This is an optimization exercise on Yosys and OpenROAD, whose aim is small area, a short achievable clock period and few clock cycles per item, not a production implementation.
Where RTL was checked, it was by simulation tests only, not by an equivalence proof against the original.
Not every run is shown, and edits may drop behaviour that the tests do not exercise.
The RTL of runs 12 to 14 was laid out without a check of its function.

**flow/flow/run.sh**
```bash
#!/bin/bash
bash standard.sh SETUP_SLACK_MARGIN=10.9 finish > standard.log 2>&1
```
**flow/standard.sh**
```bash
#!/bin/bash
# synth_recipe.tcl (not shown) runs the flow's synth.tcl, then flattens the netlist and writes it again
# the make line also repeats each setting of config.mk as NAME=value (left out here)
make -C /OpenROAD-flow-scripts/flow DESIGN_CONFIG=/design/flow/config.mk WORK_HOME=/design/flow/orfs CLKGATE_MAP_FILE= SYNTH_SCRIPT=/design/flow/synth_recipe.tcl "${@:-finish}"
```
**flow/config.mk**
```make
export PLATFORM = sky130hd
export DESIGN_NAME = square_root32
export DESIGN_NICKNAME = square_root32
export VERILOG_FILES = /design/flow/design.v
export SDC_FILE = /design/flow/constraint.sdc
export NUM_CORES = 4
export LEC_CHECK = 0
export ABC_AREA = 1
export CAP_MARGIN = 20
export CORE_MARGIN = 2
export CORE_UTILIZATION = 40
export CTS_BUF_LIST = sky130_fd_sc_hd__clkbuf_8
export SLEW_MARGIN = 20
```
**flow/constraint.sdc**
```tcl
create_clock -name core_clock -period 15.0 [get_ports {iCLOCK}]
set_input_delay 3.0000 -clock core_clock [delete_from_list [all_inputs] [get_ports {iCLOCK}]]
set_output_delay 3.0000 -clock core_clock [all_outputs]
set_load 0.01 [all_outputs]
```
**flow/design.v**
```verilog
`default_nettype none
module square_root32(
		input wire iCLOCK,
		input wire inRESET,
		input wire iDATA_REQ,
		output wire oDATA_BUSY,
		input wire [31:0] iDATA,
		output wire oDATA_VALID,
		input wire iDATA_BUSY,
		output wire [15:0] oDATA
	);
	reg b_skid_valid;
	reg [15:0] b_skid_data;
	reg b_out_valid;
	reg [15:0] b_out_data;
	wire adv = !b_skid_valid;
	reg b_v1;
	reg b_v2;
	reg b_v3;
	reg b_v4;
	reg b_v5;
	reg b_v6;
	reg b_v7;
	wire [31:0] x0;
	wire [0:0] q1;
	wire [1:0] r1;
	wire [29:0] x1;
	reg [1:0] q2;
	reg [2:0] r2;
	reg [27:0] x2;
	wire [2:0] q3;
	wire [3:0] r3;
	wire [25:0] x3;
	wire [3:0] q4;
	wire [4:0] r4;
	wire [23:0] x4;
	reg [4:0] q5;
	reg [5:0] r5;
	reg [21:0] x5;
	wire [5:0] q6;
	wire [6:0] r6;
	wire [19:0] x6;
	reg [6:0] q7;
	reg [7:0] r7;
	reg [17:0] x7;
	wire [7:0] q8;
	wire [8:0] r8;
	wire [15:0] x8;
	reg [8:0] q9;
	reg [9:0] r9;
	reg [13:0] x9;
	wire [9:0] q10;
	wire [10:0] r10;
	wire [11:0] x10;
	reg [10:0] q11;
	reg [11:0] r11;
	reg [9:0] x11;
	wire [11:0] q12;
	wire [12:0] r12;
	wire [7:0] x12;
	reg [12:0] q13;
	reg [13:0] r13;
	reg [5:0] x13;
	wire [13:0] q14;
	wire [14:0] r14;
	wire [3:0] x14;
	reg [14:0] q15;
	reg [15:0] r15;
	reg [1:0] x15;
	wire [15:0] q16;
	assign x0 = iDATA;
	wire ge0 = (x0[31:30] != 2'b00);
	assign q1 = {ge0};
	assign r1 = (ge0 ? (x0[31:30] - 2'd1) : x0[31:30]);
	assign x1 = x0[29:0];
	wire [3:0] t1 = {r1, x1[29:28]};
	wire [4:0] d1 = {1'b0, t1} - {2'b00, q1, 2'b01};
	wire ge1 = !d1[4];
	always @(posedge iCLOCK) begin
		if (adv) begin
			q2 <= {q1, ge1};
			r2 <= (ge1 ? d1[2:0] : t1[2:0]);
			x2 <= x1[27:0];
		end
	end
	wire [4:0] t2 = {r2, x2[27:26]};
	wire [5:0] d2 = {1'b0, t2} - {2'b00, q2, 2'b01};
	wire ge2 = !d2[5];
	assign q3 = {q2, ge2};
	assign r3 = (ge2 ? d2[3:0] : t2[3:0]);
	assign x3 = x2[25:0];
	wire [5:0] t3 = {r3, x3[25:24]};
	wire [6:0] d3 = {1'b0, t3} - {2'b00, q3, 2'b01};
	wire ge3 = !d3[6];
	assign q4 = {q3, ge3};
	assign r4 = (ge3 ? d3[4:0] : t3[4:0]);
	assign x4 = x3[23:0];
	wire [6:0] t4 = {r4, x4[23:22]};
	wire [7:0] d4 = {1'b0, t4} - {2'b00, q4, 2'b01};
	wire ge4 = !d4[7];
	always @(posedge iCLOCK) begin
		if (adv) begin
			q5 <= {q4, ge4};
			r5 <= (ge4 ? d4[5:0] : t4[5:0]);
			x5 <= x4[21:0];
		end
	end
	wire [7:0] t5 = {r5, x5[21:20]};
	wire [8:0] d5 = {1'b0, t5} - {2'b00, q5, 2'b01};
	wire ge5 = !d5[8];
	assign q6 = {q5, ge5};
	assign r6 = (ge5 ? d5[6:0] : t5[6:0]);
	assign x6 = x5[19:0];
	wire [8:0] t6 = {r6, x6[19:18]};
	wire [9:0] d6 = {1'b0, t6} - {2'b00, q6, 2'b01};
	wire ge6 = !d6[9];
	always @(posedge iCLOCK) begin
		if (adv) begin
			q7 <= {q6, ge6};
			r7 <= (ge6 ? d6[7:0] : t6[7:0]);
			x7 <= x6[17:0];
		end
	end
	wire [9:0] t7 = {r7, x7[17:16]};
	wire [10:0] d7 = {1'b0, t7} - {2'b00, q7, 2'b01};
	wire ge7 = !d7[10];
	assign q8 = {q7, ge7};
	assign r8 = (ge7 ? d7[8:0] : t7[8:0]);
	assign x8 = x7[15:0];
	wire [10:0] t8 = {r8, x8[15:14]};
	wire [11:0] d8 = {1'b0, t8} - {2'b00, q8, 2'b01};
	wire ge8 = !d8[11];
	always @(posedge iCLOCK) begin
		if (adv) begin
			q9 <= {q8, ge8};
			r9 <= (ge8 ? d8[9:0] : t8[9:0]);
			x9 <= x8[13:0];
		end
	end
	wire [11:0] t9 = {r9, x9[13:12]};
	wire [12:0] d9 = {1'b0, t9} - {2'b00, q9, 2'b01};
	wire ge9 = !d9[12];
	assign q10 = {q9, ge9};
	assign r10 = (ge9 ? d9[10:0] : t9[10:0]);
	assign x10 = x9[11:0];
	wire [12:0] t10 = {r10, x10[11:10]};
	wire [13:0] d10 = {1'b0, t10} - {2'b00, q10, 2'b01};
	wire ge10 = !d10[13];
	always @(posedge iCLOCK) begin
		if (adv) begin
			q11 <= {q10, ge10};
			r11 <= (ge10 ? d10[11:0] : t10[11:0]);
			x11 <= x10[9:0];
		end
	end
	wire [13:0] t11 = {r11, x11[9:8]};
	wire [14:0] d11 = {1'b0, t11} - {2'b00, q11, 2'b01};
	wire ge11 = !d11[14];
	assign q12 = {q11, ge11};
	assign r12 = (ge11 ? d11[12:0] : t11[12:0]);
	assign x12 = x11[7:0];
	wire [14:0] t12 = {r12, x12[7:6]};
	wire [15:0] d12 = {1'b0, t12} - {2'b00, q12, 2'b01};
	wire ge12 = !d12[15];
	always @(posedge iCLOCK) begin
		if (adv) begin
			q13 <= {q12, ge12};
			r13 <= (ge12 ? d12[13:0] : t12[13:0]);
			x13 <= x12[5:0];
		end
	end
	wire [15:0] t13 = {r13, x13[5:4]};
	wire [16:0] d13 = {1'b0, t13} - {2'b00, q13, 2'b01};
	wire ge13 = !d13[16];
	assign q14 = {q13, ge13};
	assign r14 = (ge13 ? d13[14:0] : t13[14:0]);
	assign x14 = x13[3:0];
	wire [16:0] t14 = {r14, x14[3:2]};
	wire [17:0] d14 = {1'b0, t14} - {2'b00, q14, 2'b01};
	wire ge14 = !d14[17];
	always @(posedge iCLOCK) begin
		if (adv) begin
			q15 <= {q14, ge14};
			r15 <= (ge14 ? d14[15:0] : t14[15:0]);
			x15 <= x14[1:0];
		end
	end
	wire [17:0] t15 = {r15, x15[1:0]};
	wire [18:0] d15 = {1'b0, t15} - {2'b00, q15, 2'b01};
	wire ge15 = !d15[18];
	wire [15:0] res = {q15, ge15};
	always @(posedge iCLOCK or negedge inRESET) begin
		if (!inRESET) b_v1 <= 1'b0;
		else if (adv) b_v1 <= iDATA_REQ;
	end
	always @(posedge iCLOCK or negedge inRESET) begin
		if (!inRESET) b_v2 <= 1'b0;
		else if (adv) b_v2 <= b_v1;
	end
	always @(posedge iCLOCK or negedge inRESET) begin
		if (!inRESET) b_v3 <= 1'b0;
		else if (adv) b_v3 <= b_v2;
	end
	always @(posedge iCLOCK or negedge inRESET) begin
		if (!inRESET) b_v4 <= 1'b0;
		else if (adv) b_v4 <= b_v3;
	end
	always @(posedge iCLOCK or negedge inRESET) begin
		if (!inRESET) b_v5 <= 1'b0;
		else if (adv) b_v5 <= b_v4;
	end
	always @(posedge iCLOCK or negedge inRESET) begin
		if (!inRESET) b_v6 <= 1'b0;
		else if (adv) b_v6 <= b_v5;
	end
	always @(posedge iCLOCK or negedge inRESET) begin
		if (!inRESET) b_v7 <= 1'b0;
		else if (adv) b_v7 <= b_v6;
	end
	wire out_free = !b_out_valid || !iDATA_BUSY;
	always @(posedge iCLOCK or negedge inRESET) begin
		if (!inRESET) begin
			b_out_valid <= 1'b0;
			b_skid_valid <= 1'b0;
		end else if (out_free) begin
			b_out_valid <= b_skid_valid || b_v7;
			b_skid_valid <= 1'b0;
		end else if (!b_skid_valid) begin
			b_skid_valid <= b_v7;
		end
	end
	always @(posedge iCLOCK) begin
		if (out_free) b_out_data <= b_skid_valid ? b_skid_data : res;
		if (!b_skid_valid) b_skid_data <= res;
	end
	assign oDATA_BUSY = b_skid_valid;
	assign oDATA_VALID = b_out_valid;
	assign oDATA = b_out_data;
endmodule
`default_nettype wire
```
### Local utilization, run 1

Drawn at 2 px/µm. The die is cut into 20 by 20 equal tiles; black is low, pale yellow is high, 0 to 100% covered.
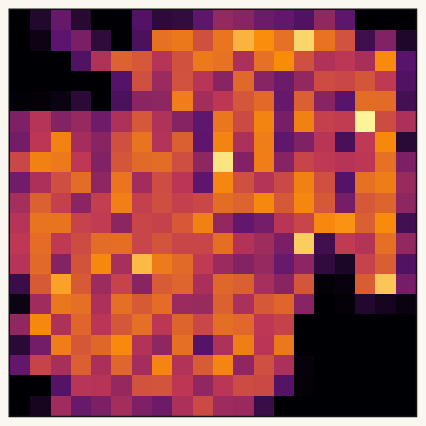
The fullest tile reaches 98%. The mean over all tiles is 42%. 2.5% of the tiles are over 75% full.

### Nets reached from selected ports, run 1

Drawn at 3 px/µm.
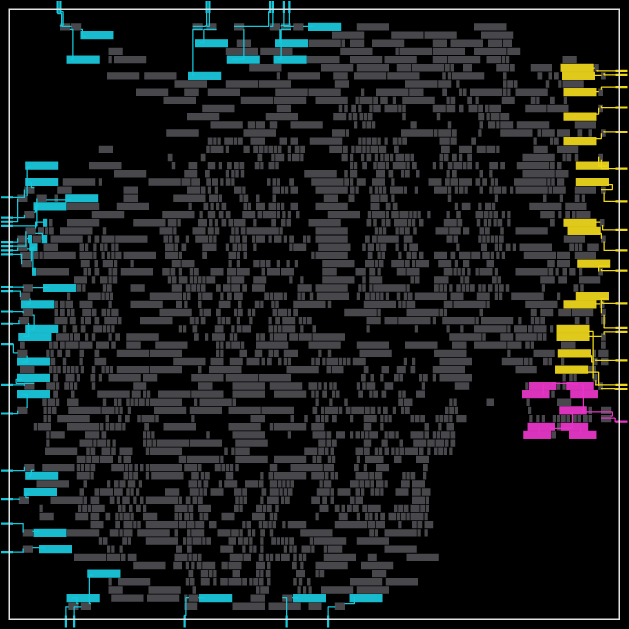
Key: iDATA = cyan [bits 32, direction input, edge 19 left, 8 top, 5 bottom, end cells 34, buffers 32, wire 424 µm]; inRESET = magenta [bits 1, direction input, edge right, end cells 9, buffers 1, wire 57.1 µm]; oDATA = yellow [bits 16, direction output, edge right, end cells 16, buffers 16, wire 179 µm]

### Metal layers overlaid, run 1

Drawn at 2 px/µm. Two of the layers only.
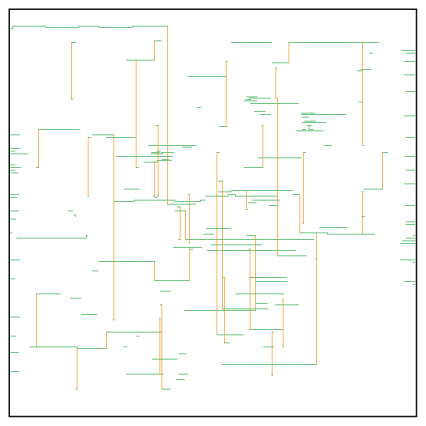
Key: met3 = green [wire length 1,580 µm]; met4 = orange [wire length 1,270 µm]

==> impl_metrics.py, run 1 <==
metrics = {
    "timing": {
        "grt_setup_unrepaired": "true",
        "period_share_pct": 27.4,
        "relSlewSlack_pct": 37.4,
        "fin_ws_ns": 10.88,
        "fin_tns_setup_ns": 0,
        "max_clock_freq_ghz": 0.243,
        "tightest_slew_ns": 0.939,
        "finClkSkew_ns": 0.0338,
        "hold_viol_final": 0,
        "maxSlewViolCount": 0,
        "setup_viol": 0,
        "period_needed_ns": 4.12,
    },
    "placement": {
        "place_ws_ns": 10.56,
        "dp.final_hpwl_um": 25200,
        "gp_congestion": 0.876,
        "port_buffers": 53,
        "place_inst": 2243,
    },
    "yosys": {
        "yosys.area.top_type": "edfxtp_1",
        "syn-num-nets": 1859,
        "synthCells": 1690,
        "avgSynthCellArea_um2": 9.36,
        "synth_most_common_cell": "nand2_1",
        "synthArstFlopShare_pct": 3.31,
        "synth-seq-area-share_pct": 50.3,
        "synth_common_cells": "432 x nand2_1, 247 x edfxtp_1, 215 x inv_1",
        "synth_top_area_share_pct": 46.9,
        "synthTopCellsByArea": "edfxtp_1 47%, ha_1 11%, nand2_1 10%",
        "synthesis.area_um2": 15800,
        "synth-edff-count": 247,
        "synth_ff_type": "edfxtp_1",
        "ys_seq_elements": 272,
        "synth.distinct_cells": 59,
    },
    "grt": {
        "track_usage_pct": 16.6,
        "gr-total-overflow": 0,
        "grt_first_pass_wirelength_um": 55100,
        "grt_max_degree": 99,
        "antenna_found_initial": 0,
        "grt_pass1_vias": 11200,
    },
    "floorplanning": {
        "fp.dieArea_um2": 41100,
        "coreArea_um2": 38800,
        "num_rows": 72,
        "start_util_pct": 40.7,
        "ioPinCount": 54,
        "die_w_um": 203,
        "dieHeight_um": 203,
    },
    "worst_setup_path": {
        "criticalPathCategory": "reg -> out",
        "cp_data_required_time_ns": 12.00,
        "start_kind": "flip-flop",
        "endpoint_kind": "primary output",
        "path_buf_inv": 1,
        "critPathTopFamily": "flip-flops",
        "crit_fanout": 2,
        "crit_arrival_ns": 1.12,
        "cp_cell_sequence": "buf_2",
        "cpPeakStageDelay_ns": 0.38,
        "slowest_stage": "dfrtp_1",
    },
    "cts": {
        "clockRootBuffer": "clkbuf_8",
        "clk_latency_ns": 0.61,
        "h-tree-depth": 2,
        "cts_buffers": 48,
        "cts_tree": "done",
        "clk_pin_slew_ns": 0.06,
        "cts_num_sinks": 272,
        "clock_path_buffers": 3,
    },
    "detailed_routing": {
        "via_per_inst": 4.97,
        "drc": 0,
        "drt_iter0_drc": 478,
        "avgRoutedWirePerCell_um": 14.4,
        "drt-pass1-iter-count": 5,
        "ant_nets": 0,
        "vias": 11700,
        "wl_um": 33700,
    },
    "run_status": {
        "status": "no timing/DRC/antenna violations",
    },
    "layout": {
        "finalNonFillerCells": 2348,
        "syn2layout_area_growth_pct": 13.2,
        "diodes": 0,
        "drive_gt1_share_pct": 9.34,
        "nets": 1966,
        "fin_util_pct": 46.1,
    },
    "flow_run": {
        "cap_violations": 0,
    },
    "worst_hold_path": {
        "hold_class": "reg -> reg",
    },
}
Testbench counts for the RTL of run 1, summed over its fixed seeds: cycles 12,064, items 12,000.
==> run 1: routing by layer <==
layer	GRT usage, %	part of all wire, %
met5	0	0
met4	7.74	3.8
met3	3.02	4.7
met2	26.7	45
met1	21.9	47
==> run 1: worst paths after layout <==
path / depth (start not counted) / to / start / slack [ns]
setup / recovery: 1 / oDATA_BUSY / b_skid_valid / 10.88
hold / removal: 0 / x5[14] / x2[14] / 0.42
setup reg to reg: 20 / r15[3] / q13[11] / 11.16
hold reg to reg: 0 / x5[14] / x2[14] / 0.42
max in group asynchronous: 1 / b_out_valid / inRESET / 12.04
min in group asynchronous: 1 / b_v7 / inRESET / 2.68
==> run 1: cell type report <==
type / instances / area (µm²)
Timing Repair Buffer: 76 / 613
Inverter: 223 / 868
Clock inverter: 31 / 154
Clock buffer: 52 / 716
Timing Repair inverter: 2 / 15.0
Tap cell: 518 / 648
Sequential cell: 272 / 7960
Multi-Input combinational cell: 1174 / 6930
Fill cell: 3712 / 20900
==> run 1: flip-flops by register name, indices dropped and copies added (netlist names), 12 cells and up <==
name / cells
x2: 28
x5: 22
x7: 18
b_out_data: 16
b_skid_data: 16
r15: 16
q15: 15
r13: 14
x9: 14
q13: 13
r11: 12
==> run 1: layout by cell type (no fill, tap or decap), types with 5 or more instances in the layout <==
cell	netlist	layout
a211oi_1	7	7
a21o_1	8	8
a21oi_1	98	94
a21oi_2	1	5
buf_2	7	18
buf_4	2	23
clkbuf_8	0	52
clkdlybuf4s50_1	0	35
clkinv_1	1	9
clkinv_2	0	6
clkinvlp_4	0	6
dfrtp_1	9	9
dfxtp_1	16	16
edfxtp_1	247	247
ha_1	133	133
inv_1	215	224
inv_2	4	6
nand2_1	432	429
nand2_2	11	9
nand2_4	4	8
nand3_1	107	107
nand3b_1	9	9
nand4_1	13	13
nor2_1	80	80
nor3_1	12	11
o21ai_0	106	88
o21ai_1	9	25
o21ai_2	9	11
o21bai_1	10	10
or2_2	5	5
xnor2_1	25	25
xor2_1	51	51
==> run 1: repair_timing <==
action | CTS | global route
resized for setup | 81 | 34
hold buffers | 0 | 0
gates cloned | 0 | 2
setup buffers | 2 | 18
pin swaps | 0 | 6
setup endpoints to repair | 36 | 79
==> run 1: cells by family after synthesis <==
kind of cell	Yosys count	synth area share, %
flip-flops	272	50.3
buffers and inverters	244	6.38
AO/OA/AOI/OAI	273	9.74
adder cells (fa/ha/maj)	133	10.5
XOR/XNOR	76	4.21
AND/OR/NAND/NOR	692	18.8
==> run 1: stage by stage <==
step	hold slack [ns]	instance area [µm²]
6_report	0.416	17900
5_1_grt	0.418	17900
4_1_cts	0.414	17700
3_5_place_dp	0.405	16900
3_3_place_gp	0.401	16900
2_1_floorplan	0.400	15800
## Run 2: what changed since run 1
==> flow/flow/run.sh (replaced) <==
#!/bin/bash
bash standard.sh SETUP_SLACK_MARGIN=10.5 finish > standard.log 2>&1
--- a/flow/config.mk
+++ b/flow/config.mk
@@ -7,3 +7,2 @@
 export LEC_CHECK = 0
-export ABC_AREA = 1
 export CAP_MARGIN = 20
@@ -11,3 +10,2 @@
 export CORE_UTILIZATION = 40
-export CTS_BUF_LIST = sky130_fd_sc_hd__clkbuf_8
 export SLEW_MARGIN = 20
==> run 2 against run 1 <==
Effect of this change:
- core utilization up 2.4 points
- register-to-register slack worse by 0.59 ns
- global-route usage fell by 1.7 points
- cell area up 1.4%
- non-clock buffer count up 30
- wire length is 11% lower
- critical path depth increased by 1
- synthesized cell count shrank 22%
- highest routed layer unchanged
==> impl_metrics.py, run 2 <==
metrics = {
    "timing": {
        "grt_setup_unrepaired": "true",
        "fin_tns_setup_ns": 0,
        "hold_viol_final": 0,
        "finClkSkew_ns": 0.0109,
        "period_share_pct": 29.6,
    },
    "grt": {
        "grt_first_pass_wirelength_um": 47500,
        "grt_max_degree": 176,
        "gr-total-overflow": 0,
        "grt_pass1_vias": 9836,
    },
    "layout": {
        "top_register": "x2",
        "mostFrequentLayoutCells": "247 x edfxtp_1, 119 x ha_1, 107 x inv_1, 105 x nand2_1, 101 x nor2_1",
        "fin_util_pct": 48.5,
        "largest_reg_flops": 28,
    },
    "worst_setup_path": {
        "start_kind": "flip-flop",
        "criticalPathCategory": "reg -> out",
        "crit_arrival_ns": 1.44,
        "crit_fanout": 21,
        "reg2regPathDepth": 19,
        "cp_cell_sequence": "buf_12 > dlygate4sd2_1",
    },
    "placement": {
        "gp_congestion": 0.929,
        "dp.final_hpwl_um": 20300,
        "port_buffers": 53,
    },
    "floorplanning": {
        "die_w_um": 198,
        "start_util_pct": 40.4,
        "fp.dieArea_um2": 39300,
    },
    "detailed_routing": {
        "drt_iter0_drc": 422,
        "via_per_inst": 5.10,
        "drc": 0,
        "wl_um": 30000,
        "wl_met2_um": 15500,
    },
    "yosys": {
        "synth_common_cells": "247 x edfxtp_1, 133 x ha_1, 113 x inv_1",
        "syn-num-nets": 1494,
        "synthesis.area_um2": 15100,
    },
    "cts": {
        "clk_pin_slew_ns": 0.06,
        "cts_num_sinks": 272,
        "clock_path_buffers": 3,
        "clk_latency_ns": 0.58,
    },
    "worst_hold_path": {
        "hold_path_end": "x9[4]",
        "min_from": "x7[4]",
    },
    "run_status": {
        "status": "no timing/DRC/antenna violations",
    },
    "flow_run": {
        "cap_violations": 0,
    },
}
run 2: cell types whose count changed in the layout (fill, tap and decap cells not counted), moves of 32 or more:
cell       previous run  this run
xnor2_1              25        65
clkbuf_16             0        32
mux2_2                0        33
nand2_1             429       105
o21ai_0              88        49
nand3_1             107        12
clkbuf_8             52         2
inv_1               224       107
run 2: cells by family (layout without fill, tap and decap cells):
| kind of cell | Yosys count | after routing | share of synthesized area, % |
|---|---|---|---|
| compound gates | 311 | 312 | 13.4 |
| fa+ha+maj | 133 | 133 | 11.0 |
| flops | 272 | 272 | 52.7 |
| mux | 45 | 45 | 3.35 |
| simple gates | 324 | 325 | 9.97 |
| buf+inv | 139 | 280 | 3.64 |
| xor+xnor | 101 | 101 | 5.90 |
run 2: cell type report:
| cell class | count | area [µm²] | area share [%] |
|---|---|---|---|
| clock inverter | 19 | 189 | 1.04 |
| clock buffer | 37 | 818 | 4.51 |
| sequential | 272 | 7960 | 43.9 |
| multi-input combinational | 916 | 7040 | 38.8 |
| inverter | 117 | 455 | 2.51 |
| tap | 511 | 639 | 3.52 |
| timing repair inverter | 1 | 6.26 | 0.0345 |
| timing repair buffer | 106 | 1040 | 5.71 |
run 2: metal layers:
metal | vias up | track usage (%)
met5 | - | 0
li1 | 5081 | -
met1 | 4765 | 17.4
met3 | 66 | 2.30
met4 | 0 | 5.71
met2 | 179 | 27.5
run 2: per-stage QoR:
step           worst slack [ns]  cells  cell area (µm²)
2_1_floorplan             10.51   1325            15100
3_3_place_gp               9.30   1870            16200
3_5_place_dp               9.15   1870            16200
4_1_cts                   10.51   1956            17700
5_1_grt                   10.44   1979            18200
6_report                  10.56   1979            18200
run 2: how the worst max path moves through the flow:
| stage | start | depth (start not counted) | to | slack, ns |
|---|---|---|---|---|
| final | b_skid_valid | 2 | oDATA_BUSY | 10.56 |
| after global placement | r13[0] | 17 | r15[11] | 9.30 |
| after detailed placement | q13[0] | 18 | r15[12] | 9.15 |
| after floorplan | q13[0] | 18 | r15[10] | 10.51 |
| after global routing | q2[0] | 21 | r5[2] | 10.44 |
| after CTS | b_out_valid | 1 | oDATA_VALID | 10.51 |
run 2: what timing repair did:
action,CTS,global route
setup buffers,28,20
setup endpoints to repair,64,61
resized for setup,49,62
pin swaps,17,17
gates cloned,2,3
### Routing congestion, run 2

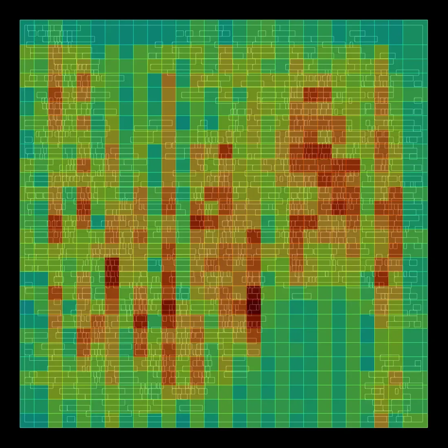
Avg WL per Cell: 15.2 µm
GRT busiest layer: met2
Global Route met1 Usage: 17.4%
aggregate global-route resource usage: 14.9%
GR Util met2: 27.5%

### Local utilization, run 2

Drawn at 2 px/µm. The die is cut into 20 by 20 equal tiles; black is low, pale yellow is high, 0 to 100% covered.
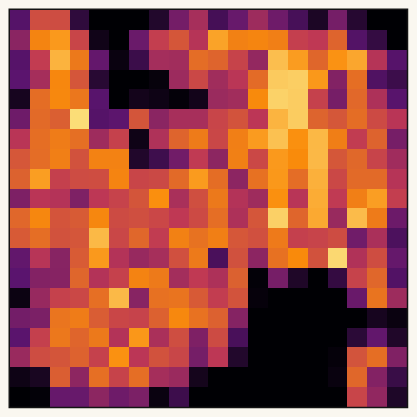
9.5% of the tiles are over 75% full. The fullest tile reaches 93%. The emptiest ninth of the die: lower right.

## Run 3: what changed since run 2
==> flow/flow/run.sh (replaced) <==
#!/bin/bash
bash standard.sh SETUP_SLACK_MARGIN=10.5 ABC_AREA=1 finish > standard.log 2>&1
==> run 3 against run 2 <==
Effect of this change:
- clock skew decreased by 0.0012 ns
- synthesized area up 4.7%
- non-clock buffer count decreased by 47
- core utilization down 2.4 points
- first-iteration DRC count is 41% higher
==> impl_metrics.py, run 3 <==
metrics = {
    "worst_setup_path": {
        "crit_fanout": 1,
        "cpPeakStageDelay_ns": 0.53,
        "cp_cell_sequence": "clkdlybuf4s50_1",
        "reg2regPathDepth": 16,
        "crit_arrival_ns": 1.42,
        "endpoint_kind": "primary output",
    },
    "layout": {
        "final_common_cell": "nand2_1",
        "design_area_um2": 17900,
        "multi_input_area_um2": 6850,
        "diodes": 0,
    },
    "placement": {
        "placed_area_um2": 16900,
        "place_inst": 2243,
        "port_buffers": 53,
    },
    "detailed_routing": {
        "vias": 11500,
        "drt_iter0_drc": 593,
        "via_per_inst": 4.97,
        "wl_um": 32900,
        "ant_nets": 0,
        "drt-pass1-iter-count": 6,
        "avgRoutedWirePerCell_um": 14.3,
    },
    "run_status": {
        "status": "no timing/DRC/antenna violations",
    },
    "cts": {
        "clk_latency_ns": 0.58,
        "clock_path_buffers": 3,
        "clockRootBuffer": "clkbuf_16",
        "h-tree-depth": 1,
    },
    "yosys": {
        "synthCells": 1690,
        "yosys.area.top_type": "edfxtp_1",
        "synth_top_area_share_pct": 46.9,
        "syn-num-nets": 1859,
        "avgSynthCellArea_um2": 9.36,
        "synthTopCellsByArea": "edfxtp_1 47%, ha_1 11%, nand2_1 10%",
        "synthArstFlopShare_pct": 3.31,
        "synth_most_common_cell": "nand2_1",
        "synthesis.area_um2": 15800,
    },
    "timing": {
        "hold_viol_final": 0,
        "finClkSkew_ns": 0.00969,
        "grt_setup_unrepaired": "false",
        "hold_slack_ns": 0.410,
        "period_share_pct": 29.5,
        "max_clock_freq_ghz": 0.226,
        "relSlewSlack_pct": 38.2,
    },
    "worst_hold_path": {
        "whs_path_depth": 0,
        "min_from": "x5[13]",
    },
    "flow_run": {
        "cap_violations": 0,
    },
    "grt": {
        "grt_pass1_vias": 11000,
        "grt_max_degree": 99,
    },
    "floorplanning": {
        "fp.dieArea_um2": 41100,
        "ioPinCount": 54,
        "num_rows": 72,
        "dieHeight_um": 203,
    },
}
## run 3: per-stage QoR
step                      setup slack [ns]  util (%)
after floorplan                      11.11         -
after global placement               10.59      43.4
after detailed placement             10.56      43.4
after CTS                            10.51      46.0
after global routing                 10.51      46.1
final                                10.58      46.1
## run 3: repair_timing
item,in CTS,in global routing
endpoints found under the setup margin,1,10
buffers inserted,0,3
gates resized for setup,1,8
## run 3: worst max path at each step
stage / cells after the start / endpoint / slack (ns) / from
floorplan: 5 / r2[0] / 11.11 / iDATA[28]
global placement: 6 / r2[0] / 10.59 / iDATA[28]
detailed placement: 6 / r2[0] / 10.56 / iDATA[28]
CTS: 1 / oDATA_VALID / 10.51 / b_out_valid
global route: 1 / oDATA[6] / 10.51 / b_out_data[6]
finish: 1 / oDATA[11] / 10.58 / b_out_data[11]
## run 3: final cells by class
| cell class | instances | area share, % |
|---|---|---|
| tap | 518 | 3.62 |
| inverter | 223 | 4.83 |
| sequential | 272 | 44.5 |
| timing repair buffer | 59 | 3.22 |
| multi-input combinational | 1174 | 38.2 |
| clock buffer | 39 | 4.90 |
| clock inverter | 19 | 0.727 |
## run 3: per-layer routing
metal  up-vias  share of wire (%)  global-route usage, %
met3        62                4.7                   2.70
met5         -                  0                      0
li1       5908                  -                      -
met1      5242                 47                   21.9
met4         0                2.7                   5.42
met2       248                 45                   26.7
## run 3: cell families (layout without fill, tap and decap cells)
group	after synthesis	in the layout	synth area share [%]
compound gates	273	273	9.74
xor+xnor	76	76	4.21
fa+ha+maj	133	133	10.5
buf+inv	244	340	6.38
flops	272	272	50.3
simple gates	692	692	18.8
### The worst timing path, run 3

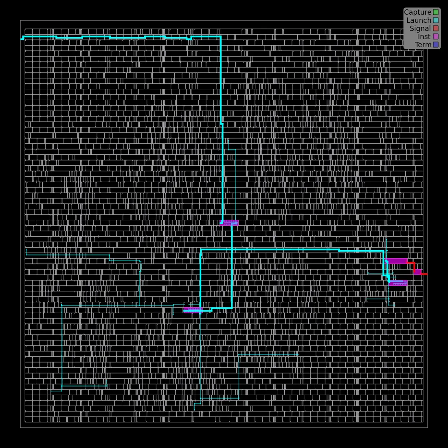
post-route minimum period: 4.42 ns
Non-Filler Instances: 2,304
fin util: 46.1%
setup_tns: 0 ns
PnR worst setup slack: 10.58 ns

### Nets reached from selected ports, run 3

Drawn at 3 px/µm.
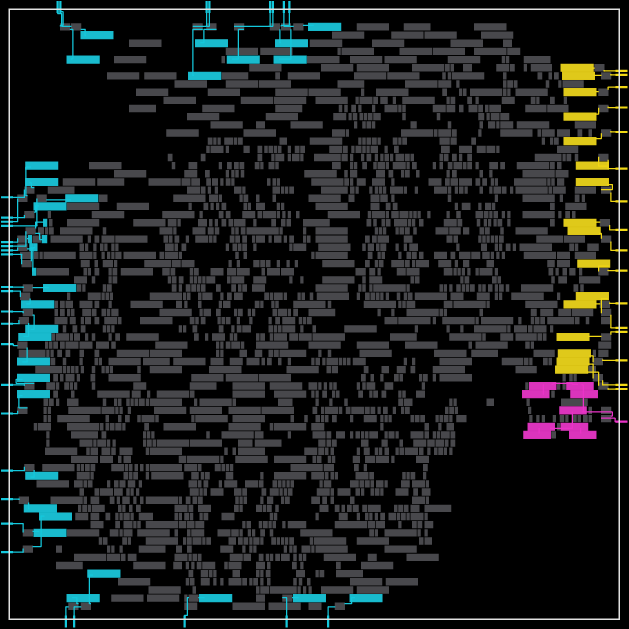
Key: oDATA = yellow [bits 16, direction output, edge right, end cells 16, buffers 16, wire 130 µm]; inRESET = magenta [bits 1, direction input, edge right, end cells 9, buffers 1, wire 57.1 µm]; iDATA = cyan [bits 32, direction input, edge 19 left, 8 top, 5 bottom, end cells 34, buffers 32, wire 436 µm]

## Run 4: what changed since run 3
==> flow/flow/run.sh (replaced) <==
#!/bin/bash
bash standard.sh SETUP_SLACK_MARGIN=10.2 ABC_AREA=1 finish > standard.log 2>&1
### The worst timing path, run 4

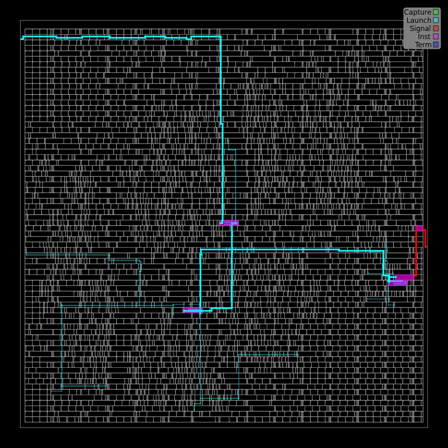
PnR worst setup slack: 10.53 ns
fin util: 46.0%

==> run 4 against run 3 <==
Effect of this change:
- flip-flop and latch count stayed put
- sequential share of layout area rose by 0.090 points
- highest routed layer unchanged
- first-iteration DRC count fell by 11%
- register-to-register slack about the same
- global-route usage unchanged
- clock skew barely moved
- die area unchanged
- core utilization is 0.094 points lower
- wire length is 0.17% lower
- critical path type unchanged
- cell area shrank 0.20%
==> impl_metrics.py, run 4 <==
metrics = {
    "timing": {
        "max_clock_freq_ghz": 0.224,
        "setup_viol": 0,
        "hold_slack_ns": 0.410,
        "period_share_pct": 29.8,
        "period_needed_ns": 4.47,
        "grt_setup_unrepaired": "false",
        "relSlewSlack_pct": 37.9,
        "hold_viol_final": 0,
        "maxSlewViolCount": 0,
        "tightest_slew_ns": 0.931,
        "fin_tns_setup_ns": 0,
        "finClkSkew_ns": 0.00995,
    },
    "cts": {
        "clk_latency_ns": 0.58,
        "clockRootBuffer": "clkbuf_16",
        "cts-resized-gates": 0,
        "cts_buffers": 31,
        "clock_path_buffers": 3,
        "h-tree-depth": 1,
        "postCtsHoldBufs": 0,
        "clk_pin_slew_ns": 0.06,
        "cts_tree": "done",
    },
    "detailed_routing": {
        "via_per_inst": 4.98,
        "drc": 0,
        "drt-pass1-iter-count": 5,
        "wl_um": 32800,
        "drt_iter0_drc": 526,
        "avgRoutedWirePerCell_um": 14.3,
        "vias": 11500,
    },
    "worst_setup_path": {
        "start_kind": "flip-flop",
        "cp_data_required_time_ns": 12.00,
        "crit_arrival_ns": 1.47,
        "cpPeakStageDelay_ns": 0.54,
        "slowest_stage": "clkdlybuf4s50_1",
        "path_buf_inv": 1,
        "timing.rr.start": "q13[11]",
        "r2r_slack_ns": 10.85,
        "endpoint_kind": "primary output",
        "reg2regPathDepth": 20,
        "regToRegEndpoint": "r15[3]",
        "criticalPathCategory": "reg -> out",
        "critPathTopFamily": "buffers and inverters",
        "cp_cell_sequence": "clkdlybuf4s50_1",
    },
    "layout": {
        "diodes": 0,
        "syn2layout_area_growth_pct": 13.0,
        "nets": 1927,
        "design_area_um2": 17900,
        "top_register": "x2",
        "drive_gt1_share_pct": 5.78,
    },
    "grt": {
        "grt_pass1_vias": 11000,
        "gr-total-overflow": 0,
        "track_usage_pct": 16.3,
        "grt_first_pass_wirelength_um": 54400,
        "grt_max_degree": 99,
    },
    "yosys": {
        "synth_most_common_cell": "nand2_1",
        "synth-edff-count": 247,
        "synthArstFlopShare_pct": 3.31,
        "yosys.area.top_type": "edfxtp_1",
        "synth_top_area_share_pct": 46.9,
        "avgSynthCellArea_um2": 9.36,
        "synth_ff_type": "edfxtp_1",
        "synthesis.area_um2": 15800,
        "synthTopCellsByArea": "edfxtp_1 47%, ha_1 11%, nand2_1 10%",
        "synthCells": 1690,
        "ys_seq_elements": 272,
        "synth_common_cells": "432 x nand2_1, 247 x edfxtp_1, 215 x inv_1",
    },
    "placement": {
        "port_buffers": 53,
        "placed_area_um2": 16900,
        "gp_congestion": 0.876,
    },
    "worst_hold_path": {
        "whs_path_depth": 0,
        "hold_class": "reg -> reg",
        "min_from": "x5[13]",
        "hold_path_end": "x7[13]",
    },
    "run_status": {
        "status": "no timing/DRC/antenna violations",
    },
    "floorplanning": {
        "num_rows": 72,
        "start_util_pct": 40.7,
        "coreArea_um2": 38800,
        "fp.dieArea_um2": 41100,
        "die_w_um": 203,
    },
}
### Cells colored by class, run 4

Drawn at 2 px/µm. Fill, decap, tap and diode cells in gray.
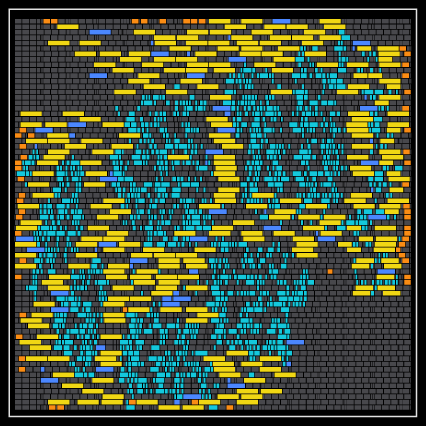
Key: clock drivers and dummy loads = blue [cells 58, share of their area 5.9%]; all other logic = cyan [cells 1,397, share of their area 45%]; flops = yellow [cells 272, share of their area 46%]; other buffers and delay cells = orange [cells 56, share of their area 3.2%]

## run 4: worst max-delay path by stage
stage                             from         end  slack, ns  depth (start not counted)
final                     b_skid_valid  oDATA_BUSY      10.53                          1
after global routing      b_skid_valid  oDATA_BUSY      10.45                          1
after CTS                 b_skid_valid  oDATA_BUSY      10.48                          1
after detailed placement     iDATA[28]       r2[0]      10.56                          6
after global placement       iDATA[28]       r2[0]      10.59                          6
after floorplan              iDATA[28]       r2[0]      11.11                          5
## run 4: routing by layer
| layer | GRT usage (%) | share of wire, % | vias to the layer above |
|---|---|---|---|
| met1 | 21.9 | 47 | 5233 |
| met4 | 5.42 | 2.8 | 0 |
| met3 | 2.70 | 5.1 | 67 |
| li1 | - | - | 5901 |
| met2 | 26.7 | 45 | 269 |
| met5 | 0 | 0 | - |
## run 4: logic make-up after synthesis
| logic type | after synthesis | share of synthesized area, % |
|---|---|---|
| xor+xnor | 76 | 4.21 |
| buf+inv | 244 | 6.38 |
| flops | 272 | 50.3 |
| fa+ha+maj | 133 | 10.5 |
| compound gates | 273 | 9.74 |
| simple gates | 692 | 18.8 |
## run 4: final cells by class
cell class	instances	area (µm²)
multi-input combinational	1174	6840
timing repair buffer	56	553
clock inverter	19	130
fill	3697	21000
clock buffer	39	878
sequential	272	7960
inverter	223	857
tap	518	648
## run 4: through the flow
| step | setup slack [ns] | instances |
|---|---|---|
| after floorplan | 11.11 | 1690 |
| after global placement | 10.59 | 2243 |
| after detailed placement | 10.56 | 2243 |
| after CTS | 10.48 | 2301 |
| after global routing | 10.45 | 2301 |
| final | 10.53 | 2301 |
## Run 5: what changed since run 4
==> flow/flow/run.sh (replaced) <==
#!/bin/bash
bash standard.sh SETUP_SLACK_MARGIN=10.8 ABC_AREA=1 finish > standard.log 2>&1
### Routing congestion, run 5

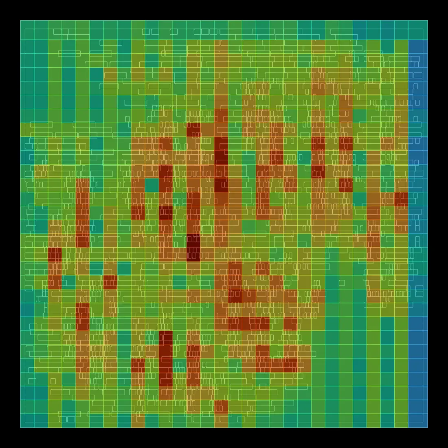
Avg WL per Cell: 14.3 µm
aggregate global-route resource usage: 16.3%
GR Util met2: 26.7%

==> run 5 against run 4 <==
Effect of this change:
- still clean
- non-clock buffer count increased by 9
- cell count increased by 0.43%
- synthesized cell count unchanged
- core utilization increased by 0.15 points
- die area unchanged
- hold slack about the same
- global-route usage unchanged
- critical endpoint is now oDATA[3]
==> impl_metrics.py, run 5 <==
metrics = {
    "timing": {
        "max_clock_freq_ghz": 0.241,
        "period_share_pct": 27.6,
        "setup_viol": 0,
        "maxSlewViolCount": 0,
        "relSlewSlack_pct": 38.1,
        "hold_viol_final": 0,
        "finClkSkew_ns": 0.00941,
        "grt_setup_unrepaired": "false",
        "tightest_slew_ns": 0.928,
    },
    "floorplanning": {
        "dieHeight_um": 203,
        "fp.dieArea_um2": 41100,
        "die_w_um": 203,
        "start_util_pct": 40.7,
        "coreArea_um2": 38800,
    },
    "worst_setup_path": {
        "cp_cell_sequence": "clkdlybuf4s15_2",
        "slowest_stage": "edfxtp_1",
        "crit_fanout": 1,
        "endpoint_kind": "primary output",
        "path_buf_inv": 1,
        "critPathTopFamily": "flip-flops",
        "cp_data_required_time_ns": 12.00,
        "start_kind": "flip-flop",
        "crit_arrival_ns": 1.14,
        "cpPeakStageDelay_ns": 0.35,
    },
    "cts": {
        "clk_latency_ns": 0.58,
        "cts_tree": "done",
        "cts_buffers": 31,
        "clockRootBuffer": "clkbuf_16",
        "cts_num_sinks": 272,
        "h-tree-depth": 1,
    },
    "detailed_routing": {
        "via_per_inst": 4.99,
        "wl_um": 33100,
        "ant_nets": 0,
        "drt_iter0_drc": 518,
        "drc": 0,
        "drt-pass1-iter-count": 6,
    },
    "layout": {
        "nets": 1937,
        "finalNonFillerCells": 2311,
        "final_common_cell": "nand2_1",
        "reg.largest.list": "x2 (28), x5 (22), x7 (18)",
        "largest_reg_flops": 28,
        "mostFrequentLayoutCells": "429 x nand2_1, 247 x edfxtp_1, 211 x inv_1, 133 x ha_1, 107 x nand3_1",
        "design_area_um2": 17900,
        "diodes": 0,
    },
    "yosys": {
        "synth_common_cells": "432 x nand2_1, 247 x edfxtp_1, 215 x inv_1",
        "synthTopCellsByArea": "edfxtp_1 47%, ha_1 11%, nand2_1 10%",
        "synth.distinct_cells": 59,
        "synthCells": 1690,
        "syn-num-nets": 1859,
        "synth_top_area_share_pct": 46.9,
        "synth_most_common_cell": "nand2_1",
        "synth_ff_type": "edfxtp_1",
        "synth-edff-count": 247,
        "yosys.area.top_type": "edfxtp_1",
        "avgSynthCellArea_um2": 9.36,
    },
    "run_status": {
        "status": "no timing/DRC/antenna violations",
    },
    "grt": {
        "antenna_found_initial": 0,
        "gr-total-overflow": 0,
    },
    "placement": {
        "place_inst": 2243,
        "placed_area_um2": 16900,
        "port_buffers": 53,
    },
    "flow_run": {
        "cap_violations": 0,
    },
    "worst_hold_path": {
        "hold_class": "reg -> reg",
    },
}
### Cells colored by class, run 5

Drawn at 2 px/µm. Fill, decap, tap and diode cells in gray.
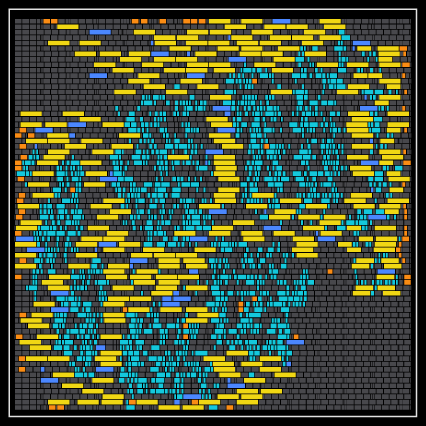
Key: clock drivers and dummy loads = blue [cells 58, share of their area 5.8%]; flops = yellow [cells 272, share of their area 46%]; other buffers and delay cells = orange [cells 65, share of their area 3.2%]; all other logic = cyan [cells 1,398, share of their area 45%]

run 5: cell counts after synthesis:
No cell type changed its count.
run 5: logic make-up (layout without fill, tap and decap cells):
kind of cell	Yosys count	count (layout)	synth area share, %
adder cells (fa/ha/maj)	133	133	10.5
flip-flops	272	272	50.3
XOR/XNOR	76	76	4.21
AND/OR/NAND/NOR	692	692	18.8
AO/OA/AOI/OAI	273	273	9.74
buffers and inverters	244	347	6.38
run 5: area by class of cell:
| class | instances | area (µm²) | share of cell area, % |
|---|---|---|---|
| Inverter | 223 | 868 | 4.84 |
| Clock inverter | 19 | 130 | 0.726 |
| Multi-Input combinational cell | 1174 | 6890 | 38.4 |
| Tap cell | 518 | 648 | 3.61 |
| Timing Repair inverter | 1 | 7.51 | 0.0419 |
| Sequential cell | 272 | 7960 | 44.4 |
| Timing Repair Buffer | 65 | 549 | 3.06 |
| Clock buffer | 39 | 878 | 4.90 |
run 5: repair_timing:
action                     in CTS  in global routing
buffers inserted                0                  9
hold buffers                    0                  0
setup endpoints to repair      18                 67
pin swaps                       0                  2
resized for setup              60                 36
gates cloned                    0                  1
run 5: metal layers:
metal  track usage, %  wire, µm  vias to the layer above
met5                0         0                        -
met4             5.42       875                        0
met3             2.70      1580                       68
met2             26.7     15100                      254
met1             21.9     15600                     5285
li1                 -         -                     5925
run 5: metrics by stage:
step                setup WS (ns)  utilization [%]
floorplan                   11.11                -
global placement            10.59             43.4
detailed placement          10.56             43.4
CTS                         10.76             45.9
global route                10.77             46.2
finish                      10.86             46.2
run 5: path summary, 6_finish.rpt:
| check | from | end | slack [ns] | cells past startpoint |
|---|---|---|---|---|
| worst min register to register | x5[13] | x7[13] | 0.41 | 0 |
| min in group asynchronous | inRESET | b_v4 | 2.71 | 1 |
| worst max-delay path | b_out_data[3] | oDATA[3] | 10.86 | 1 |
| worst min-delay path | x5[13] | x7[13] | 0.41 | 0 |
| max in group asynchronous | inRESET | b_v7 | 12.01 | 1 |
| worst max register to register | x9[12] | r11[10] | 11.04 | 17 |
run 5: worst reg2reg max path: stages, from the launching register on:
cell,delay [ns]
edfxtp_1,0.54
inv_1,0.18
ha_1,0.28
o21ai_2,0.23
nand3_1,0.18
nand3_4,0.19
clkinvlp_4,0.20
buf_4,0.21
o21ai_0,0.36
ha_1,0.37
a21o_1,0.22
o21ai_0,0.19
o311a_1,0.24
nand2_1,0.06
nand2_1,0.05
nand2_1,0.05
nand2_1,0.07
nand2_1,0.08
### Metal layers overlaid, run 5

Drawn at 2 px/µm. Two of the layers only.
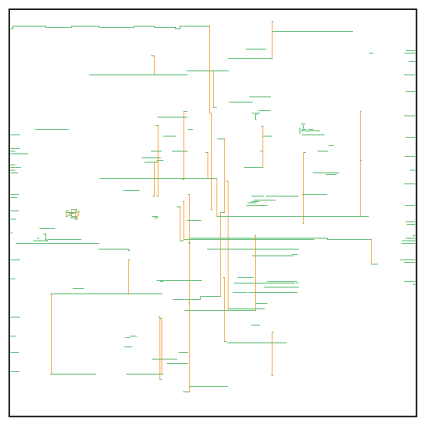

## Run 6: what changed since run 5
==> flow/flow/run.sh (replaced) <==
#!/bin/bash
bash standard.sh SETUP_SLACK_MARGIN=11.0 ABC_AREA=1 finish > standard.log 2>&1
### Metal layers overlaid, run 6

Drawn at 2 px/µm. Two of the layers only.
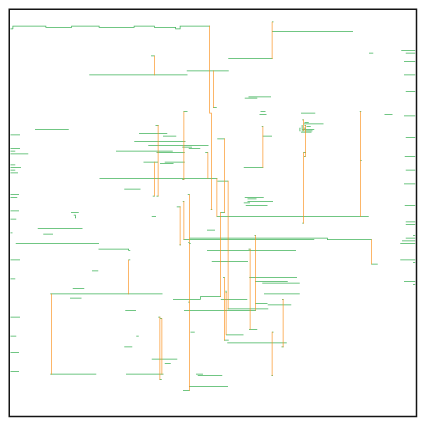
Key: met4 = orange [wire length 969 µm]; met3 = green [wire length 1,590 µm]

==> run 6 against run 5 <==
Effect of this change:
- non-clock buffer count up 18
- largest cell class unchanged
- sequential share of layout area decreased by 0.52 points
- critical path type unchanged
- critical endpoint is now oDATA_BUSY
- still clean on timing, DRC and antenna
- clock skew hardly changed
- cell count increased by 0.82%
- die area stayed put
- via count grew 0.73%
==> impl_metrics.py, run 6 <==
metrics = {
    "yosys": {
        "synthAdderAreaFrac_pct": 10.5,
        "syn-num-nets": 1859,
        "synth_ff_type": "edfxtp_1",
        "ys_seq_elements": 272,
        "synth-seq-area-share_pct": 50.3,
        "synth_common_cells": "432 x nand2_1, 247 x edfxtp_1, 215 x inv_1",
        "synth-edff-count": 247,
        "synthCells": 1690,
        "synth_compound_area_share_pct": 9.74,
        "synthArstFlopShare_pct": 3.31,
        "avgSynthCellArea_um2": 9.36,
        "synth_top_family_by_area": "simple AND/OR/NAND/NOR gates",
        "synthesis.area_um2": 15800,
        "synth_top_area_share_pct": 46.9,
        "synth_most_common_cell": "nand2_1",
        "synthMuxAreaShare_pct": 0,
        "yosys.area.top_type": "edfxtp_1",
        "synthTopCellsByArea": "edfxtp_1 47%, ha_1 11%, nand2_1 10%",
    },
    "cts": {
        "cts_buffers": 31,
        "clockRootBuffer": "clkbuf_16",
        "cts_num_sinks": 272,
        "clk_pin_slew_ns": 0.06,
        "clk_latency_ns": 0.58,
        "cts_tree": "done",
    },
    "worst_setup_path": {
        "critPathTopFamily": "flip-flops",
        "endpoint_kind": "primary output",
        "r2r_slack_ns": 11.17,
        "cp_cell_sequence": "buf_2",
        "crit_arrival_ns": 1.09,
        "timing.rr.start": "q13[11]",
        "crit_path_start": "b_skid_valid",
        "reg2regPathDepth": 18,
        "cp_data_required_time_ns": 12.00,
        "start_kind": "flip-flop",
        "cpPeakStageDelay_ns": 0.38,
        "criticalPathCategory": "reg -> out",
        "slowest_stage": "dfrtp_1",
    },
    "floorplanning": {
        "die_w_um": 203,
        "num_rows": 72,
        "fp.dieArea_um2": 41100,
        "start_util_pct": 40.7,
        "dieHeight_um": 203,
        "ioPinCount": 54,
    },
    "timing": {
        "maxSlewViolCount": 0,
        "relSlewSlack_pct": 37.8,
        "max_clock_freq_ghz": 0.244,
        "grt_setup_unrepaired": "true",
        "hold_viol_final": 0,
        "setup_viol": 0,
        "finClkSkew_ns": 0.00947,
        "hold_slack_ns": 0.410,
        "period_share_pct": 27.3,
        "fin_tns_setup_ns": 0,
        "tightest_slew_ns": 0.932,
        "period_needed_ns": 4.09,
    },
    "layout": {
        "largest_reg_flops": 28,
        "mostFrequentLayoutCells": "429 x nand2_1, 247 x edfxtp_1, 211 x inv_1, 131 x ha_1, 106 x nand3_1",
        "drive_gt1_share_pct": 9.38,
        "nets": 1956,
        "final_common_cell": "nand2_1",
        "design_area_um2": 18100,
        "finalNonFillerCells": 2330,
    },
    "placement": {
        "gp_congestion": 0.876,
        "place_inst": 2243,
        "port_buffers": 53,
        "placed_area_um2": 16900,
    },
    "grt": {
        "antenna_found_initial": 0,
        "grt_first_pass_wirelength_um": 54600,
        "grt_max_degree": 99,
        "grt_pass1_vias": 11100,
        "gr-total-overflow": 0,
    },
    "worst_hold_path": {
        "min_from": "x5[13]",
        "hold_class": "reg -> reg",
    },
    "run_status": {
        "status": "no timing/DRC/antenna violations",
    },
    "detailed_routing": {
        "via_per_inst": 4.99,
        "vias": 11600,
        "drc": 0,
        "avgRoutedWirePerCell_um": 14.4,
        "drt-pass1-iter-count": 7,
        "ant_nets": 0,
        "drt_iter0_drc": 554,
    },
}
### Routing congestion, run 6

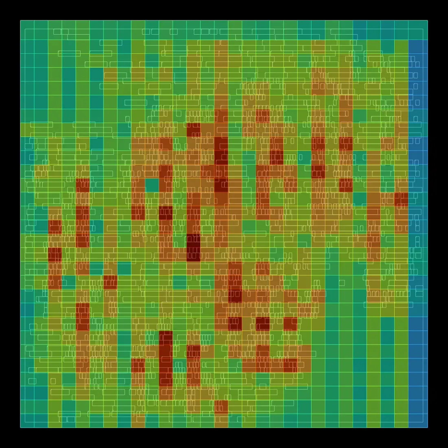
fin util: 46.7%
aggregate global-route resource usage: 16.3%
GRT met3 Usage: 2.70%
GR Util met2: 26.8%
Global Route met1 Usage: 21.9%

==> run 6: timing repair <==
action,in CTS,in global routing
pin swaps,0,7
gates resized for setup,85,39
endpoints found under the hold margin,0,0
buffers inserted,2,25
cloned,0,2
hold buffers,0,0
endpoints found under the setup margin,59,80
==> run 6: routing by layer <==
metal | track usage [%] | share of wire [%] | vias to the layer above
met4 | 5.55 | 2.9 | 0
met1 | 21.9 | 47 | 5342
li1 | - | - | 5965
met3 | 2.70 | 4.7 | 70
met2 | 26.8 | 46 | 239
met5 | 0 | 0 | -
==> run 6: layout make-up <==
| type | instances | area [µm²] | share of cell area [%] |
|---|---|---|---|
| Clock buffer | 39 | 878 | 4.84 |
| Inverter | 223 | 871 | 4.80 |
| Timing Repair Buffer | 83 | 666 | 3.67 |
| Clock inverter | 19 | 130 | 0.717 |
| Timing Repair inverter | 2 | 15.0 | 0.0828 |
| Multi-Input combinational cell | 1174 | 6970 | 38.4 |
| Sequential cell | 272 | 7960 | 43.9 |
| Tap cell | 518 | 648 | 3.57 |
==> run 6: cell families after synthesis <==
group | count (synthesis)
AOI/OAI and AO/OA | 273
xor gates and xnor gates | 76
adders and majority gates | 133
buffers and inverters | 244
DFF | 272
and+or+nand+nor | 692
==> run 6: worst paths after layout <==
| check | end |
|---|---|
| worst max-delay path | oDATA_BUSY |
| worst min-delay path | x7[13] |
| worst max register to register | r15[3] |
| worst min register to register | x7[13] |
| max in group asynchronous | b_v7 |
| min in group asynchronous | b_v4 |
## Run 7: what changed since run 6
==> flow/flow/run.sh (replaced) <==
#!/bin/bash
bash standard.sh SETUP_SLACK_MARGIN=11.3 ABC_AREA=1 finish > standard.log 2>&1
### Local utilization, run 7

Drawn at 2 px/µm. The die is cut into 20 by 20 equal tiles; black is low, pale yellow is high, 0 to 100% covered.
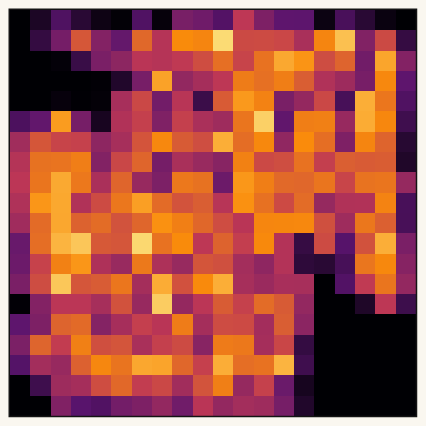
The mean over all tiles is 45%. 13% of the tiles are nearly empty. The emptiest ninth of the die: lower right. 8.3% of the tiles are over 75% full. The fullest tile reaches 92%.

==> run 7 against run 6 <==
Effect of this change:
- still clean on timing, DRC and antenna
- hold slack got worse by 0.015 ns
- synthesized area stayed put
- register-to-register slack improved by 0.24 ns
- via count increased by 2.3%
- global-route usage is 0.36 points higher
- first-iteration DRC count up 12%
- critical path type unchanged
==> impl_metrics.py, run 7 <==
metrics = {
    "run_status": {
        "status": "no timing/DRC/antenna violations",
    },
    "placement": {
        "place_ws_ns": 10.71,
        "port_buffers": 53,
        "placed_area_um2": 16900,
        "gp_congestion": 0.883,
        "dp.final_hpwl_um": 25300,
        "place_inst": 2243,
    },
    "detailed_routing": {
        "wl_met1_um": 15900,
        "via_per_inst": 5.02,
        "highest_layer": "met4",
        "wl_met3_um": 1740,
        "vias": 11900,
        "avgRoutedWirePerCell_um": 14.8,
        "drc": 0,
        "wl_met2_um": 16200,
        "drt-pass1-iter-count": 7,
        "wl_um": 35000,
        "drt_iter0_drc": 620,
        "ant_nets": 0,
    },
    "floorplanning": {
        "num_rows": 72,
        "start_util_pct": 40.7,
        "fp.dieArea_um2": 41100,
        "ioPinCount": 54,
        "coreArea_um2": 38800,
        "dieHeight_um": 203,
        "die_w_um": 203,
    },
    "yosys": {
        "synth_ff_type": "edfxtp_1",
        "synthCells": 1690,
        "synth_top_area_share_pct": 46.9,
        "synth_common_cells": "432 x nand2_1, 247 x edfxtp_1, 215 x inv_1",
        "synthesis.area_um2": 15800,
        "avgSynthCellArea_um2": 9.36,
        "synth-seq-area-share_pct": 50.3,
        "synth-edff-count": 247,
        "synthArstFlopShare_pct": 3.31,
        "synth_most_common_cell": "nand2_1",
        "yosys_warnings": 1,
        "yosys.area.top_type": "edfxtp_1",
        "syn-num-nets": 1859,
        "synthTopCellsByArea": "edfxtp_1 47%, ha_1 11%, nand2_1 10%",
        "synth.distinct_cells": 59,
        "ys_seq_elements": 272,
    },
    "cts": {
        "cts_buffers": 34,
        "cts_num_sinks": 272,
        "clock_path_buffers": 3,
        "clk_latency_ns": 0.54,
        "clockRootBuffer": "clkbuf_16",
        "cts_tree": "done",
        "clk_pin_slew_ns": 0.06,
        "h-tree-depth": 2,
    },
    "timing": {
        "max_clock_freq_ghz": 0.248,
        "finClkSkew_ns": 0.0301,
        "fin_tns_setup_ns": 0,
        "hold_viol_final": 0,
        "relSlewSlack_pct": 31.6,
        "hold_slack_ns": 0.396,
        "maxSlewViolCount": 0,
        "grt_setup_unrepaired": "true",
        "tightest_slew_ns": 1.03,
        "period_share_pct": 26.9,
        "fin_ws_ns": 10.96,
        "setup_viol": 0,
    },
    "layout": {
        "diodes": 0,
        "fin_util_pct": 49.1,
        "reg.largest.list": "x2 (28), x5 (22), x7 (18)",
        "top_register": "x2",
        "syn2layout_area_growth_pct": 20.6,
        "largest_reg_flops": 28,
        "drive_gt1_share_pct": 15.7,
        "mostFrequentLayoutCells": "421 x nand2_1, 247 x edfxtp_1, 201 x inv_1, 108 x ha_1, 104 x nand3_1",
        "design_area_um2": 19100,
        "nets": 1995,
        "final_common_cell": "nand2_1",
    },
    "grt": {
        "gr-total-overflow": 0,
        "grt_first_pass_wirelength_um": 54800,
        "grt_max_degree": 99,
        "grt_pass1_vias": 11000,
        "track_usage_pct": 16.7,
        "antenna_found_initial": 0,
    },
    "worst_setup_path": {
        "start_kind": "flip-flop",
        "path_buf_inv": 1,
        "endpoint_kind": "primary output",
        "reg2regPathDepth": 20,
        "critPathTopFamily": "flip-flops",
        "cp_data_required_time_ns": 12.00,
        "crit_arrival_ns": 1.04,
        "cp_cell_sequence": "buf_2",
        "slowest_stage": "edfxtp_1",
        "worst-path-stages": 1,
        "criticalPathCategory": "reg -> out",
        "cpPeakStageDelay_ns": 0.36,
        "r2r_slack_ns": 11.41,
        "crit_fanout": 1,
    },
    "worst_hold_path": {
        "whs_path_depth": 0,
        "hold_class": "reg -> reg",
    },
    "flow_run": {
        "cap_violations": 0,
    },
}
### The worst timing path, run 7

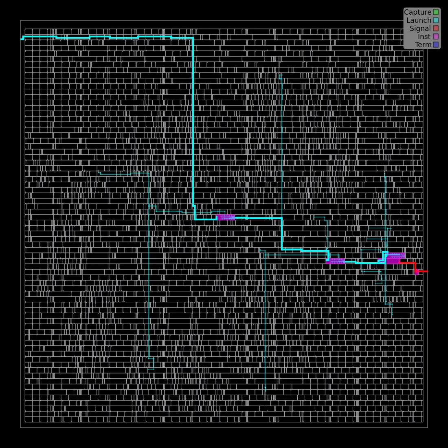
Non-Filler Instances: 2,367
post-route minimum period: 4.04 ns

==> run 7: what timing repair did <==
| action | 4_1_cts | 5_1_grt |
|---|---|---|
| pin swaps | 8 | 26 |
| hold buffers | 0 | 0 |
| hold endpoints to repair | 0 | 0 |
| setup endpoints to repair | 83 | 88 |
| resized for setup | 119 | 112 |
| gates cloned | 1 | 1 |
| setup buffers | 18 | 45 |
==> run 7: area by class of cell <==
type | instances | area [µm²]
Tap cell | 518 | 648
Clock inverter | 19 | 265
Inverter | 223 | 882
Sequential cell | 272 | 7960
Clock buffer | 40 | 905
Fill cell | 3583 | 19800
Timing Repair inverter | 1 | 7.51
Timing Repair Buffer | 119 | 946
Multi-Input combinational cell | 1175 | 7460
==> run 7: worst paths after layout <==
check | startpoint | to
worst max-delay path | b_out_data[10] | oDATA[10]
worst min-delay path | x7[5] | x9[5]
worst max register to register | q11[9] | r13[9]
worst min register to register | x7[5] | x9[5]
max in group asynchronous | inRESET | b_out_valid
min in group asynchronous | inRESET | b_v6
==> run 7: kinds of logic after synthesis <==
group / after synthesis / share of synthesized area [%]
xor+xnor: 76 / 4.21
compound gates: 273 / 9.74
buf+inv: 244 / 6.38
flops: 272 / 50.3
simple gates: 692 / 18.8
fa+ha+maj: 133 / 10.5
==> run 7: metal layers <==
| metal | GRT usage, % | vias up |
|---|---|---|
| li1 | - | 6033 |
| met1 | 22.2 | 5507 |
| met2 | 26.9 | 270 |
| met3 | 2.84 | 71 |
| met4 | 7.01 | 0 |
| met5 | 0 | - |
### Metal layers overlaid, run 7

Drawn at 2 px/µm. Two of the layers only.
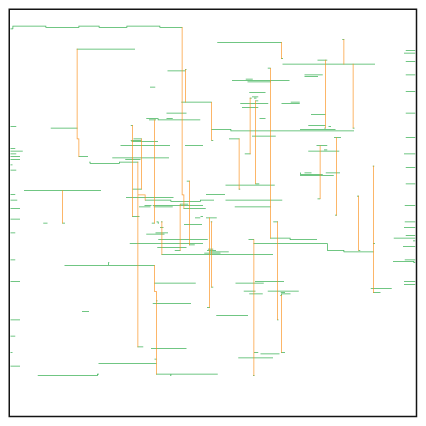

## Run 8: what changed since run 7
==> flow/flow/run.sh (replaced) <==
#!/bin/bash
bash standard.sh SETUP_SLACK_MARGIN=10.5 CORE_UTILIZATION=60 finish > standard.log 2>&1
### Metal layers overlaid, run 8

Drawn at 2 px/µm. Two of the layers only.
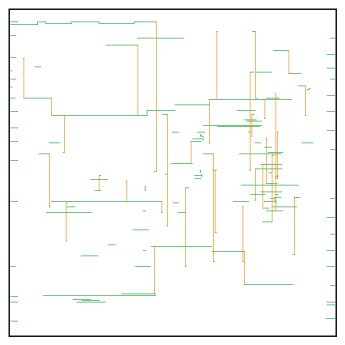
Key: met3 = green [wire length 1,020 µm]; met4 = orange [wire length 873 µm]

==> run 8 against run 7 <==
Effect of this change:
- still clean
- wire length fell by 12%
- cell count is 23% lower
- core utilization grew 24 points
- critical path depth rose by 19
- non-clock buffer count grew 5
- worst setup slack got worse by 0.51 ns
==> impl_metrics.py, run 8 <==
metrics = {
    "cts": {
        "clockRootBuffer": "clkbuf_16",
        "cts_tree": "done",
        "h-tree-depth": 1,
        "postCtsHoldBufs": 0,
        "cts_buffers": 29,
        "cts_num_sinks": 272,
        "clk_pin_slew_ns": 0.06,
        "clock_path_buffers": 3,
        "clk_latency_ns": 0.56,
    },
    "timing": {
        "tightest_slew_ns": 1.09,
        "fin_ws_ns": 10.45,
        "max_clock_freq_ghz": 0.220,
        "finClkSkew_ns": 0.0109,
        "setup_viol": 0,
        "period_share_pct": 30.3,
        "grt_setup_unrepaired": "true",
        "period_needed_ns": 4.55,
        "fin_tns_setup_ns": 0,
        "hold_viol_final": 0,
        "maxSlewViolCount": 0,
        "relSlewSlack_pct": 27.0,
    },
    "worst_setup_path": {
        "path_buf_inv": 3,
        "criticalPathCategory": "reg -> reg",
        "crit_fanout": 6,
        "cpPeakStageDelay_ns": 0.57,
        "reg2regPathDepth": 20,
        "slowest_stage": "nor4b_1",
        "timing.rr.start": "q13[3]",
        "cp_cell_sequence": "inv_1 > ha_4 > o211a_1 > o31ai_2 > buf_4 > a31oi_4 > a211oi_4 > nor2_4 > buf_6 > nor2_1 > nor2_1 > ha_1 > nand3_1 > nor2_2 > o21ai_1 > nor4b_1 > o21ai_0 > o22ai_1 > xnor2_1 > mux2_2",
        "endpoint_kind": "flip-flop",
        "regToRegEndpoint": "r15[15]",
        "start_kind": "flip-flop",
        "r2r_slack_ns": 10.45,
        "critPathTopFamily": "simple AND/OR/NAND/NOR gates",
        "cp_data_required_time_ns": 15.31,
        "crit_arrival_ns": 4.85,
    },
    "yosys": {
        "synth_top_area_share_pct": 49.1,
        "synthesis.area_um2": 15100,
        "synth_common_cells": "247 x edfxtp_1, 133 x ha_1, 113 x inv_1",
        "avgSynthCellArea_um2": 11.4,
        "synthArstFlopShare_pct": 3.31,
        "synth_ff_type": "edfxtp_1",
        "yosys_warnings": 1,
        "yosys.area.top_type": "edfxtp_1",
        "synthTopCellsByArea": "edfxtp_1 49%, ha_1 11%, xnor2_1 3.8%",
        "synth_most_common_cell": "edfxtp_1",
        "synth-seq-area-share_pct": 52.7,
        "synthCells": 1325,
        "syn-num-nets": 1494,
        "synth.distinct_cells": 82,
        "ys_seq_elements": 272,
        "synth-edff-count": 247,
    },
    "flow_run": {
        "cap_violations": 0,
    },
    "floorplanning": {
        "num_rows": 58,
        "die_w_um": 163,
        "start_util_pct": 60.5,
        "coreArea_um2": 25000,
        "dieHeight_um": 163,
        "fp.dieArea_um2": 26500,
        "ioPinCount": 54,
    },
    "layout": {
        "drive_gt1_share_pct": 17.5,
        "design_area_um2": 18100,
        "largest_reg_flops": 28,
        "top_register": "x2",
        "nets": 1629,
        "mostFrequentLayoutCells": "247 x edfxtp_1, 112 x ha_1, 105 x nand2_1, 102 x inv_1, 100 x nor2_1",
        "finalNonFillerCells": 1813,
        "final_common_cell": "edfxtp_1",
        "reg.largest.list": "x2 (28), x5 (22), x7 (18)",
        "diodes": 0,
        "syn2layout_area_growth_pct": 20.0,
        "fillCellCount": 1735,
    },
    "worst_hold_path": {
        "whs_path_depth": 0,
        "hold_class": "reg -> reg",
        "min_from": "x7[0]",
        "hold_path_end": "x9[0]",
    },
    "placement": {
        "gp_congestion": 0.860,
        "dp.final_hpwl_um": 20300,
        "port_buffers": 53,
        "place_ws_ns": 9.50,
        "place_inst": 1691,
        "placed_area_um2": 16000,
    },
    "detailed_routing": {
        "drt_iter0_drc": 643,
        "drc": 0,
        "vias": 10300,
        "ant_nets": 0,
        "via_per_inst": 5.68,
        "wl_um": 30800,
        "avgRoutedWirePerCell_um": 17.0,
        "drt-pass1-iter-count": 7,
    },
    "grt": {
        "gr-total-overflow": 0,
        "antenna_found_initial": 0,
        "grt_first_pass_wirelength_um": 47000,
        "grt_pass1_vias": 10000,
        "track_usage_pct": 22.0,
        "grt_max_degree": 186,
    },
    "run_status": {
        "status": "no timing/DRC/antenna violations",
    },
}
### Local utilization, run 8

Drawn at 2 px/µm. The die is cut into 16 by 16 equal tiles; black is low, pale yellow is high, 0 to 100% covered.
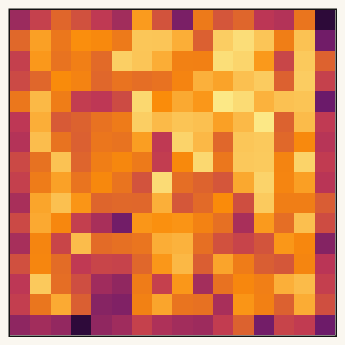
32% of the tiles are over 75% full. The mean over all tiles is 67%. The fullest tile reaches 95%.

==> run 8: cell types whose count changed after synthesis, moves of 33 or more <==
| cell | delta |
|---|---|
| nand3_1 | -94 |
| nand2_1 | -324 |
| mux2_2 | +33 |
| inv_1 | -102 |
| xnor2_1 | +40 |
| o21ai_0 | -48 |
==> run 8: metrics by stage <==
step | util (%) | hold slack (ns)
global placement | 64.1 | 0.400
global route | 72.6 | 0.423
finish | 72.6 | 0.412
detailed placement | 64.1 | 0.405
CTS | 69.8 | 0.417
floorplan | - | 0.400
==> run 8: final cells by class <==
cell class	instances	area (µm²)	area share (%)
sequential	272	7960	43.9
timing repair buffer	124	1160	6.37
clock inverter	9	87.6	0.483
timing repair inverter	1	6.26	0.0345
multi-input combinational	915	7220	39.8
inverter	117	469	2.59
clock buffer	45	816	4.50
tap	330	413	2.28
==> run 8: worst max-delay path by stage <==
stage,cells after the start,to,startpoint
2_1_floorplan,18,r15[10],q13[0]
3_3_place_gp,18,r15[11],r13[0]
3_5_place_dp,18,r15[15],r13[0]
4_1_cts,17,r15[10],q13[1]
5_1_grt,19,r15[15],r13[3]
6_report,20,r15[15],q13[3]
==> run 8: cells by family (layout without fill, tap and decap cells) <==
logic type / count (synthesis) / in the layout / share of synthesized area [%]
adder cells (fa/ha/maj): 133 / 133 / 11.0
flip-flops: 272 / 272 / 52.7
multiplexers: 45 / 45 / 3.35
AO/OA/AOI/OAI: 311 / 311 / 13.4
XOR/XNOR: 101 / 101 / 5.90
buffers and inverters: 139 / 296 / 3.64
AND/OR/NAND/NOR: 324 / 325 / 9.97
==> run 8: layer usage <==
metal	vias up	GRT usage, %	routed length (µm)
met3	69	2.39	1020
met4	0	7.32	873
met5	-	0	0
met1	4904	25.4	12600
li1	5099	-	-
met2	219	42.2	16400
==> run 8: what timing repair did <==
action / 4_1_cts / 5_1_grt
gates resized for setup: 63 / 91
endpoints found under the setup margin: 63 / 57
setup buffers: 33 / 29
pin swaps: 13 / 24
cloned: 3 / 2
## Run 9: what changed since run 8
==> flow/flow/run.sh (replaced) <==
#!/bin/bash
bash standard.sh SETUP_SLACK_MARGIN=10.8 CORE_UTILIZATION=65 BUFFER_PORTS_ARGS='-buffer_cell sky130_fd_sc_hd__buf_2' finish > standard.log 2>&1
### Local utilization, run 9

Drawn at 2 px/µm. The die is cut into 16 by 16 equal tiles; black is low, pale yellow is high, 0 to 100% covered.
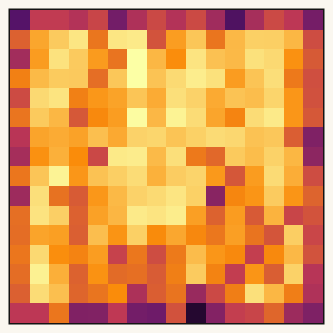
The densest ninth of the die: center. The mean over all tiles is 73%. The fullest tile reaches 100%.

### Cells colored by class, run 9

Drawn at 2 px/µm. Fill, decap, tap and diode cells in gray.
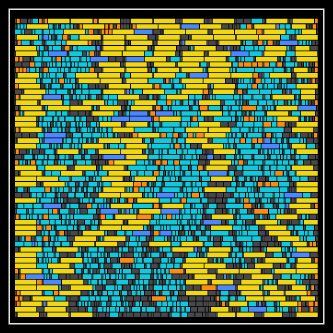
Key: clock drivers and dummy loads = blue [cells 52, share of their area 5.0%]; other buffers and delay cells = orange [cells 142, share of their area 5.9%]; flops = yellow [cells 272, share of their area 44%]; all other logic = cyan [cells 1,033, share of their area 45%]

==> run 9 against run 8 <==
Effect of this change:
- fmax increased by 2.2%
- hold slack improved by 0.0029 ns
- global-route usage increased by 3.0 points
- worst setup slack improved by 0.097 ns
- flip-flop and latch count unchanged
- sequential share of layout area decreased by 0.32 points
- clock skew increased by 0.0090 ns
- first-iteration DRC count increased by 2.0%
- die area decreased by 7.5%
==> impl_metrics.py, run 9 <==
metrics = {
    "placement": {
        "dp.final_hpwl_um": 20700,
        "gp_congestion": 0.896,
    },
    "timing": {
        "max_clock_freq_ghz": 0.225,
        "relSlewSlack_pct": 25.9,
        "finClkSkew_ns": 0.0198,
        "grt_setup_unrepaired": "true",
        "hold_viol_final": 0,
        "setup_viol": 0,
    },
    "grt": {
        "grtUsageMet3_pct": 2.88,
        "gr-usage-met2_pct": 46.7,
        "grt_pass1_vias": 10100,
        "antenna_found_initial": 0,
        "grt_first_pass_wirelength_um": 49000,
        "track_usage_pct": 25.0,
        "grt.busiest_layer": "met2",
        "grt_max_degree": 198,
    },
    "worst_setup_path": {
        "crit_fanout": 8,
        "path_buf_inv": 4,
        "crit_arrival_ns": 4.74,
        "slowest_stage": "edfxtp_1",
        "cp_data_required_time_ns": 15.29,
        "cpPeakStageDelay_ns": 0.39,
        "cp_cell_sequence": "inv_1 > ha_2 > nor2b_4 > o31ai_4 > a31oi_4 > a211oi_4 > nor2_4 > buf_6 > a21oi_4 > ha_4 > a31o_4 > a21oi_4 > nor2b_4 > a2111oi_4 > a21oi_2 > a221o_2 > a41oi_4 > buf_12 > inv_8 > mux2_2",
        "criticalPathCategory": "reg -> reg",
        "crit_path_start": "x13[4]",
        "timing.rr.start": "x13[4]",
    },
    "worst_hold_path": {
        "min_from": "x5[14]",
        "hold_class": "reg -> reg",
    },
    "flow_run": {
        "cap_violations": 0,
    },
    "yosys": {
        "synthesis.area_um2": 15100,
        "synth_top_area_share_pct": 49.1,
        "avgSynthCellArea_um2": 11.4,
        "synthTopCellsByArea": "edfxtp_1 49%, ha_1 11%, xnor2_1 3.8%",
        "synth-edff-count": 247,
        "synth_common_cells": "247 x edfxtp_1, 133 x ha_1, 113 x inv_1",
        "yosys_warnings": 1,
        "syn-num-nets": 1494,
        "synth_most_common_cell": "edfxtp_1",
        "synthCells": 1325,
    },
    "run_status": {
        "status": "no timing/DRC/antenna violations",
    },
    "cts": {
        "clock_path_buffers": 3,
        "cts_buffers": 28,
        "cts_tree": "done",
        "clockRootBuffer": "clkbuf_16",
    },
    "layout": {
        "largest_reg_flops": 28,
        "syn2layout_area_growth_pct": 20.9,
        "top_register": "x2",
        "mostFrequentLayoutCells": "247 x edfxtp_1, 106 x ha_1, 96 x nand2_1, 94 x inv_1, 94 x nor2_1",
        "diodes": 0,
        "fin_util_pct": 80.4,
        "final_common_cell": "edfxtp_1",
    },
    "detailed_routing": {
        "drt-pass1-iter-count": 6,
        "wl_um": 32900,
    },
    "floorplanning": {
        "num_rows": 55,
        "die_w_um": 156,
        "dieHeight_um": 156,
    },
}
## run 9: cell counts after synthesis
Identical to the previous run, type by type.
## run 9: cells by family (layout without fill, tap and decap cells)
kind of cell,after synthesis,after routing,synth area share (%)
mux,45,45,3.35
simple gates,324,325,9.97
fa+ha+maj,133,133,11.0
flops,272,272,52.7
buf+inv,139,311,3.64
xor+xnor,101,101,5.90
compound gates,311,312,13.4
## run 9: repair_timing
action / 4_1_cts / 5_1_grt
setup endpoints to repair: 66 / 59
setup buffers: 43 / 44
pin swaps: 29 / 62
hold buffers: 0 / 0
cloned: 1 / 1
gates resized for setup: 78 / 131
## run 9: path summary, 6_finish.rpt
kind	endpoint	slack [ns]	cells past startpoint
max	r15[12]	10.55	20
max in group asynchronous	b_skid_valid	12.50	1
min	x7[14]	0.42	0
max reg2reg	r15[12]	10.55	20
min in group asynchronous	b_v1	2.31	1
min reg2reg	x7[14]	0.42	0
## run 9: cell type report
cell class                      instances  area (µm²)
Sequential cell                       272        7960
Multi-Input combinational cell        916        7510
Fill cell                            1303        4440
Timing Repair Buffer                  142        1060
Clock buffer                           35         727
Inverter                              117         480
Tap cell                              285         357
Clock inverter                         17         174
## run 9: metrics by stage
step           setup WS [ns]  cells  hold slack [ns]  instance area [µm²]
4_1_cts                10.40   1739            0.419                17400
5_1_grt                10.44   1784            0.419                18300
2_1_floorplan          10.56   1325            0.400                15200
6_report               10.55   1784            0.415                18300
3_3_place_gp            9.66   1643            0.401                15700
3_5_place_dp            9.62   1643            0.405                15700
## run 9: routing by layer
layer	up-vias	part of all wire, %
met5	-	0
met4	0	3.9
met3	97	3.8
li1	5148	-
met1	5137	40
met2	297	52
### Nets reached from selected ports, run 9

Drawn at 4 px/µm.
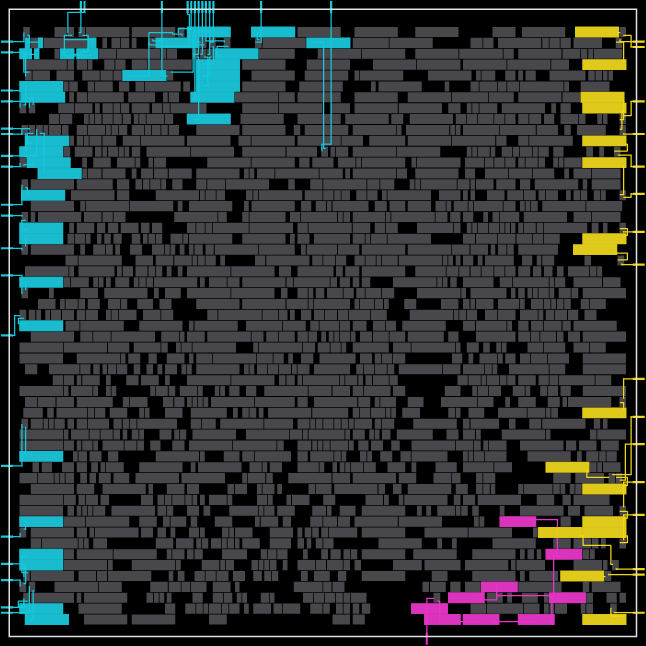

## Run 10: what changed since run 9
==> flow/flow/run.sh (replaced) <==
#!/bin/bash
bash standard.sh SETUP_SLACK_MARGIN=11.1 CORE_UTILIZATION=65 BUFFER_PORTS_ARGS='-buffer_cell sky130_fd_sc_hd__buf_2' finish > standard.log 2>&1
### Nets reached from selected ports, run 10

Drawn at 4 px/µm.
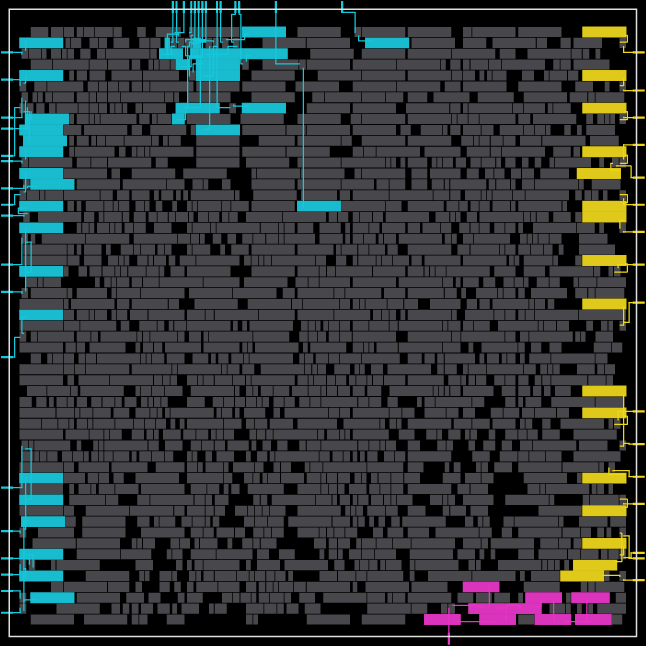
Key: oDATA = yellow [bits 16, direction output, edge right, end cells 16, buffers 16, wire 162 µm]; inRESET = magenta [bits 1, direction input, edge bottom, end cells 9, buffers 1, wire 61.5 µm]; iDATA = cyan [bits 32, direction input, edge 18 left, 14 top, end cells 36, buffers 32, wire 584 µm]

==> run 10 against run 9 <==
Effect of this change:
- first-iteration DRC count grew 36%
- critical endpoint is now r15[2]
- clock-buffer cell count shrank 4
- core utilization grew 5.2 points
- still clean on timing, DRC and antenna
==> impl_metrics.py, run 10 <==
metrics = {
    "layout": {
        "nets": 1707,
        "fin_util_pct": 85.6,
        "final_common_cell": "edfxtp_1",
        "fillCellCount": 1124,
        "diodes": 0,
        "largest_reg_flops": 28,
        "mostFrequentLayoutCells": "247 x edfxtp_1, 124 x buf_4, 92 x inv_1, 87 x nand2_1, 83 x nor2_1",
        "regArea_um2": 7960,
        "drive_gt1_share_pct": 33.3,
        "reg.largest.list": "x2 (28), x5 (22), x7 (18)",
        "multi_input_area_um2": 8100,
        "top_register": "x2",
        "syn2layout_area_growth_pct": 28.6,
    },
    "yosys": {
        "synth_ff_type": "edfxtp_1",
        "syn-num-nets": 1494,
        "yosys_warnings": 1,
        "avgSynthCellArea_um2": 11.4,
        "yosys.area.top_type": "edfxtp_1",
        "synthTopCellsByArea": "edfxtp_1 49%, ha_1 11%, xnor2_1 3.8%",
        "ys_seq_elements": 272,
        "synthArstFlopShare_pct": 3.31,
        "synth_most_common_cell": "edfxtp_1",
        "synth-seq-area-share_pct": 52.7,
        "synth_common_cells": "247 x edfxtp_1, 133 x ha_1, 113 x inv_1",
        "synth_top_area_share_pct": 49.1,
        "synthesis.area_um2": 15100,
        "synth-edff-count": 247,
        "synth.distinct_cells": 82,
        "synthCells": 1325,
    },
    "floorplanning": {
        "dieHeight_um": 156,
        "coreArea_um2": 22700,
        "start_util_pct": 66.5,
        "ioPinCount": 54,
        "num_rows": 55,
        "fp.dieArea_um2": 24500,
        "die_w_um": 156,
    },
    "run_status": {
        "status": "no timing/DRC/antenna violations",
    },
    "timing": {
        "relSlewSlack_pct": 28.7,
        "tightest_slew_ns": 1.07,
        "max_clock_freq_ghz": 0.228,
        "grt_setup_unrepaired": "true",
        "hold_viol_final": 0,
        "period_share_pct": 29.2,
        "period_needed_ns": 4.38,
        "hold_slack_ns": 0.396,
        "maxSlewViolCount": 0,
        "finClkSkew_ns": 0.0278,
        "fin_tns_setup_ns": 0,
        "setup_viol": 0,
    },
    "grt": {
        "gr-total-overflow": 0,
        "grt_max_degree": 88,
        "grt_first_pass_wirelength_um": 53200,
        "grt_pass1_vias": 11000,
        "track_usage_pct": 27.5,
        "antenna_found_initial": 0,
    },
    "cts": {
        "h-tree-depth": 1,
        "clk_pin_slew_ns": 0.07,
        "clk_latency_ns": 0.56,
        "clock_path_buffers": 3,
        "cts_num_sinks": 272,
        "cts_buffers": 28,
        "postCtsHoldBufs": 0,
        "cts_tree": "done",
        "clockRootBuffer": "clkbuf_16",
    },
    "worst_setup_path": {
        "criticalPathCategory": "reg -> reg",
        "endpoint_kind": "flip-flop",
        "crit_arrival_ns": 4.68,
        "start_kind": "flip-flop",
        "crit_fanout": 7,
        "cp_data_required_time_ns": 15.30,
    },
    "detailed_routing": {
        "avgRoutedWirePerCell_um": 20.0,
        "ant_nets": 0,
        "vias": 11100,
        "drt-pass1-iter-count": 5,
        "wl_um": 36900,
        "via_per_inst": 6.03,
        "drc": 0,
        "drt_iter0_drc": 890,
    },
    "placement": {
        "place_inst": 1647,
        "port_buffers": 53,
        "dp.final_hpwl_um": 20900,
        "gp_congestion": 0.894,
    },
    "worst_hold_path": {
        "hold_class": "reg -> reg",
    },
    "flow_run": {
        "cap_violations": 0,
    },
}
### The worst timing path, run 10

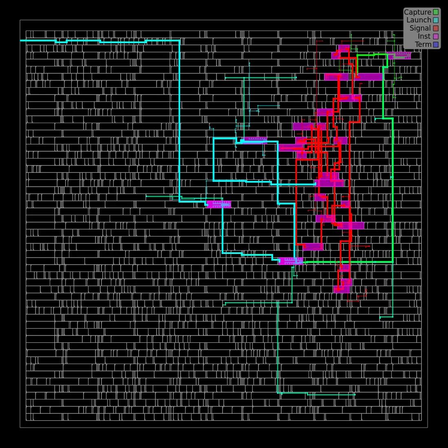
PnR worst setup slack: 10.62 ns
Non-Filler Instances: 1,845

run 10: cell counts after synthesis:
No cell type changed its count.
run 10: cell families after synthesis:
logic type      Yosys count  share of synthesized area, %
simple gates            324                          9.97
buf+inv                 139                          3.64
xor+xnor                101                          5.90
compound gates          311                          13.4
fa+ha+maj               133                          11.0
mux                      45                          3.35
flops                   272                          52.7
run 10: repair_timing:
item,in CTS,in global routing
gates resized for setup,115,166
pin swaps,60,85
endpoints found under the setup margin,89,88
gates cloned,7,1
setup buffers,96,42
run 10: critical path: stages (launching register included):
cell	delay (ns)
edfxtp_1	0.46
ha_4	0.33
o211a_1	0.19
o31ai_4	0.11
a31oi_4	0.23
a211oi_4	0.10
nor2_4	0.31
clkinv_4	0.16
buf_12	0.16
nand2_4	0.07
o21ai_4	0.07
ha_4	0.28
a21oi_4	0.16
nor2b_4	0.07
a2111oi_4	0.22
a21oi_2	0.12
a221o_1	0.37
a41oi_2	0.18
buf_6	0.19
buf_4	0.15
nor2_4	0.03
xnor2_1	0.14
run 10: layout make-up:
type | instances | area share [%]
multi-input cells | 917 | 41.7
flip-flops and latches | 272 | 41.0
repair buffers | 201 | 8.02
clock buffers | 31 | 3.77
inverters | 117 | 2.43
well taps | 285 | 1.83
clock inverters | 21 | 1.24
repair inverters | 1 | 0.0322
run 10: per-layer routing:
layer	global-route usage [%]	part of all wire [%]	vias up
li1	-	-	5280
met1	30.2	38	5342
met2	52.1	54	375
met3	3.71	3.5	128
met4	13.5	4.9	0
met5	0	0	-
run 10: final timing paths:
check | endpoint | slack (ns) | startpoint | cells after the start
worst max-delay path | r15[2] | 10.62 | r13[1] | 21
worst min-delay path | x11[7] | 0.40 | x9[7] | 0
worst max register to register | r15[2] | 10.62 | r13[1] | 21
worst min register to register | x11[7] | 0.40 | x9[7] | 0
max in group asynchronous | b_skid_valid | 12.52 | inRESET | 1
min in group asynchronous | b_v2 | 2.29 | inRESET | 1
run 10: per-stage QoR:
| step | cell area (µm²) | setup WS (ns) |
|---|---|---|
| 2_1_floorplan | 15500 | 10.56 |
| 3_3_place_gp | 15900 | 10.20 |
| 3_5_place_dp | 15900 | 10.09 |
| 4_1_cts | 18300 | 10.67 |
| 5_1_grt | 19400 | 10.51 |
| 6_report | 19400 | 10.62 |
## Run 11: what changed since run 10
==> flow/flow/run.sh (replaced) <==
#!/bin/bash
bash standard.sh SETUP_SLACK_MARGIN=10.9 BUFFER_PORTS_ARGS='-buffer_cell sky130_fd_sc_hd__buf_1' finish > standard.log 2>&1
--- a/flow/config.mk
+++ b/flow/config.mk
@@ -7,2 +7,3 @@
 export LEC_CHECK = 0
+export ABC_AREA = 1
 export CAP_MARGIN = 20
### The worst timing path, run 11

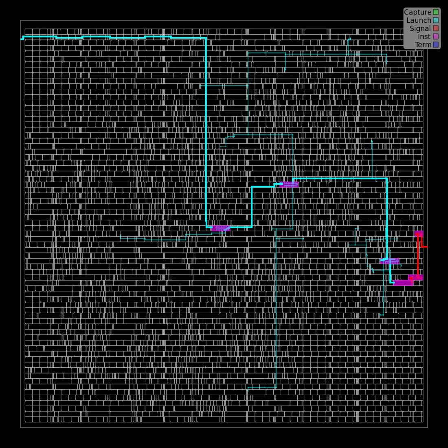
Non-Filler Instances: 2,327
post-route minimum period: 4.22 ns

### Local utilization, run 11

Drawn at 2 px/µm. The die is cut into 20 by 20 equal tiles; black is low, pale yellow is high, 0 to 100% covered.
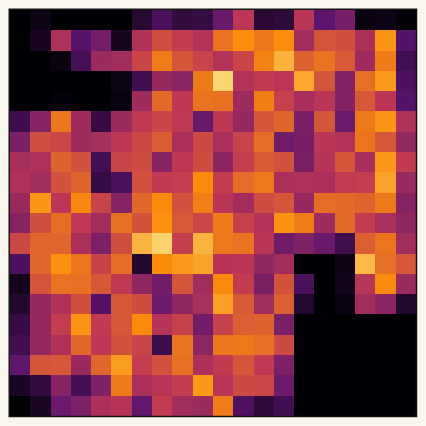
14% of the tiles are nearly empty. The densest ninth of the die: center. The mean over all tiles is 42%.

==> run 11 against run 10 <==
Effect of this change:
- still clean
- clock skew fell by 0.0065 ns
- hold slack better by 0.017 ns
- synthesized area rose by 4.7%
- flip-flop and latch count unchanged
- cell area is 8.1% lower
- via count increased by 3.7%
- non-clock buffer count shrank 119
- wire length shrank 7.6%
==> impl_metrics.py, run 11 <==
metrics = {
    "run_status": {
        "status": "no timing/DRC/antenna violations",
    },
    "flow_run": {
        "cap_violations": 0,
    },
    "cts": {
        "clk_pin_slew_ns": 0.06,
        "clock_path_buffers": 3,
        "cts_buffers": 31,
        "clockRootBuffer": "clkbuf_16",
        "cts_num_sinks": 272,
        "cts_tree": "done",
        "postCtsHoldBufs": 0,
        "h-tree-depth": 1,
    },
    "yosys": {
        "syn-num-nets": 1859,
        "synthCells": 1690,
        "synth_ff_type": "edfxtp_1",
        "synth-edff-count": 247,
        "synth.distinct_cells": 59,
        "synth_most_common_cell": "nand2_1",
        "avgSynthCellArea_um2": 9.36,
        "ys_seq_elements": 272,
        "synth_common_cells": "432 x nand2_1, 247 x edfxtp_1, 215 x inv_1",
        "synthesis.area_um2": 15800,
        "yosys.area.top_type": "edfxtp_1",
        "synthArstFlopShare_pct": 3.31,
        "yosys_warnings": 1,
    },
    "timing": {
        "period_share_pct": 28.1,
        "max_clock_freq_ghz": 0.237,
        "setup_viol": 0,
        "relSlewSlack_pct": 40.0,
        "maxSlewViolCount": 0,
        "hold_viol_final": 0,
        "grt_setup_unrepaired": "true",
        "fin_ws_ns": 10.78,
        "fin_tns_setup_ns": 0,
        "finClkSkew_ns": 0.0213,
        "hold_slack_ns": 0.413,
    },
    "worst_setup_path": {
        "cpPeakStageDelay_ns": 0.42,
        "cp_data_required_time_ns": 12.00,
        "slowest_stage": "dfrtp_2",
        "crit_path_start": "b_skid_valid",
        "critPathTopFamily": "flip-flops",
        "path_buf_inv": 2,
        "cp_cell_sequence": "buf_12 > buf_6",
        "start_kind": "flip-flop",
        "timing.rr.start": "q13[10]",
        "crit_fanout": 2,
        "crit_arrival_ns": 1.22,
        "criticalPathCategory": "reg -> out",
    },
    "grt": {
        "gr-usage-met2_pct": 28.3,
        "track_usage_pct": 16.7,
        "gr-total-overflow": 0,
        "grt_max_degree": 106,
        "grt.busiest_layer": "met2",
        "antenna_found_initial": 1,
        "grtUsageMet3_pct": 2.52,
    },
    "placement": {
        "place_ws_ns": 10.68,
        "place_inst": 2243,
        "dp.final_hpwl_um": 25300,
        "placed_area_um2": 16500,
    },
    "layout": {
        "nets": 1954,
        "fillCellCount": 3661,
        "top_register": "x2",
        "syn2layout_area_growth_pct": 13.0,
        "drive_gt1_share_pct": 8.51,
        "diodes": 0,
        "fin_util_pct": 46.0,
        "largest_reg_flops": 28,
        "final_common_cell": "nand2_1",
        "mostFrequentLayoutCells": "429 x nand2_1, 247 x edfxtp_1, 210 x inv_1, 132 x ha_1, 107 x nand3_1",
        "design_area_um2": 17900,
        "reg.largest.list": "x2 (28), x5 (22), x7 (18)",
    },
    "floorplanning": {
        "fp.dieArea_um2": 41100,
        "coreArea_um2": 38800,
        "start_util_pct": 40.7,
        "num_rows": 72,
        "ioPinCount": 54,
    },
    "detailed_routing": {
        "wl_um": 34100,
        "avgRoutedWirePerCell_um": 14.7,
        "ant_nets": 0,
        "drt_iter0_drc": 576,
        "drt-pass1-iter-count": 5,
        "drc": 0,
        "vias": 11500,
        "via_per_inst": 4.96,
    },
    "worst_hold_path": {
        "min_from": "x2[1]",
        "hold_class": "reg -> reg",
    },
}
-- run 11: timing repair --
action,4_1_cts,5_1_grt
gates cloned,2,1
setup buffers,9,15
setup endpoints to repair,36,74
pin swaps,0,6
gates resized for setup,14,50
-- run 11: layer usage --
layer	part of all wire [%]	wire, µm	vias up
li1	-	-	5952
met1	46	15700	5306
met2	47	16200	221
met3	4.2	1430	52
met4	2.6	877	2
met5	0.035	12	-
-- run 11: final cells by class --
class / count / area, µm² / area share, %
clock buffer: 41 / 813 / 4.55
clock inverter: 16 / 111 / 0.623
inverter: 223 / 868 / 4.86
multi-input combinational: 1174 / 6940 / 38.9
sequential: 272 / 7960 / 44.6
tap: 518 / 648 / 3.63
timing repair buffer: 82 / 512 / 2.86
timing repair inverter: 1 / 7.51 / 0.0420
-- run 11: cells by family (layout without fill, tap and decap cells) --
logic type | Yosys count | in the layout | share of synthesized area (%)
AND/OR/NAND/NOR | 692 | 692 | 18.8
AO/OA/AOI/OAI | 273 | 273 | 9.74
flip-flops | 272 | 272 | 50.3
buffers and inverters | 244 | 363 | 6.38
adder cells (fa/ha/maj) | 133 | 133 | 10.5
XOR/XNOR | 76 | 76 | 4.21
-- run 11: final timing paths --
kind	end	slack (ns)	cells past startpoint
setup / recovery	oDATA_BUSY	10.78	2
hold / removal	x5[1]	0.41	0
setup reg to reg	r15[3]	11.18	18
hold reg to reg	x5[1]	0.41	0
max in group asynchronous	b_skid_valid	12.31	1
min in group asynchronous	b_skid_valid	2.35	1
## Run 12: what changed since run 11
--- a/flow/design.v
+++ b/flow/design.v
@@ -23,12 +23,13 @@
 	reg b_v7;
+	reg b_v8;
 	wire [31:0] x0;
-	wire [0:0] q1;
-	wire [1:0] r1;
-	wire [29:0] x1;
-	reg [1:0] q2;
-	reg [2:0] r2;
-	reg [27:0] x2;
-	wire [2:0] q3;
-	wire [3:0] r3;
-	wire [25:0] x3;
+	reg [0:0] q1;
+	reg [1:0] r1;
+	reg [29:0] x1;
+	wire [1:0] q2;
+	wire [2:0] r2;
+	wire [27:0] x2;
+	reg [2:0] q3;
+	reg [3:0] r3;
+	reg [25:0] x3;
 	wire [3:0] q4;
@@ -72,5 +73,9 @@
 	wire ge0 = (x0[31:30] != 2'b00);
-	assign q1 = {ge0};
-	assign r1 = (ge0 ? (x0[31:30] - 2'd1) : x0[31:30]);
-	assign x1 = x0[29:0];
+	always @(posedge iCLOCK) begin
+		if (adv) begin
+			q1 <= {ge0};
+			r1 <= (ge0 ? (x0[31:30] - 2'd1) : x0[31:30]);
+			x1 <= x0[29:0];
+		end
+	end
 	wire [3:0] t1 = {r1, x1[29:28]};
@@ -78,9 +83,5 @@
 	wire ge1 = !d1[4];
-	always @(posedge iCLOCK) begin
-		if (adv) begin
-			q2 <= {q1, ge1};
-			r2 <= (ge1 ? d1[2:0] : t1[2:0]);
-			x2 <= x1[27:0];
-		end
-	end
+	assign q2 = {q1, ge1};
+	assign r2 = (ge1 ? d1[2:0] : t1[2:0]);
+	assign x2 = x1[27:0];
 	wire [4:0] t2 = {r2, x2[27:26]};
@@ -88,5 +89,9 @@
 	wire ge2 = !d2[5];
-	assign q3 = {q2, ge2};
-	assign r3 = (ge2 ? d2[3:0] : t2[3:0]);
-	assign x3 = x2[25:0];
+	always @(posedge iCLOCK) begin
+		if (adv) begin
+			q3 <= {q2, ge2};
+			r3 <= (ge2 ? d2[3:0] : t2[3:0]);
+			x3 <= x2[25:0];
+		end
+	end
 	wire [5:0] t3 = {r3, x3[25:24]};
@@ -219,2 +224,6 @@
 	end
+	always @(posedge iCLOCK or negedge inRESET) begin
+		if (!inRESET) b_v8 <= 1'b0;
+		else if (adv) b_v8 <= b_v7;
+	end
 	wire out_free = !b_out_valid || !iDATA_BUSY;
@@ -225,6 +234,6 @@
 		end else if (out_free) begin
-			b_out_valid <= b_skid_valid || b_v7;
+			b_out_valid <= b_skid_valid || b_v8;
 			b_skid_valid <= 1'b0;
 		end else if (!b_skid_valid) begin
-			b_skid_valid <= b_v7;
+			b_skid_valid <= b_v8;
 		end
==> flow/run.sh (new file) <==
#!/bin/bash
# synth_recipe.tcl (not shown) runs the flow's synth.tcl, then flattens the netlist and writes it again
# the make line also repeats each setting of config.mk as NAME=value (left out here)
make -C /OpenROAD-flow-scripts/flow DESIGN_CONFIG=/design/flow/config.mk WORK_HOME=/design/flow/orfs CLKGATE_MAP_FILE= SYNTH_SCRIPT=/design/flow/synth_recipe.tcl finish
--- a/flow/config.mk
+++ b/flow/config.mk
@@ -7,3 +7,2 @@
 export LEC_CHECK = 0
-export ABC_AREA = 1
 export CAP_MARGIN = 20
removed: flow/flow/run.sh
removed: flow/standard.sh
==> run 12 against run 11 <==
Effect of this change:
- still clean
- clock-buffer cell count is 1 higher
- core utilization hardly changed
- highest routed layer is now met4
==> impl_metrics.py, run 12 <==
metrics = {
    "floorplanning": {
        "coreArea_um2": 40700,
        "dieHeight_um": 207,
        "num_rows": 74,
        "fp.dieArea_um2": 42900,
        "start_util_pct": 40.5,
        "die_w_um": 207,
        "ioPinCount": 54,
    },
    "yosys": {
        "synth_ff_type": "edfxtp_1",
        "yosys_warnings": 1,
        "synthTopCellsByArea": "edfxtp_1 51%, ha_1 10%, inv_1 3.2%",
        "synth.distinct_cells": 93,
        "synth_common_cells": "280 x edfxtp_1, 141 x inv_1, 133 x ha_1",
        "synth_most_common_cell": "edfxtp_1",
        "synth-edff-count": 280,
        "synthXorXnorAreaFrac_pct": 4.20,
        "syn-num-nets": 1579,
        "synthArstFlopShare_pct": 3.27,
        "synth_top_area_share_pct": 51.0,
        "synthCells": 1410,
        "synthAdderAreaFrac_pct": 10.1,
        "yosys.area.top_type": "edfxtp_1",
        "ys_seq_elements": 306,
        "synth-seq-area-share_pct": 54.4,
        "synth_top_family_by_area": "compound AO/OA/AOI/OAI gates",
        "synthesis.area_um2": 16500,
        "synthSimpleGateAreaFrac_pct": 9.55,
        "synthMuxAreaShare_pct": 2.84,
    },
    "layout": {
        "drive_gt1_share_pct": 8.48,
        "reg.largest.list": "x1 (30), x3 (26), x5 (22)",
        "final_common_cell": "edfxtp_1",
        "top_register": "x1",
        "mostFrequentLayoutCells": "280 x edfxtp_1, 140 x inv_1, 133 x ha_1, 94 x a21oi_1, 94 x nand2_1",
        "diodes": 0,
        "design_area_um2": 18800,
        "syn2layout_area_growth_pct": 13.7,
        "largest_reg_flops": 30,
    },
    "flow_run": {
        "cap_violations": 0,
    },
    "detailed_routing": {
        "ant_nets": 0,
        "wl_um": 31800,
        "drc": 0,
        "drt_iter0_drc": 651,
        "vias": 10700,
        "avgRoutedWirePerCell_um": 15.6,
        "drt-pass1-iter-count": 5,
        "via_per_inst": 5.25,
    },
    "timing": {
        "grt_setup_unrepaired": "false",
        "finClkSkew_ns": 0.0315,
        "tightest_slew_ns": 0.922,
        "fin_tns_setup_ns": 0,
        "setup_viol": 0,
        "hold_viol_final": 0,
        "max_clock_freq_ghz": 0.171,
        "maxSlewViolCount": 0,
        "period_share_pct": 39.0,
        "relSlewSlack_pct": 38.5,
    },
    "worst_setup_path": {
        "r2r_slack_ns": 9.15,
        "criticalPathCategory": "reg -> reg",
        "cpPeakStageDelay_ns": 0.60,
        "endpoint_kind": "flip-flop",
        "timing.rr.start": "x13[4]",
        "cp_cell_sequence": "inv_1 > ha_1 > nor2b_1 > o31a_1 > o211ai_2 > a21o_1 > nand2_1 > inv_1 > o31ai_1 > ha_1 > a2111o_1 > a21oi_1 > a21oi_1 > o2111ai_1 > and3_1 > inv_2 > mux2_2",
        "cp_data_required_time_ns": 15.28,
        "crit_arrival_ns": 6.13,
        "crit_fanout": 21,
        "path_buf_inv": 3,
        "critPathTopFamily": "compound AO/OA/AOI/OAI gates",
        "reg2regPathDepth": 17,
        "regToRegEndpoint": "r15[13]",
        "start_kind": "flip-flop",
    },
    "cts": {
        "post_cts_buffers": 0,
        "cts_tree": "done",
        "clk_latency_ns": 0.55,
        "h-tree-depth": 2,
        "cts-resized-gates": 0,
        "cts_buffers": 36,
        "cts_num_sinks": 306,
        "clock_path_buffers": 3,
        "postCtsHoldBufs": 0,
        "clockRootBuffer": "clkbuf_16",
    },
    "grt": {
        "grt_first_pass_wirelength_um": 52200,
        "track_usage_pct": 14.7,
        "gr-total-overflow": 0,
        "grt_pass1_vias": 10400,
        "antenna_found_initial": 0,
        "grt_max_degree": 129,
    },
    "placement": {
        "placed_area_um2": 17600,
        "dp.final_hpwl_um": 23100,
        "gp_congestion": 0.873,
        "place_inst": 1977,
        "port_buffers": 53,
    },
    "worst_hold_path": {
        "hold_path_end": "x3[1]",
        "min_from": "x1[1]",
        "hold_class": "reg -> reg",
    },
    "run_status": {
        "status": "no timing/DRC/antenna violations",
    },
}
-- run 12: changes by cell type after synthesis, moves of 14 or more --
| cell | previous run | this run |
|---|---|---|
| nand2_1 | 432 | 94 |
| nand3_1 | 107 | 23 |
| inv_1 | 215 | 141 |
| o21a_1 | 3 | 40 |
| o21ai_0 | 106 | 72 |
| edfxtp_1 | 247 | 280 |
| mux2_2 | 0 | 26 |
| o31ai_1 | 1 | 20 |
| xnor2_1 | 25 | 43 |
| nor3_1 | 12 | 27 |
| xor2_1 | 51 | 36 |
| and3_1 | 0 | 14 |
-- run 12: cells by family (layout without fill, tap and decap cells) --
| kind of cell | after synthesis | count (layout) |
|---|---|---|
| compound gates | 358 | 358 |
| xor+xnor | 79 | 79 |
| fa+ha+maj | 133 | 133 |
| buf+inv | 168 | 267 |
| flops | 306 | 306 |
| mux | 41 | 41 |
| simple gates | 325 | 325 |
-- run 12: through the flow --
stage	util (%)
2_1_floorplan	-
3_3_place_gp	43.3
3_5_place_dp	43.3
4_1_cts	46.0
5_1_grt	46.0
6_report	46.0
-- run 12: layer usage --
layer  global-route usage (%)  wire, µm  vias up
li1                         -         -     5369
met1                     20.0     15100     5108
met2                     23.6     14700      189
met3                     2.53      1260       56
met4                     5.44       804        0
met5                        0         0        -
-- run 12: area by class of cell --
| class | instances | area (µm²) |
|---|---|---|
| Clock buffer | 42 | 966 |
| Clock inverter | 22 | 169 |
| Fill cell | 3715 | 22000 |
| Inverter | 146 | 568 |
| Multi-Input combinational cell | 936 | 6850 |
| Sequential cell | 306 | 8980 |
| Tap cell | 532 | 666 |
| Timing Repair Buffer | 57 | 561 |
-- run 12: worst register-to-register path: stages (launching register included) --
cell and delay, ns:
edfxtp_1 0.49, inv_1 0.08, ha_1 0.22, nor2b_1 0.16, o31a_1 0.25, o211ai_2 0.15
a21o_1 0.22, nand2_1 0.60, inv_1 0.44, o31ai_1 0.46, ha_1 0.34, a2111o_1 0.43
a21oi_1 0.19, a21oi_1 0.14, o2111ai_1 0.29, and3_1 0.55, inv_2 0.26, mux2_2 0.33
-- run 12: worst max path at each step --
stage               endpoint  slack [ns]  depth (start not counted)    startpoint
2_1_floorplan  b_out_data[0]        8.05                          5  b_skid_valid
3_3_place_gp         r15[13]        9.29                         17        x13[4]
3_5_place_dp         r15[13]        9.25                         17        x13[4]
4_1_cts              r15[13]        9.18                         17        x13[4]
5_1_grt              r15[13]        8.70                         17        q13[5]
6_report             r15[13]        9.15                         17        x13[4]
### The worst timing path, run 12

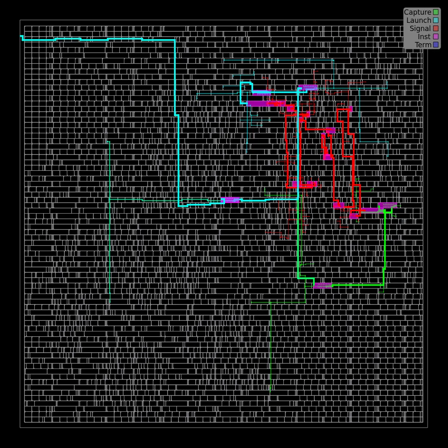
PnR worst setup slack: 9.15 ns
post-route minimum period: 5.85 ns
fin util: 46.0%
Non-Filler Instances: 2,041

### Nets reached from selected ports, run 12

Drawn at 3 px/µm.
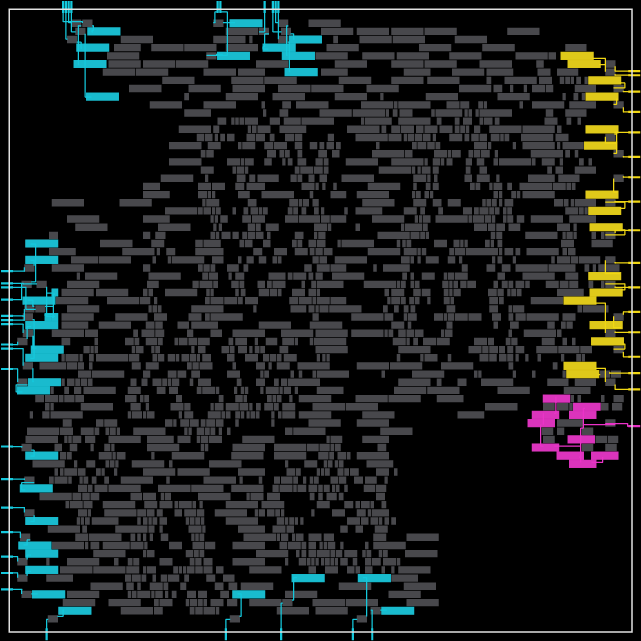
Key: oDATA = yellow [bits 16, direction output, edge right, end cells 16, buffers 16, wire 185 µm]; iDATA = cyan [bits 32, direction input, edge 17 left, 10 top, 5 bottom, end cells 33, buffers 32, wire 469 µm]; inRESET = magenta [bits 1, direction input, edge right, end cells 10, buffers 1, wire 71.2 µm]

## Run 13: what changed since run 12
--- a/flow/config.mk
+++ b/flow/config.mk
@@ -7,2 +7,3 @@
 export LEC_CHECK = 0
+export ABC_CLOCK_PERIOD_IN_PS = 2000
 export CAP_MARGIN = 20
### Routing congestion, run 13

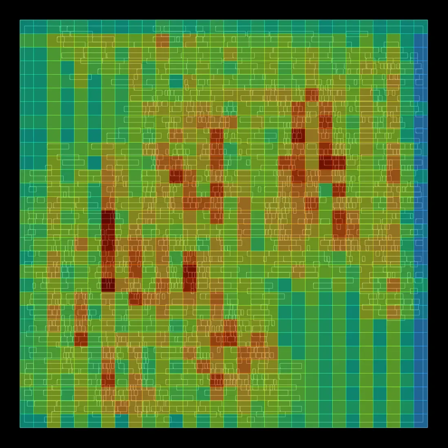
aggregate global-route resource usage: 14.7%
Global Route met1 Usage: 20.0%

==> run 13 against run 12 <==
Effect of this change:
- via count is the same
- core utilization is the same
- clock-buffer cell count is the same
- cell count is the same
==> impl_metrics.py, run 13 <==
metrics = {
    "run_status": {
        "status": "no timing/DRC/antenna violations",
    },
    "yosys": {
        "synthArstFlopShare_pct": 3.27,
        "synth_ff_type": "edfxtp_1",
        "synth_most_common_cell": "edfxtp_1",
        "synth_top_area_share_pct": 51.0,
        "synth.distinct_cells": 93,
        "yosys.area.top_type": "edfxtp_1",
        "syn-num-nets": 1579,
        "synthTopCellsByArea": "edfxtp_1 51%, ha_1 10%, inv_1 3.2%",
        "yosys_warnings": 1,
        "synthCells": 1410,
        "synth_common_cells": "280 x edfxtp_1, 141 x inv_1, 133 x ha_1",
        "synthesis.area_um2": 16500,
        "synth-seq-area-share_pct": 54.4,
    },
    "layout": {
        "nets": 1652,
        "largest_reg_flops": 30,
        "mostFrequentLayoutCells": "280 x edfxtp_1, 140 x inv_1, 133 x ha_1, 94 x a21oi_1, 94 x nand2_1",
        "syn2layout_area_growth_pct": 13.7,
        "regArea_um2": 8980,
        "diodes": 0,
        "drive_gt1_share_pct": 8.48,
        "fillCellCount": 3715,
        "reg.largest.list": "x1 (30), x3 (26), x5 (22)",
    },
    "cts": {
        "clk_pin_slew_ns": 0.06,
        "h-tree-depth": 2,
        "cts_buffers": 36,
        "clk_latency_ns": 0.55,
        "cts_tree": "done",
        "postCtsHoldBufs": 0,
        "cts-resized-gates": 0,
        "cts_num_sinks": 306,
    },
    "placement": {
        "gp_congestion": 0.873,
        "place_inst": 1977,
        "dp.final_hpwl_um": 23100,
        "port_buffers": 53,
    },
    "worst_hold_path": {
        "hold_class": "reg -> reg",
        "min_from": "x1[1]",
        "whs_path_depth": 0,
    },
    "timing": {
        "period_needed_ns": 5.85,
        "tightest_slew_ns": 0.922,
        "finClkSkew_ns": 0.0315,
        "relSlewSlack_pct": 38.5,
        "grt_setup_unrepaired": "false",
        "max_clock_freq_ghz": 0.171,
        "setup_viol": 0,
        "hold_slack_ns": 0.403,
        "hold_viol_final": 0,
        "period_share_pct": 39.0,
    },
    "grt": {
        "grt_first_pass_wirelength_um": 52200,
        "antenna_found_initial": 0,
        "grt_pass1_vias": 10400,
    },
    "flow_run": {
        "cap_violations": 0,
    },
    "detailed_routing": {
        "vias": 10700,
        "avgRoutedWirePerCell_um": 15.6,
        "wl_um": 31800,
        "via_per_inst": 5.25,
        "drt_iter0_drc": 651,
        "drt-pass1-iter-count": 5,
    },
    "worst_setup_path": {
        "regToRegEndpoint": "r15[13]",
        "cp_data_required_time_ns": 15.28,
        "r2r_slack_ns": 9.15,
        "crit_fanout": 21,
        "criticalPathCategory": "reg -> reg",
        "timing.rr.start": "x13[4]",
        "start_kind": "flip-flop",
    },
    "floorplanning": {
        "num_rows": 74,
        "dieHeight_um": 207,
    },
}
### Metal layers overlaid, run 13

Drawn at 2 px/µm. Two of the layers only.
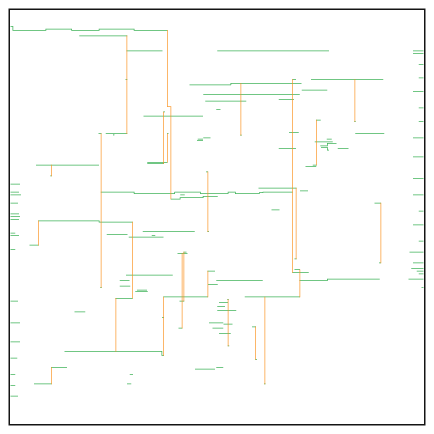
Key: met3 = green [wire length 1,260 µm]; met4 = orange [wire length 804 µm]

==> run 13: cell counts in the layout (fill, tap and decap cells not counted) <==
Identical to the previous run, type by type.
==> run 13: worst max path at each step <==
stage                          endpoint  slack [ns]         start  cells after the start
after floorplan           b_out_data[0]        8.05  b_skid_valid                      5
after detailed placement        r15[13]        9.25        x13[4]                     17
after global routing            r15[13]        8.70        q13[5]                     17
final                           r15[13]        9.15        x13[4]                     17
after global placement          r15[13]        9.29        x13[4]                     17
after CTS                       r15[13]        9.18        x13[4]                     17
==> run 13: routing by layer <==
layer / share of wire (%) / GRT usage, %
met4: 2.5 / 5.44
met3: 4.0 / 2.53
met2: 46 / 23.6
met5: 0 / 0
met1: 47 / 20.0
==> run 13: area by class of cell <==
class	instances	area share, %
well taps	532	3.55
clock buffers	42	5.15
clock inverters	22	0.901
inverters	146	3.03
flip-flops and latches	306	47.9
multi-input cells	936	36.5
repair buffers	57	2.99
==> run 13: worst max-delay path, stage by stage, from the launching register on <==
cell and delay (ns):
edfxtp_1 0.49, inv_1 0.08, ha_1 0.22, nor2b_1 0.16, o31a_1 0.25, o211ai_2 0.15
a21o_1 0.22, nand2_1 0.60, inv_1 0.43, o31ai_1 0.46, ha_1 0.34, a2111o_1 0.43
a21oi_1 0.19, a21oi_1 0.14, o2111ai_1 0.29, and3_1 0.55, inv_2 0.25, mux2_2 0.33
==> run 13: per-stage QoR <==
step	setup WS, ns	cell area (µm²)	util, %
floorplan	8.05	16500	-
global placement	9.29	17600	43.3
detailed placement	9.25	17600	43.3
CTS	9.18	18800	46.0
global route	8.70	18800	46.0
finish	9.15	18800	46.0
==> run 13: kinds of logic (layout without fill, tap and decap cells) <==
logic type | count (synthesis) | in the layout | synth area share [%]
adder cells (fa/ha/maj) | 133 | 133 | 10.1
AO/OA/AOI/OAI | 358 | 358 | 14.8
flip-flops | 306 | 306 | 54.4
buffers and inverters | 168 | 267 | 4.03
multiplexers | 41 | 41 | 2.84
XOR/XNOR | 79 | 79 | 4.20
AND/OR/NAND/NOR | 325 | 325 | 9.55
## Run 14: what changed since run 13
==> flow/flow/run.sh (new file) <==
#!/bin/bash
# Standard layout, unchanged; tool output goes to standard.log.
bash standard.sh > standard.log 2>&1
==> flow/standard.sh (new file) <==
#!/bin/bash
# synth_recipe.tcl (not shown) runs the flow's synth.tcl, then flattens the netlist and writes it again
# the make line also repeats each setting of config.mk as NAME=value (left out here)
make -C /OpenROAD-flow-scripts/flow DESIGN_CONFIG=/design/flow/config.mk WORK_HOME=/design/flow/orfs CLKGATE_MAP_FILE= SYNTH_SCRIPT=/design/flow/synth_recipe.tcl "${@:-finish}"
--- a/flow/config.mk
+++ b/flow/config.mk
@@ -7,3 +7,2 @@
 export LEC_CHECK = 0
-export ABC_CLOCK_PERIOD_IN_PS = 2000
 export CAP_MARGIN = 20
removed: flow/run.sh
==> run 14 against run 13 <==
Effect of this change:
- still clean on timing, DRC and antenna
- fmax did not move
- critical path type unchanged
- first-iteration DRC count stayed put
- flip-flop and latch count stayed put
- critical path depth did not move
- sequential share of layout area unchanged
- cell area unchanged
- via count unchanged
==> impl_metrics.py, run 14 <==
metrics = {
    "floorplanning": {
        "num_rows": 74,
        "coreArea_um2": 40700,
        "die_w_um": 207,
        "fp.dieArea_um2": 42900,
        "ioPinCount": 54,
        "dieHeight_um": 207,
        "start_util_pct": 40.5,
    },
    "grt": {
        "antenna_found_initial": 0,
        "track_usage_pct": 14.7,
        "grt_first_pass_wirelength_um": 52200,
        "grt_max_degree": 129,
        "gr-total-overflow": 0,
        "grt_pass1_vias": 10400,
    },
    "yosys": {
        "syn-num-nets": 1579,
        "synth.distinct_cells": 93,
        "synthArstFlopShare_pct": 3.27,
        "synth_common_cells": "280 x edfxtp_1, 141 x inv_1, 133 x ha_1",
        "synth_ff_type": "edfxtp_1",
        "avgSynthCellArea_um2": 11.7,
        "synthTopCellsByArea": "edfxtp_1 51%, ha_1 10%, inv_1 3.2%",
        "synth_top_area_share_pct": 51.0,
        "synth-edff-count": 280,
        "synthCells": 1410,
        "synth-seq-area-share_pct": 54.4,
        "yosys_warnings": 1,
        "synth_most_common_cell": "edfxtp_1",
        "yosys.area.top_type": "edfxtp_1",
        "ys_seq_elements": 306,
        "synthesis.area_um2": 16500,
    },
    "layout": {
        "final_common_cell": "edfxtp_1",
        "nets": 1652,
        "diodes": 0,
        "syn2layout_area_growth_pct": 13.7,
        "mostFrequentLayoutCells": "280 x edfxtp_1, 140 x inv_1, 133 x ha_1, 94 x a21oi_1, 94 x nand2_1",
        "fillCellCount": 3715,
        "multi_input_area_um2": 6850,
        "regArea_um2": 8980,
        "top_register": "x1",
        "drive_gt1_share_pct": 8.48,
        "fin_util_pct": 46.0,
        "largest_reg_flops": 30,
        "reg.largest.list": "x1 (30), x3 (26), x5 (22)",
    },
    "detailed_routing": {
        "drt-pass1-iter-count": 5,
        "via_per_inst": 5.25,
        "wl_um": 31800,
        "avgRoutedWirePerCell_um": 15.6,
        "ant_nets": 0,
        "vias": 10700,
        "drc": 0,
        "drt_iter0_drc": 651,
    },
    "cts": {
        "h-tree-depth": 2,
        "clock_path_buffers": 3,
        "cts_buffers": 36,
        "cts-resized-gates": 0,
        "clk_latency_ns": 0.55,
        "post_cts_buffers": 0,
        "postCtsHoldBufs": 0,
        "cts_num_sinks": 306,
        "clockRootBuffer": "clkbuf_16",
        "cts_tree": "done",
        "clk_pin_slew_ns": 0.06,
    },
    "worst_setup_path": {
        "cpPeakStageDelay_ns": 0.60,
        "criticalPathCategory": "reg -> reg",
        "cp_data_required_time_ns": 15.28,
        "cp_cell_sequence": "inv_1 > ha_1 > nor2b_1 > o31a_1 > o211ai_2 > a21o_1 > nand2_1 > inv_1 > o31ai_1 > ha_1 > a2111o_1 > a21oi_1 > a21oi_1 > o2111ai_1 > and3_1 > inv_2 > mux2_2",
        "crit_path_start": "x13[4]",
        "crit_arrival_ns": 6.13,
        "start_kind": "flip-flop",
        "endpoint_kind": "flip-flop",
        "crit_fanout": 21,
        "timing.rr.start": "x13[4]",
        "slowest_stage": "nand2_1",
    },
    "timing": {
        "hold_slack_ns": 0.403,
        "finClkSkew_ns": 0.0315,
        "maxSlewViolCount": 0,
        "relSlewSlack_pct": 38.5,
        "setup_viol": 0,
        "grt_setup_unrepaired": "false",
        "hold_viol_final": 0,
        "period_share_pct": 39.0,
        "tightest_slew_ns": 0.922,
        "period_needed_ns": 5.85,
        "fin_tns_setup_ns": 0,
        "max_clock_freq_ghz": 0.171,
    },
    "run_status": {
        "status": "no timing/DRC/antenna violations",
    },
    "worst_hold_path": {
        "hold_class": "reg -> reg",
        "min_from": "x1[1]",
    },
    "placement": {
        "gp_congestion": 0.873,
        "dp.final_hpwl_um": 23100,
        "port_buffers": 53,
    },
    "flow_run": {
        "cap_violations": 0,
    },
}
[run 14: cell counts after synthesis]
No cell type changed its count.
[run 14: cell type report]
class	count	share of cell area, %
clock buffer	42	5.15
clock inverter	22	0.901
inverter	146	3.03
multi-input combinational	936	36.5
sequential	306	47.9
tap	532	3.55
timing repair buffer	57	2.99
[run 14: metal layers]
metal,track usage [%],routed length [µm],vias up
met1,20.0,15100,5108
li1,-,-,5369
met2,23.6,14700,189
met5,0,0,-
met3,2.53,1260,56
met4,5.44,804,0
[run 14: through the flow]
step                      setup WS (ns)  instances  instance area (µm²)
final                              9.15       2041                18800
after global routing               8.70       2041                18800
after CTS                          9.18       2041                18800
after detailed placement           9.25       1977                17600
after global placement             9.29       1977                17600
after floorplan                    8.05       1410                16500
[run 14: path summary, 6_finish.rpt]
check                                    to  slack [ns]  depth (start not counted)
max in group asynchronous              b_v7       11.93                          1
min in group asynchronous       b_out_valid        2.77                          1
worst max-delay path                r15[13]        9.15                         17
worst min-delay path                  x3[1]        0.40                          0
worst max register to register      r15[13]        9.15                         17
worst min register to register        x3[1]        0.40                          0
[run 14: cell families after synthesis]
logic type,Yosys count,synth area share (%)
fa+ha+maj,133,10.1
compound gates,358,14.8
xor+xnor,79,4.20
simple gates,325,9.55
flops,306,54.4
buf+inv,168,4.03
mux,41,2.84
[run 14: critical path: cells and delay by family (launching register included)]
family / cells / cell delay (ns)
compound gates: 8 / 2.13
buf+inv: 3 / 0.76
fa+ha+maj: 2 / 0.56
mux: 1 / 0.33
simple gates: 3 / 1.31
flops: 1 / 0.49
### Local utilization, run 14

Drawn at 2 px/µm. The die is cut into 21 by 21 equal tiles; black is low, pale yellow is high, 0 to 100% covered.
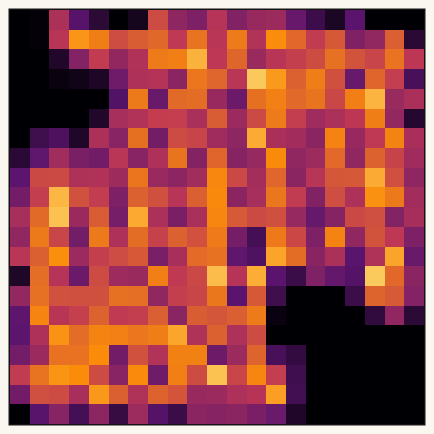
14% of the tiles are nearly empty. The mean over all tiles is 42%. The fullest tile reaches 88%.

### Cells colored by class, run 14

Drawn at 2 px/µm. Fill, decap, tap and diode cells in gray.
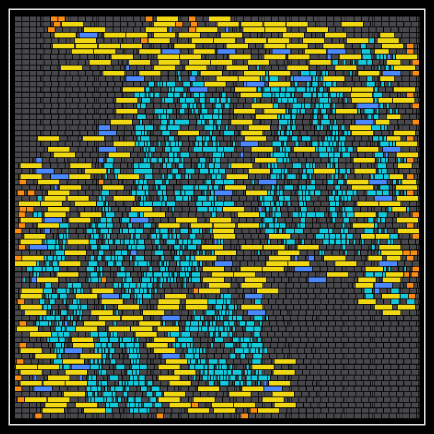
Key: clock drivers and dummy loads = blue [cells 64, share of their area 6.3%]; flops = yellow [cells 306, share of their area 50%]; other buffers and delay cells = orange [cells 57, share of their area 3.1%]; all other logic = cyan [cells 1,082, share of their area 41%]


## Gallery

Metal layers overlaid.
Drawn at 2 px/µm. Two of the layers only.
image #1
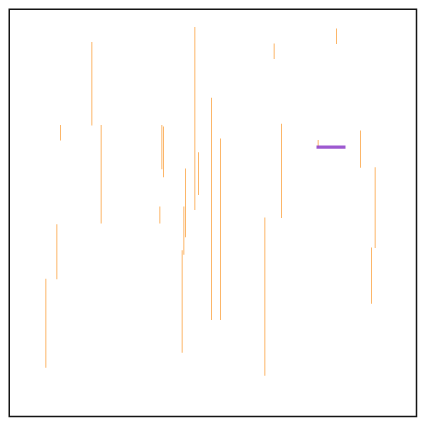
image #2
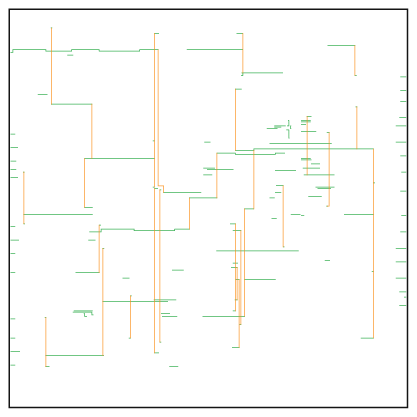
image #3
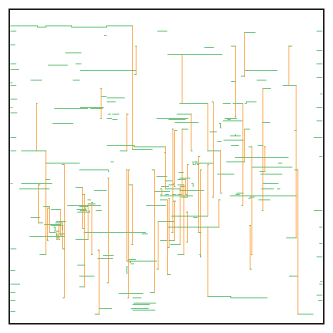
image #4
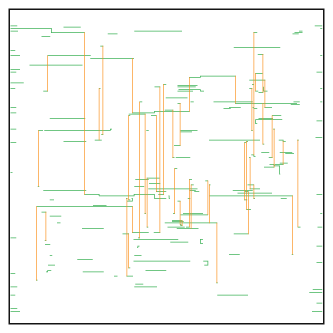
image #5
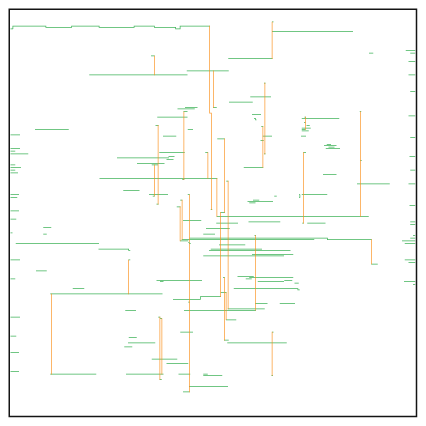
image #2 -> run 2
image #3 -> run 10
image #5 -> run 4
image #4 -> run 9
image #1 -> run 11

Key to image #3:
Key: met4 = orange [wire length 1,810 µm]; met3 = green [wire length 1,290 µm]


## Gallery

Cells colored by class.
Drawn at 2 px/µm. Fill, decap, tap and diode cells in gray.
panel A
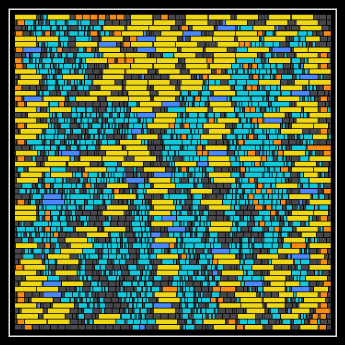
panel B
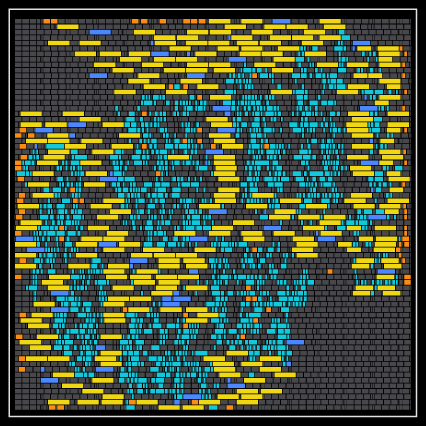
panel C
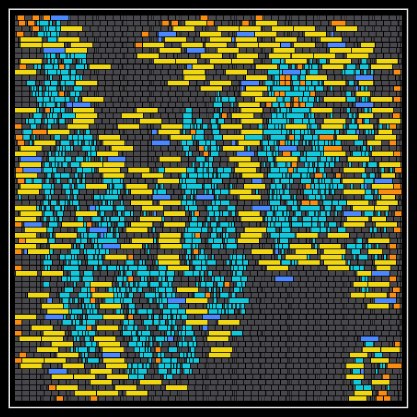
- panel B = run 6
- panel A = run 8
- panel C = run 2

## afterwards: timing with drivers on the ports
No port has a modelled driver above. Below, the same layouts with a new extraction and two added sets of constraints.
Step 1 sets driving cells, clkbuf_16 on the clock port and buf_2 on the other inputs (assumed; they add their load-dependent delay and slew).
Step 2, shift: input delay + t, output delay - t, t = (earliest + latest rising clock arrival at the registers) / 2. This alone moves slack from input paths to output paths.
a / b / c = ideal ports / drivers / drivers and shift; a / b = the first two.
run	t, ns	setup slack, ns	worst hold slack (ns)	clock arrival spread, ns	slew at the worst register clock pin (ns)
run 1	0.642	10.883 / 10.834 / 10.556	0.416 / 0.416 / 0.416	0.033 / 0.034	0.07 / 0.07
run 2	0.623	10.558 / 10.508 / 10.568	0.414 / 0.414 / 0.414	0.011 / 0.011	0.06 / 0.06
run 3	0.625	10.580 / 10.527 / 10.554	0.410 / 0.410 / 0.410	0.011 / 0.011	0.07 / 0.07
run 4	0.623	10.534 / 10.480 / 10.555	0.410 / 0.410 / 0.410	0.011 / 0.011	0.07 / 0.07
run 5	0.624	10.855 / 10.802 / 10.553	0.410 / 0.410 / 0.410	0.011 / 0.010	0.07 / 0.07
run 6	0.623	10.907 / 10.854 / 10.555	0.410 / 0.410 / 0.410	0.010 / 0.011	0.07 / 0.07
run 7	0.580	10.961 / 10.906 / 10.872	0.396 / 0.396 / 0.396	0.035 / 0.036	0.06 / 0.06
run 8	0.601	10.454 / 10.454 / 10.454	0.412 / 0.412 / 0.412	0.011 / 0.011	0.06 / 0.06
run 9	0.594	10.550 / 10.550 / 10.550	0.415 / 0.415 / 0.415	0.022 / 0.022	0.06 / 0.06
run 10	0.593	10.618 / 10.618 / 10.618	0.396 / 0.396 / 0.396	0.029 / 0.029	0.07 / 0.07
run 11	0.615	10.783 / 10.732 / 10.922	0.413 / 0.413 / 0.413	0.021 / 0.021	0.07 / 0.07
run 12	0.588	9.149 / 9.149 / 9.149	0.403 / 0.403 / 0.403	0.034 / 0.034	0.06 / 0.06
run 13	0.588	9.149 / 9.149 / 9.149	0.403 / 0.403 / 0.403	0.034 / 0.034	0.06 / 0.06
run 14	0.588	9.149 / 9.149 / 9.149	0.403 / 0.403 / 0.403	0.034 / 0.034	0.06 / 0.06
After both steps every run listed still meets setup and hold. For run 6, which loses most, drivers alone change the setup slack by -0.053 ns; drivers and shift together by -0.352 ns.
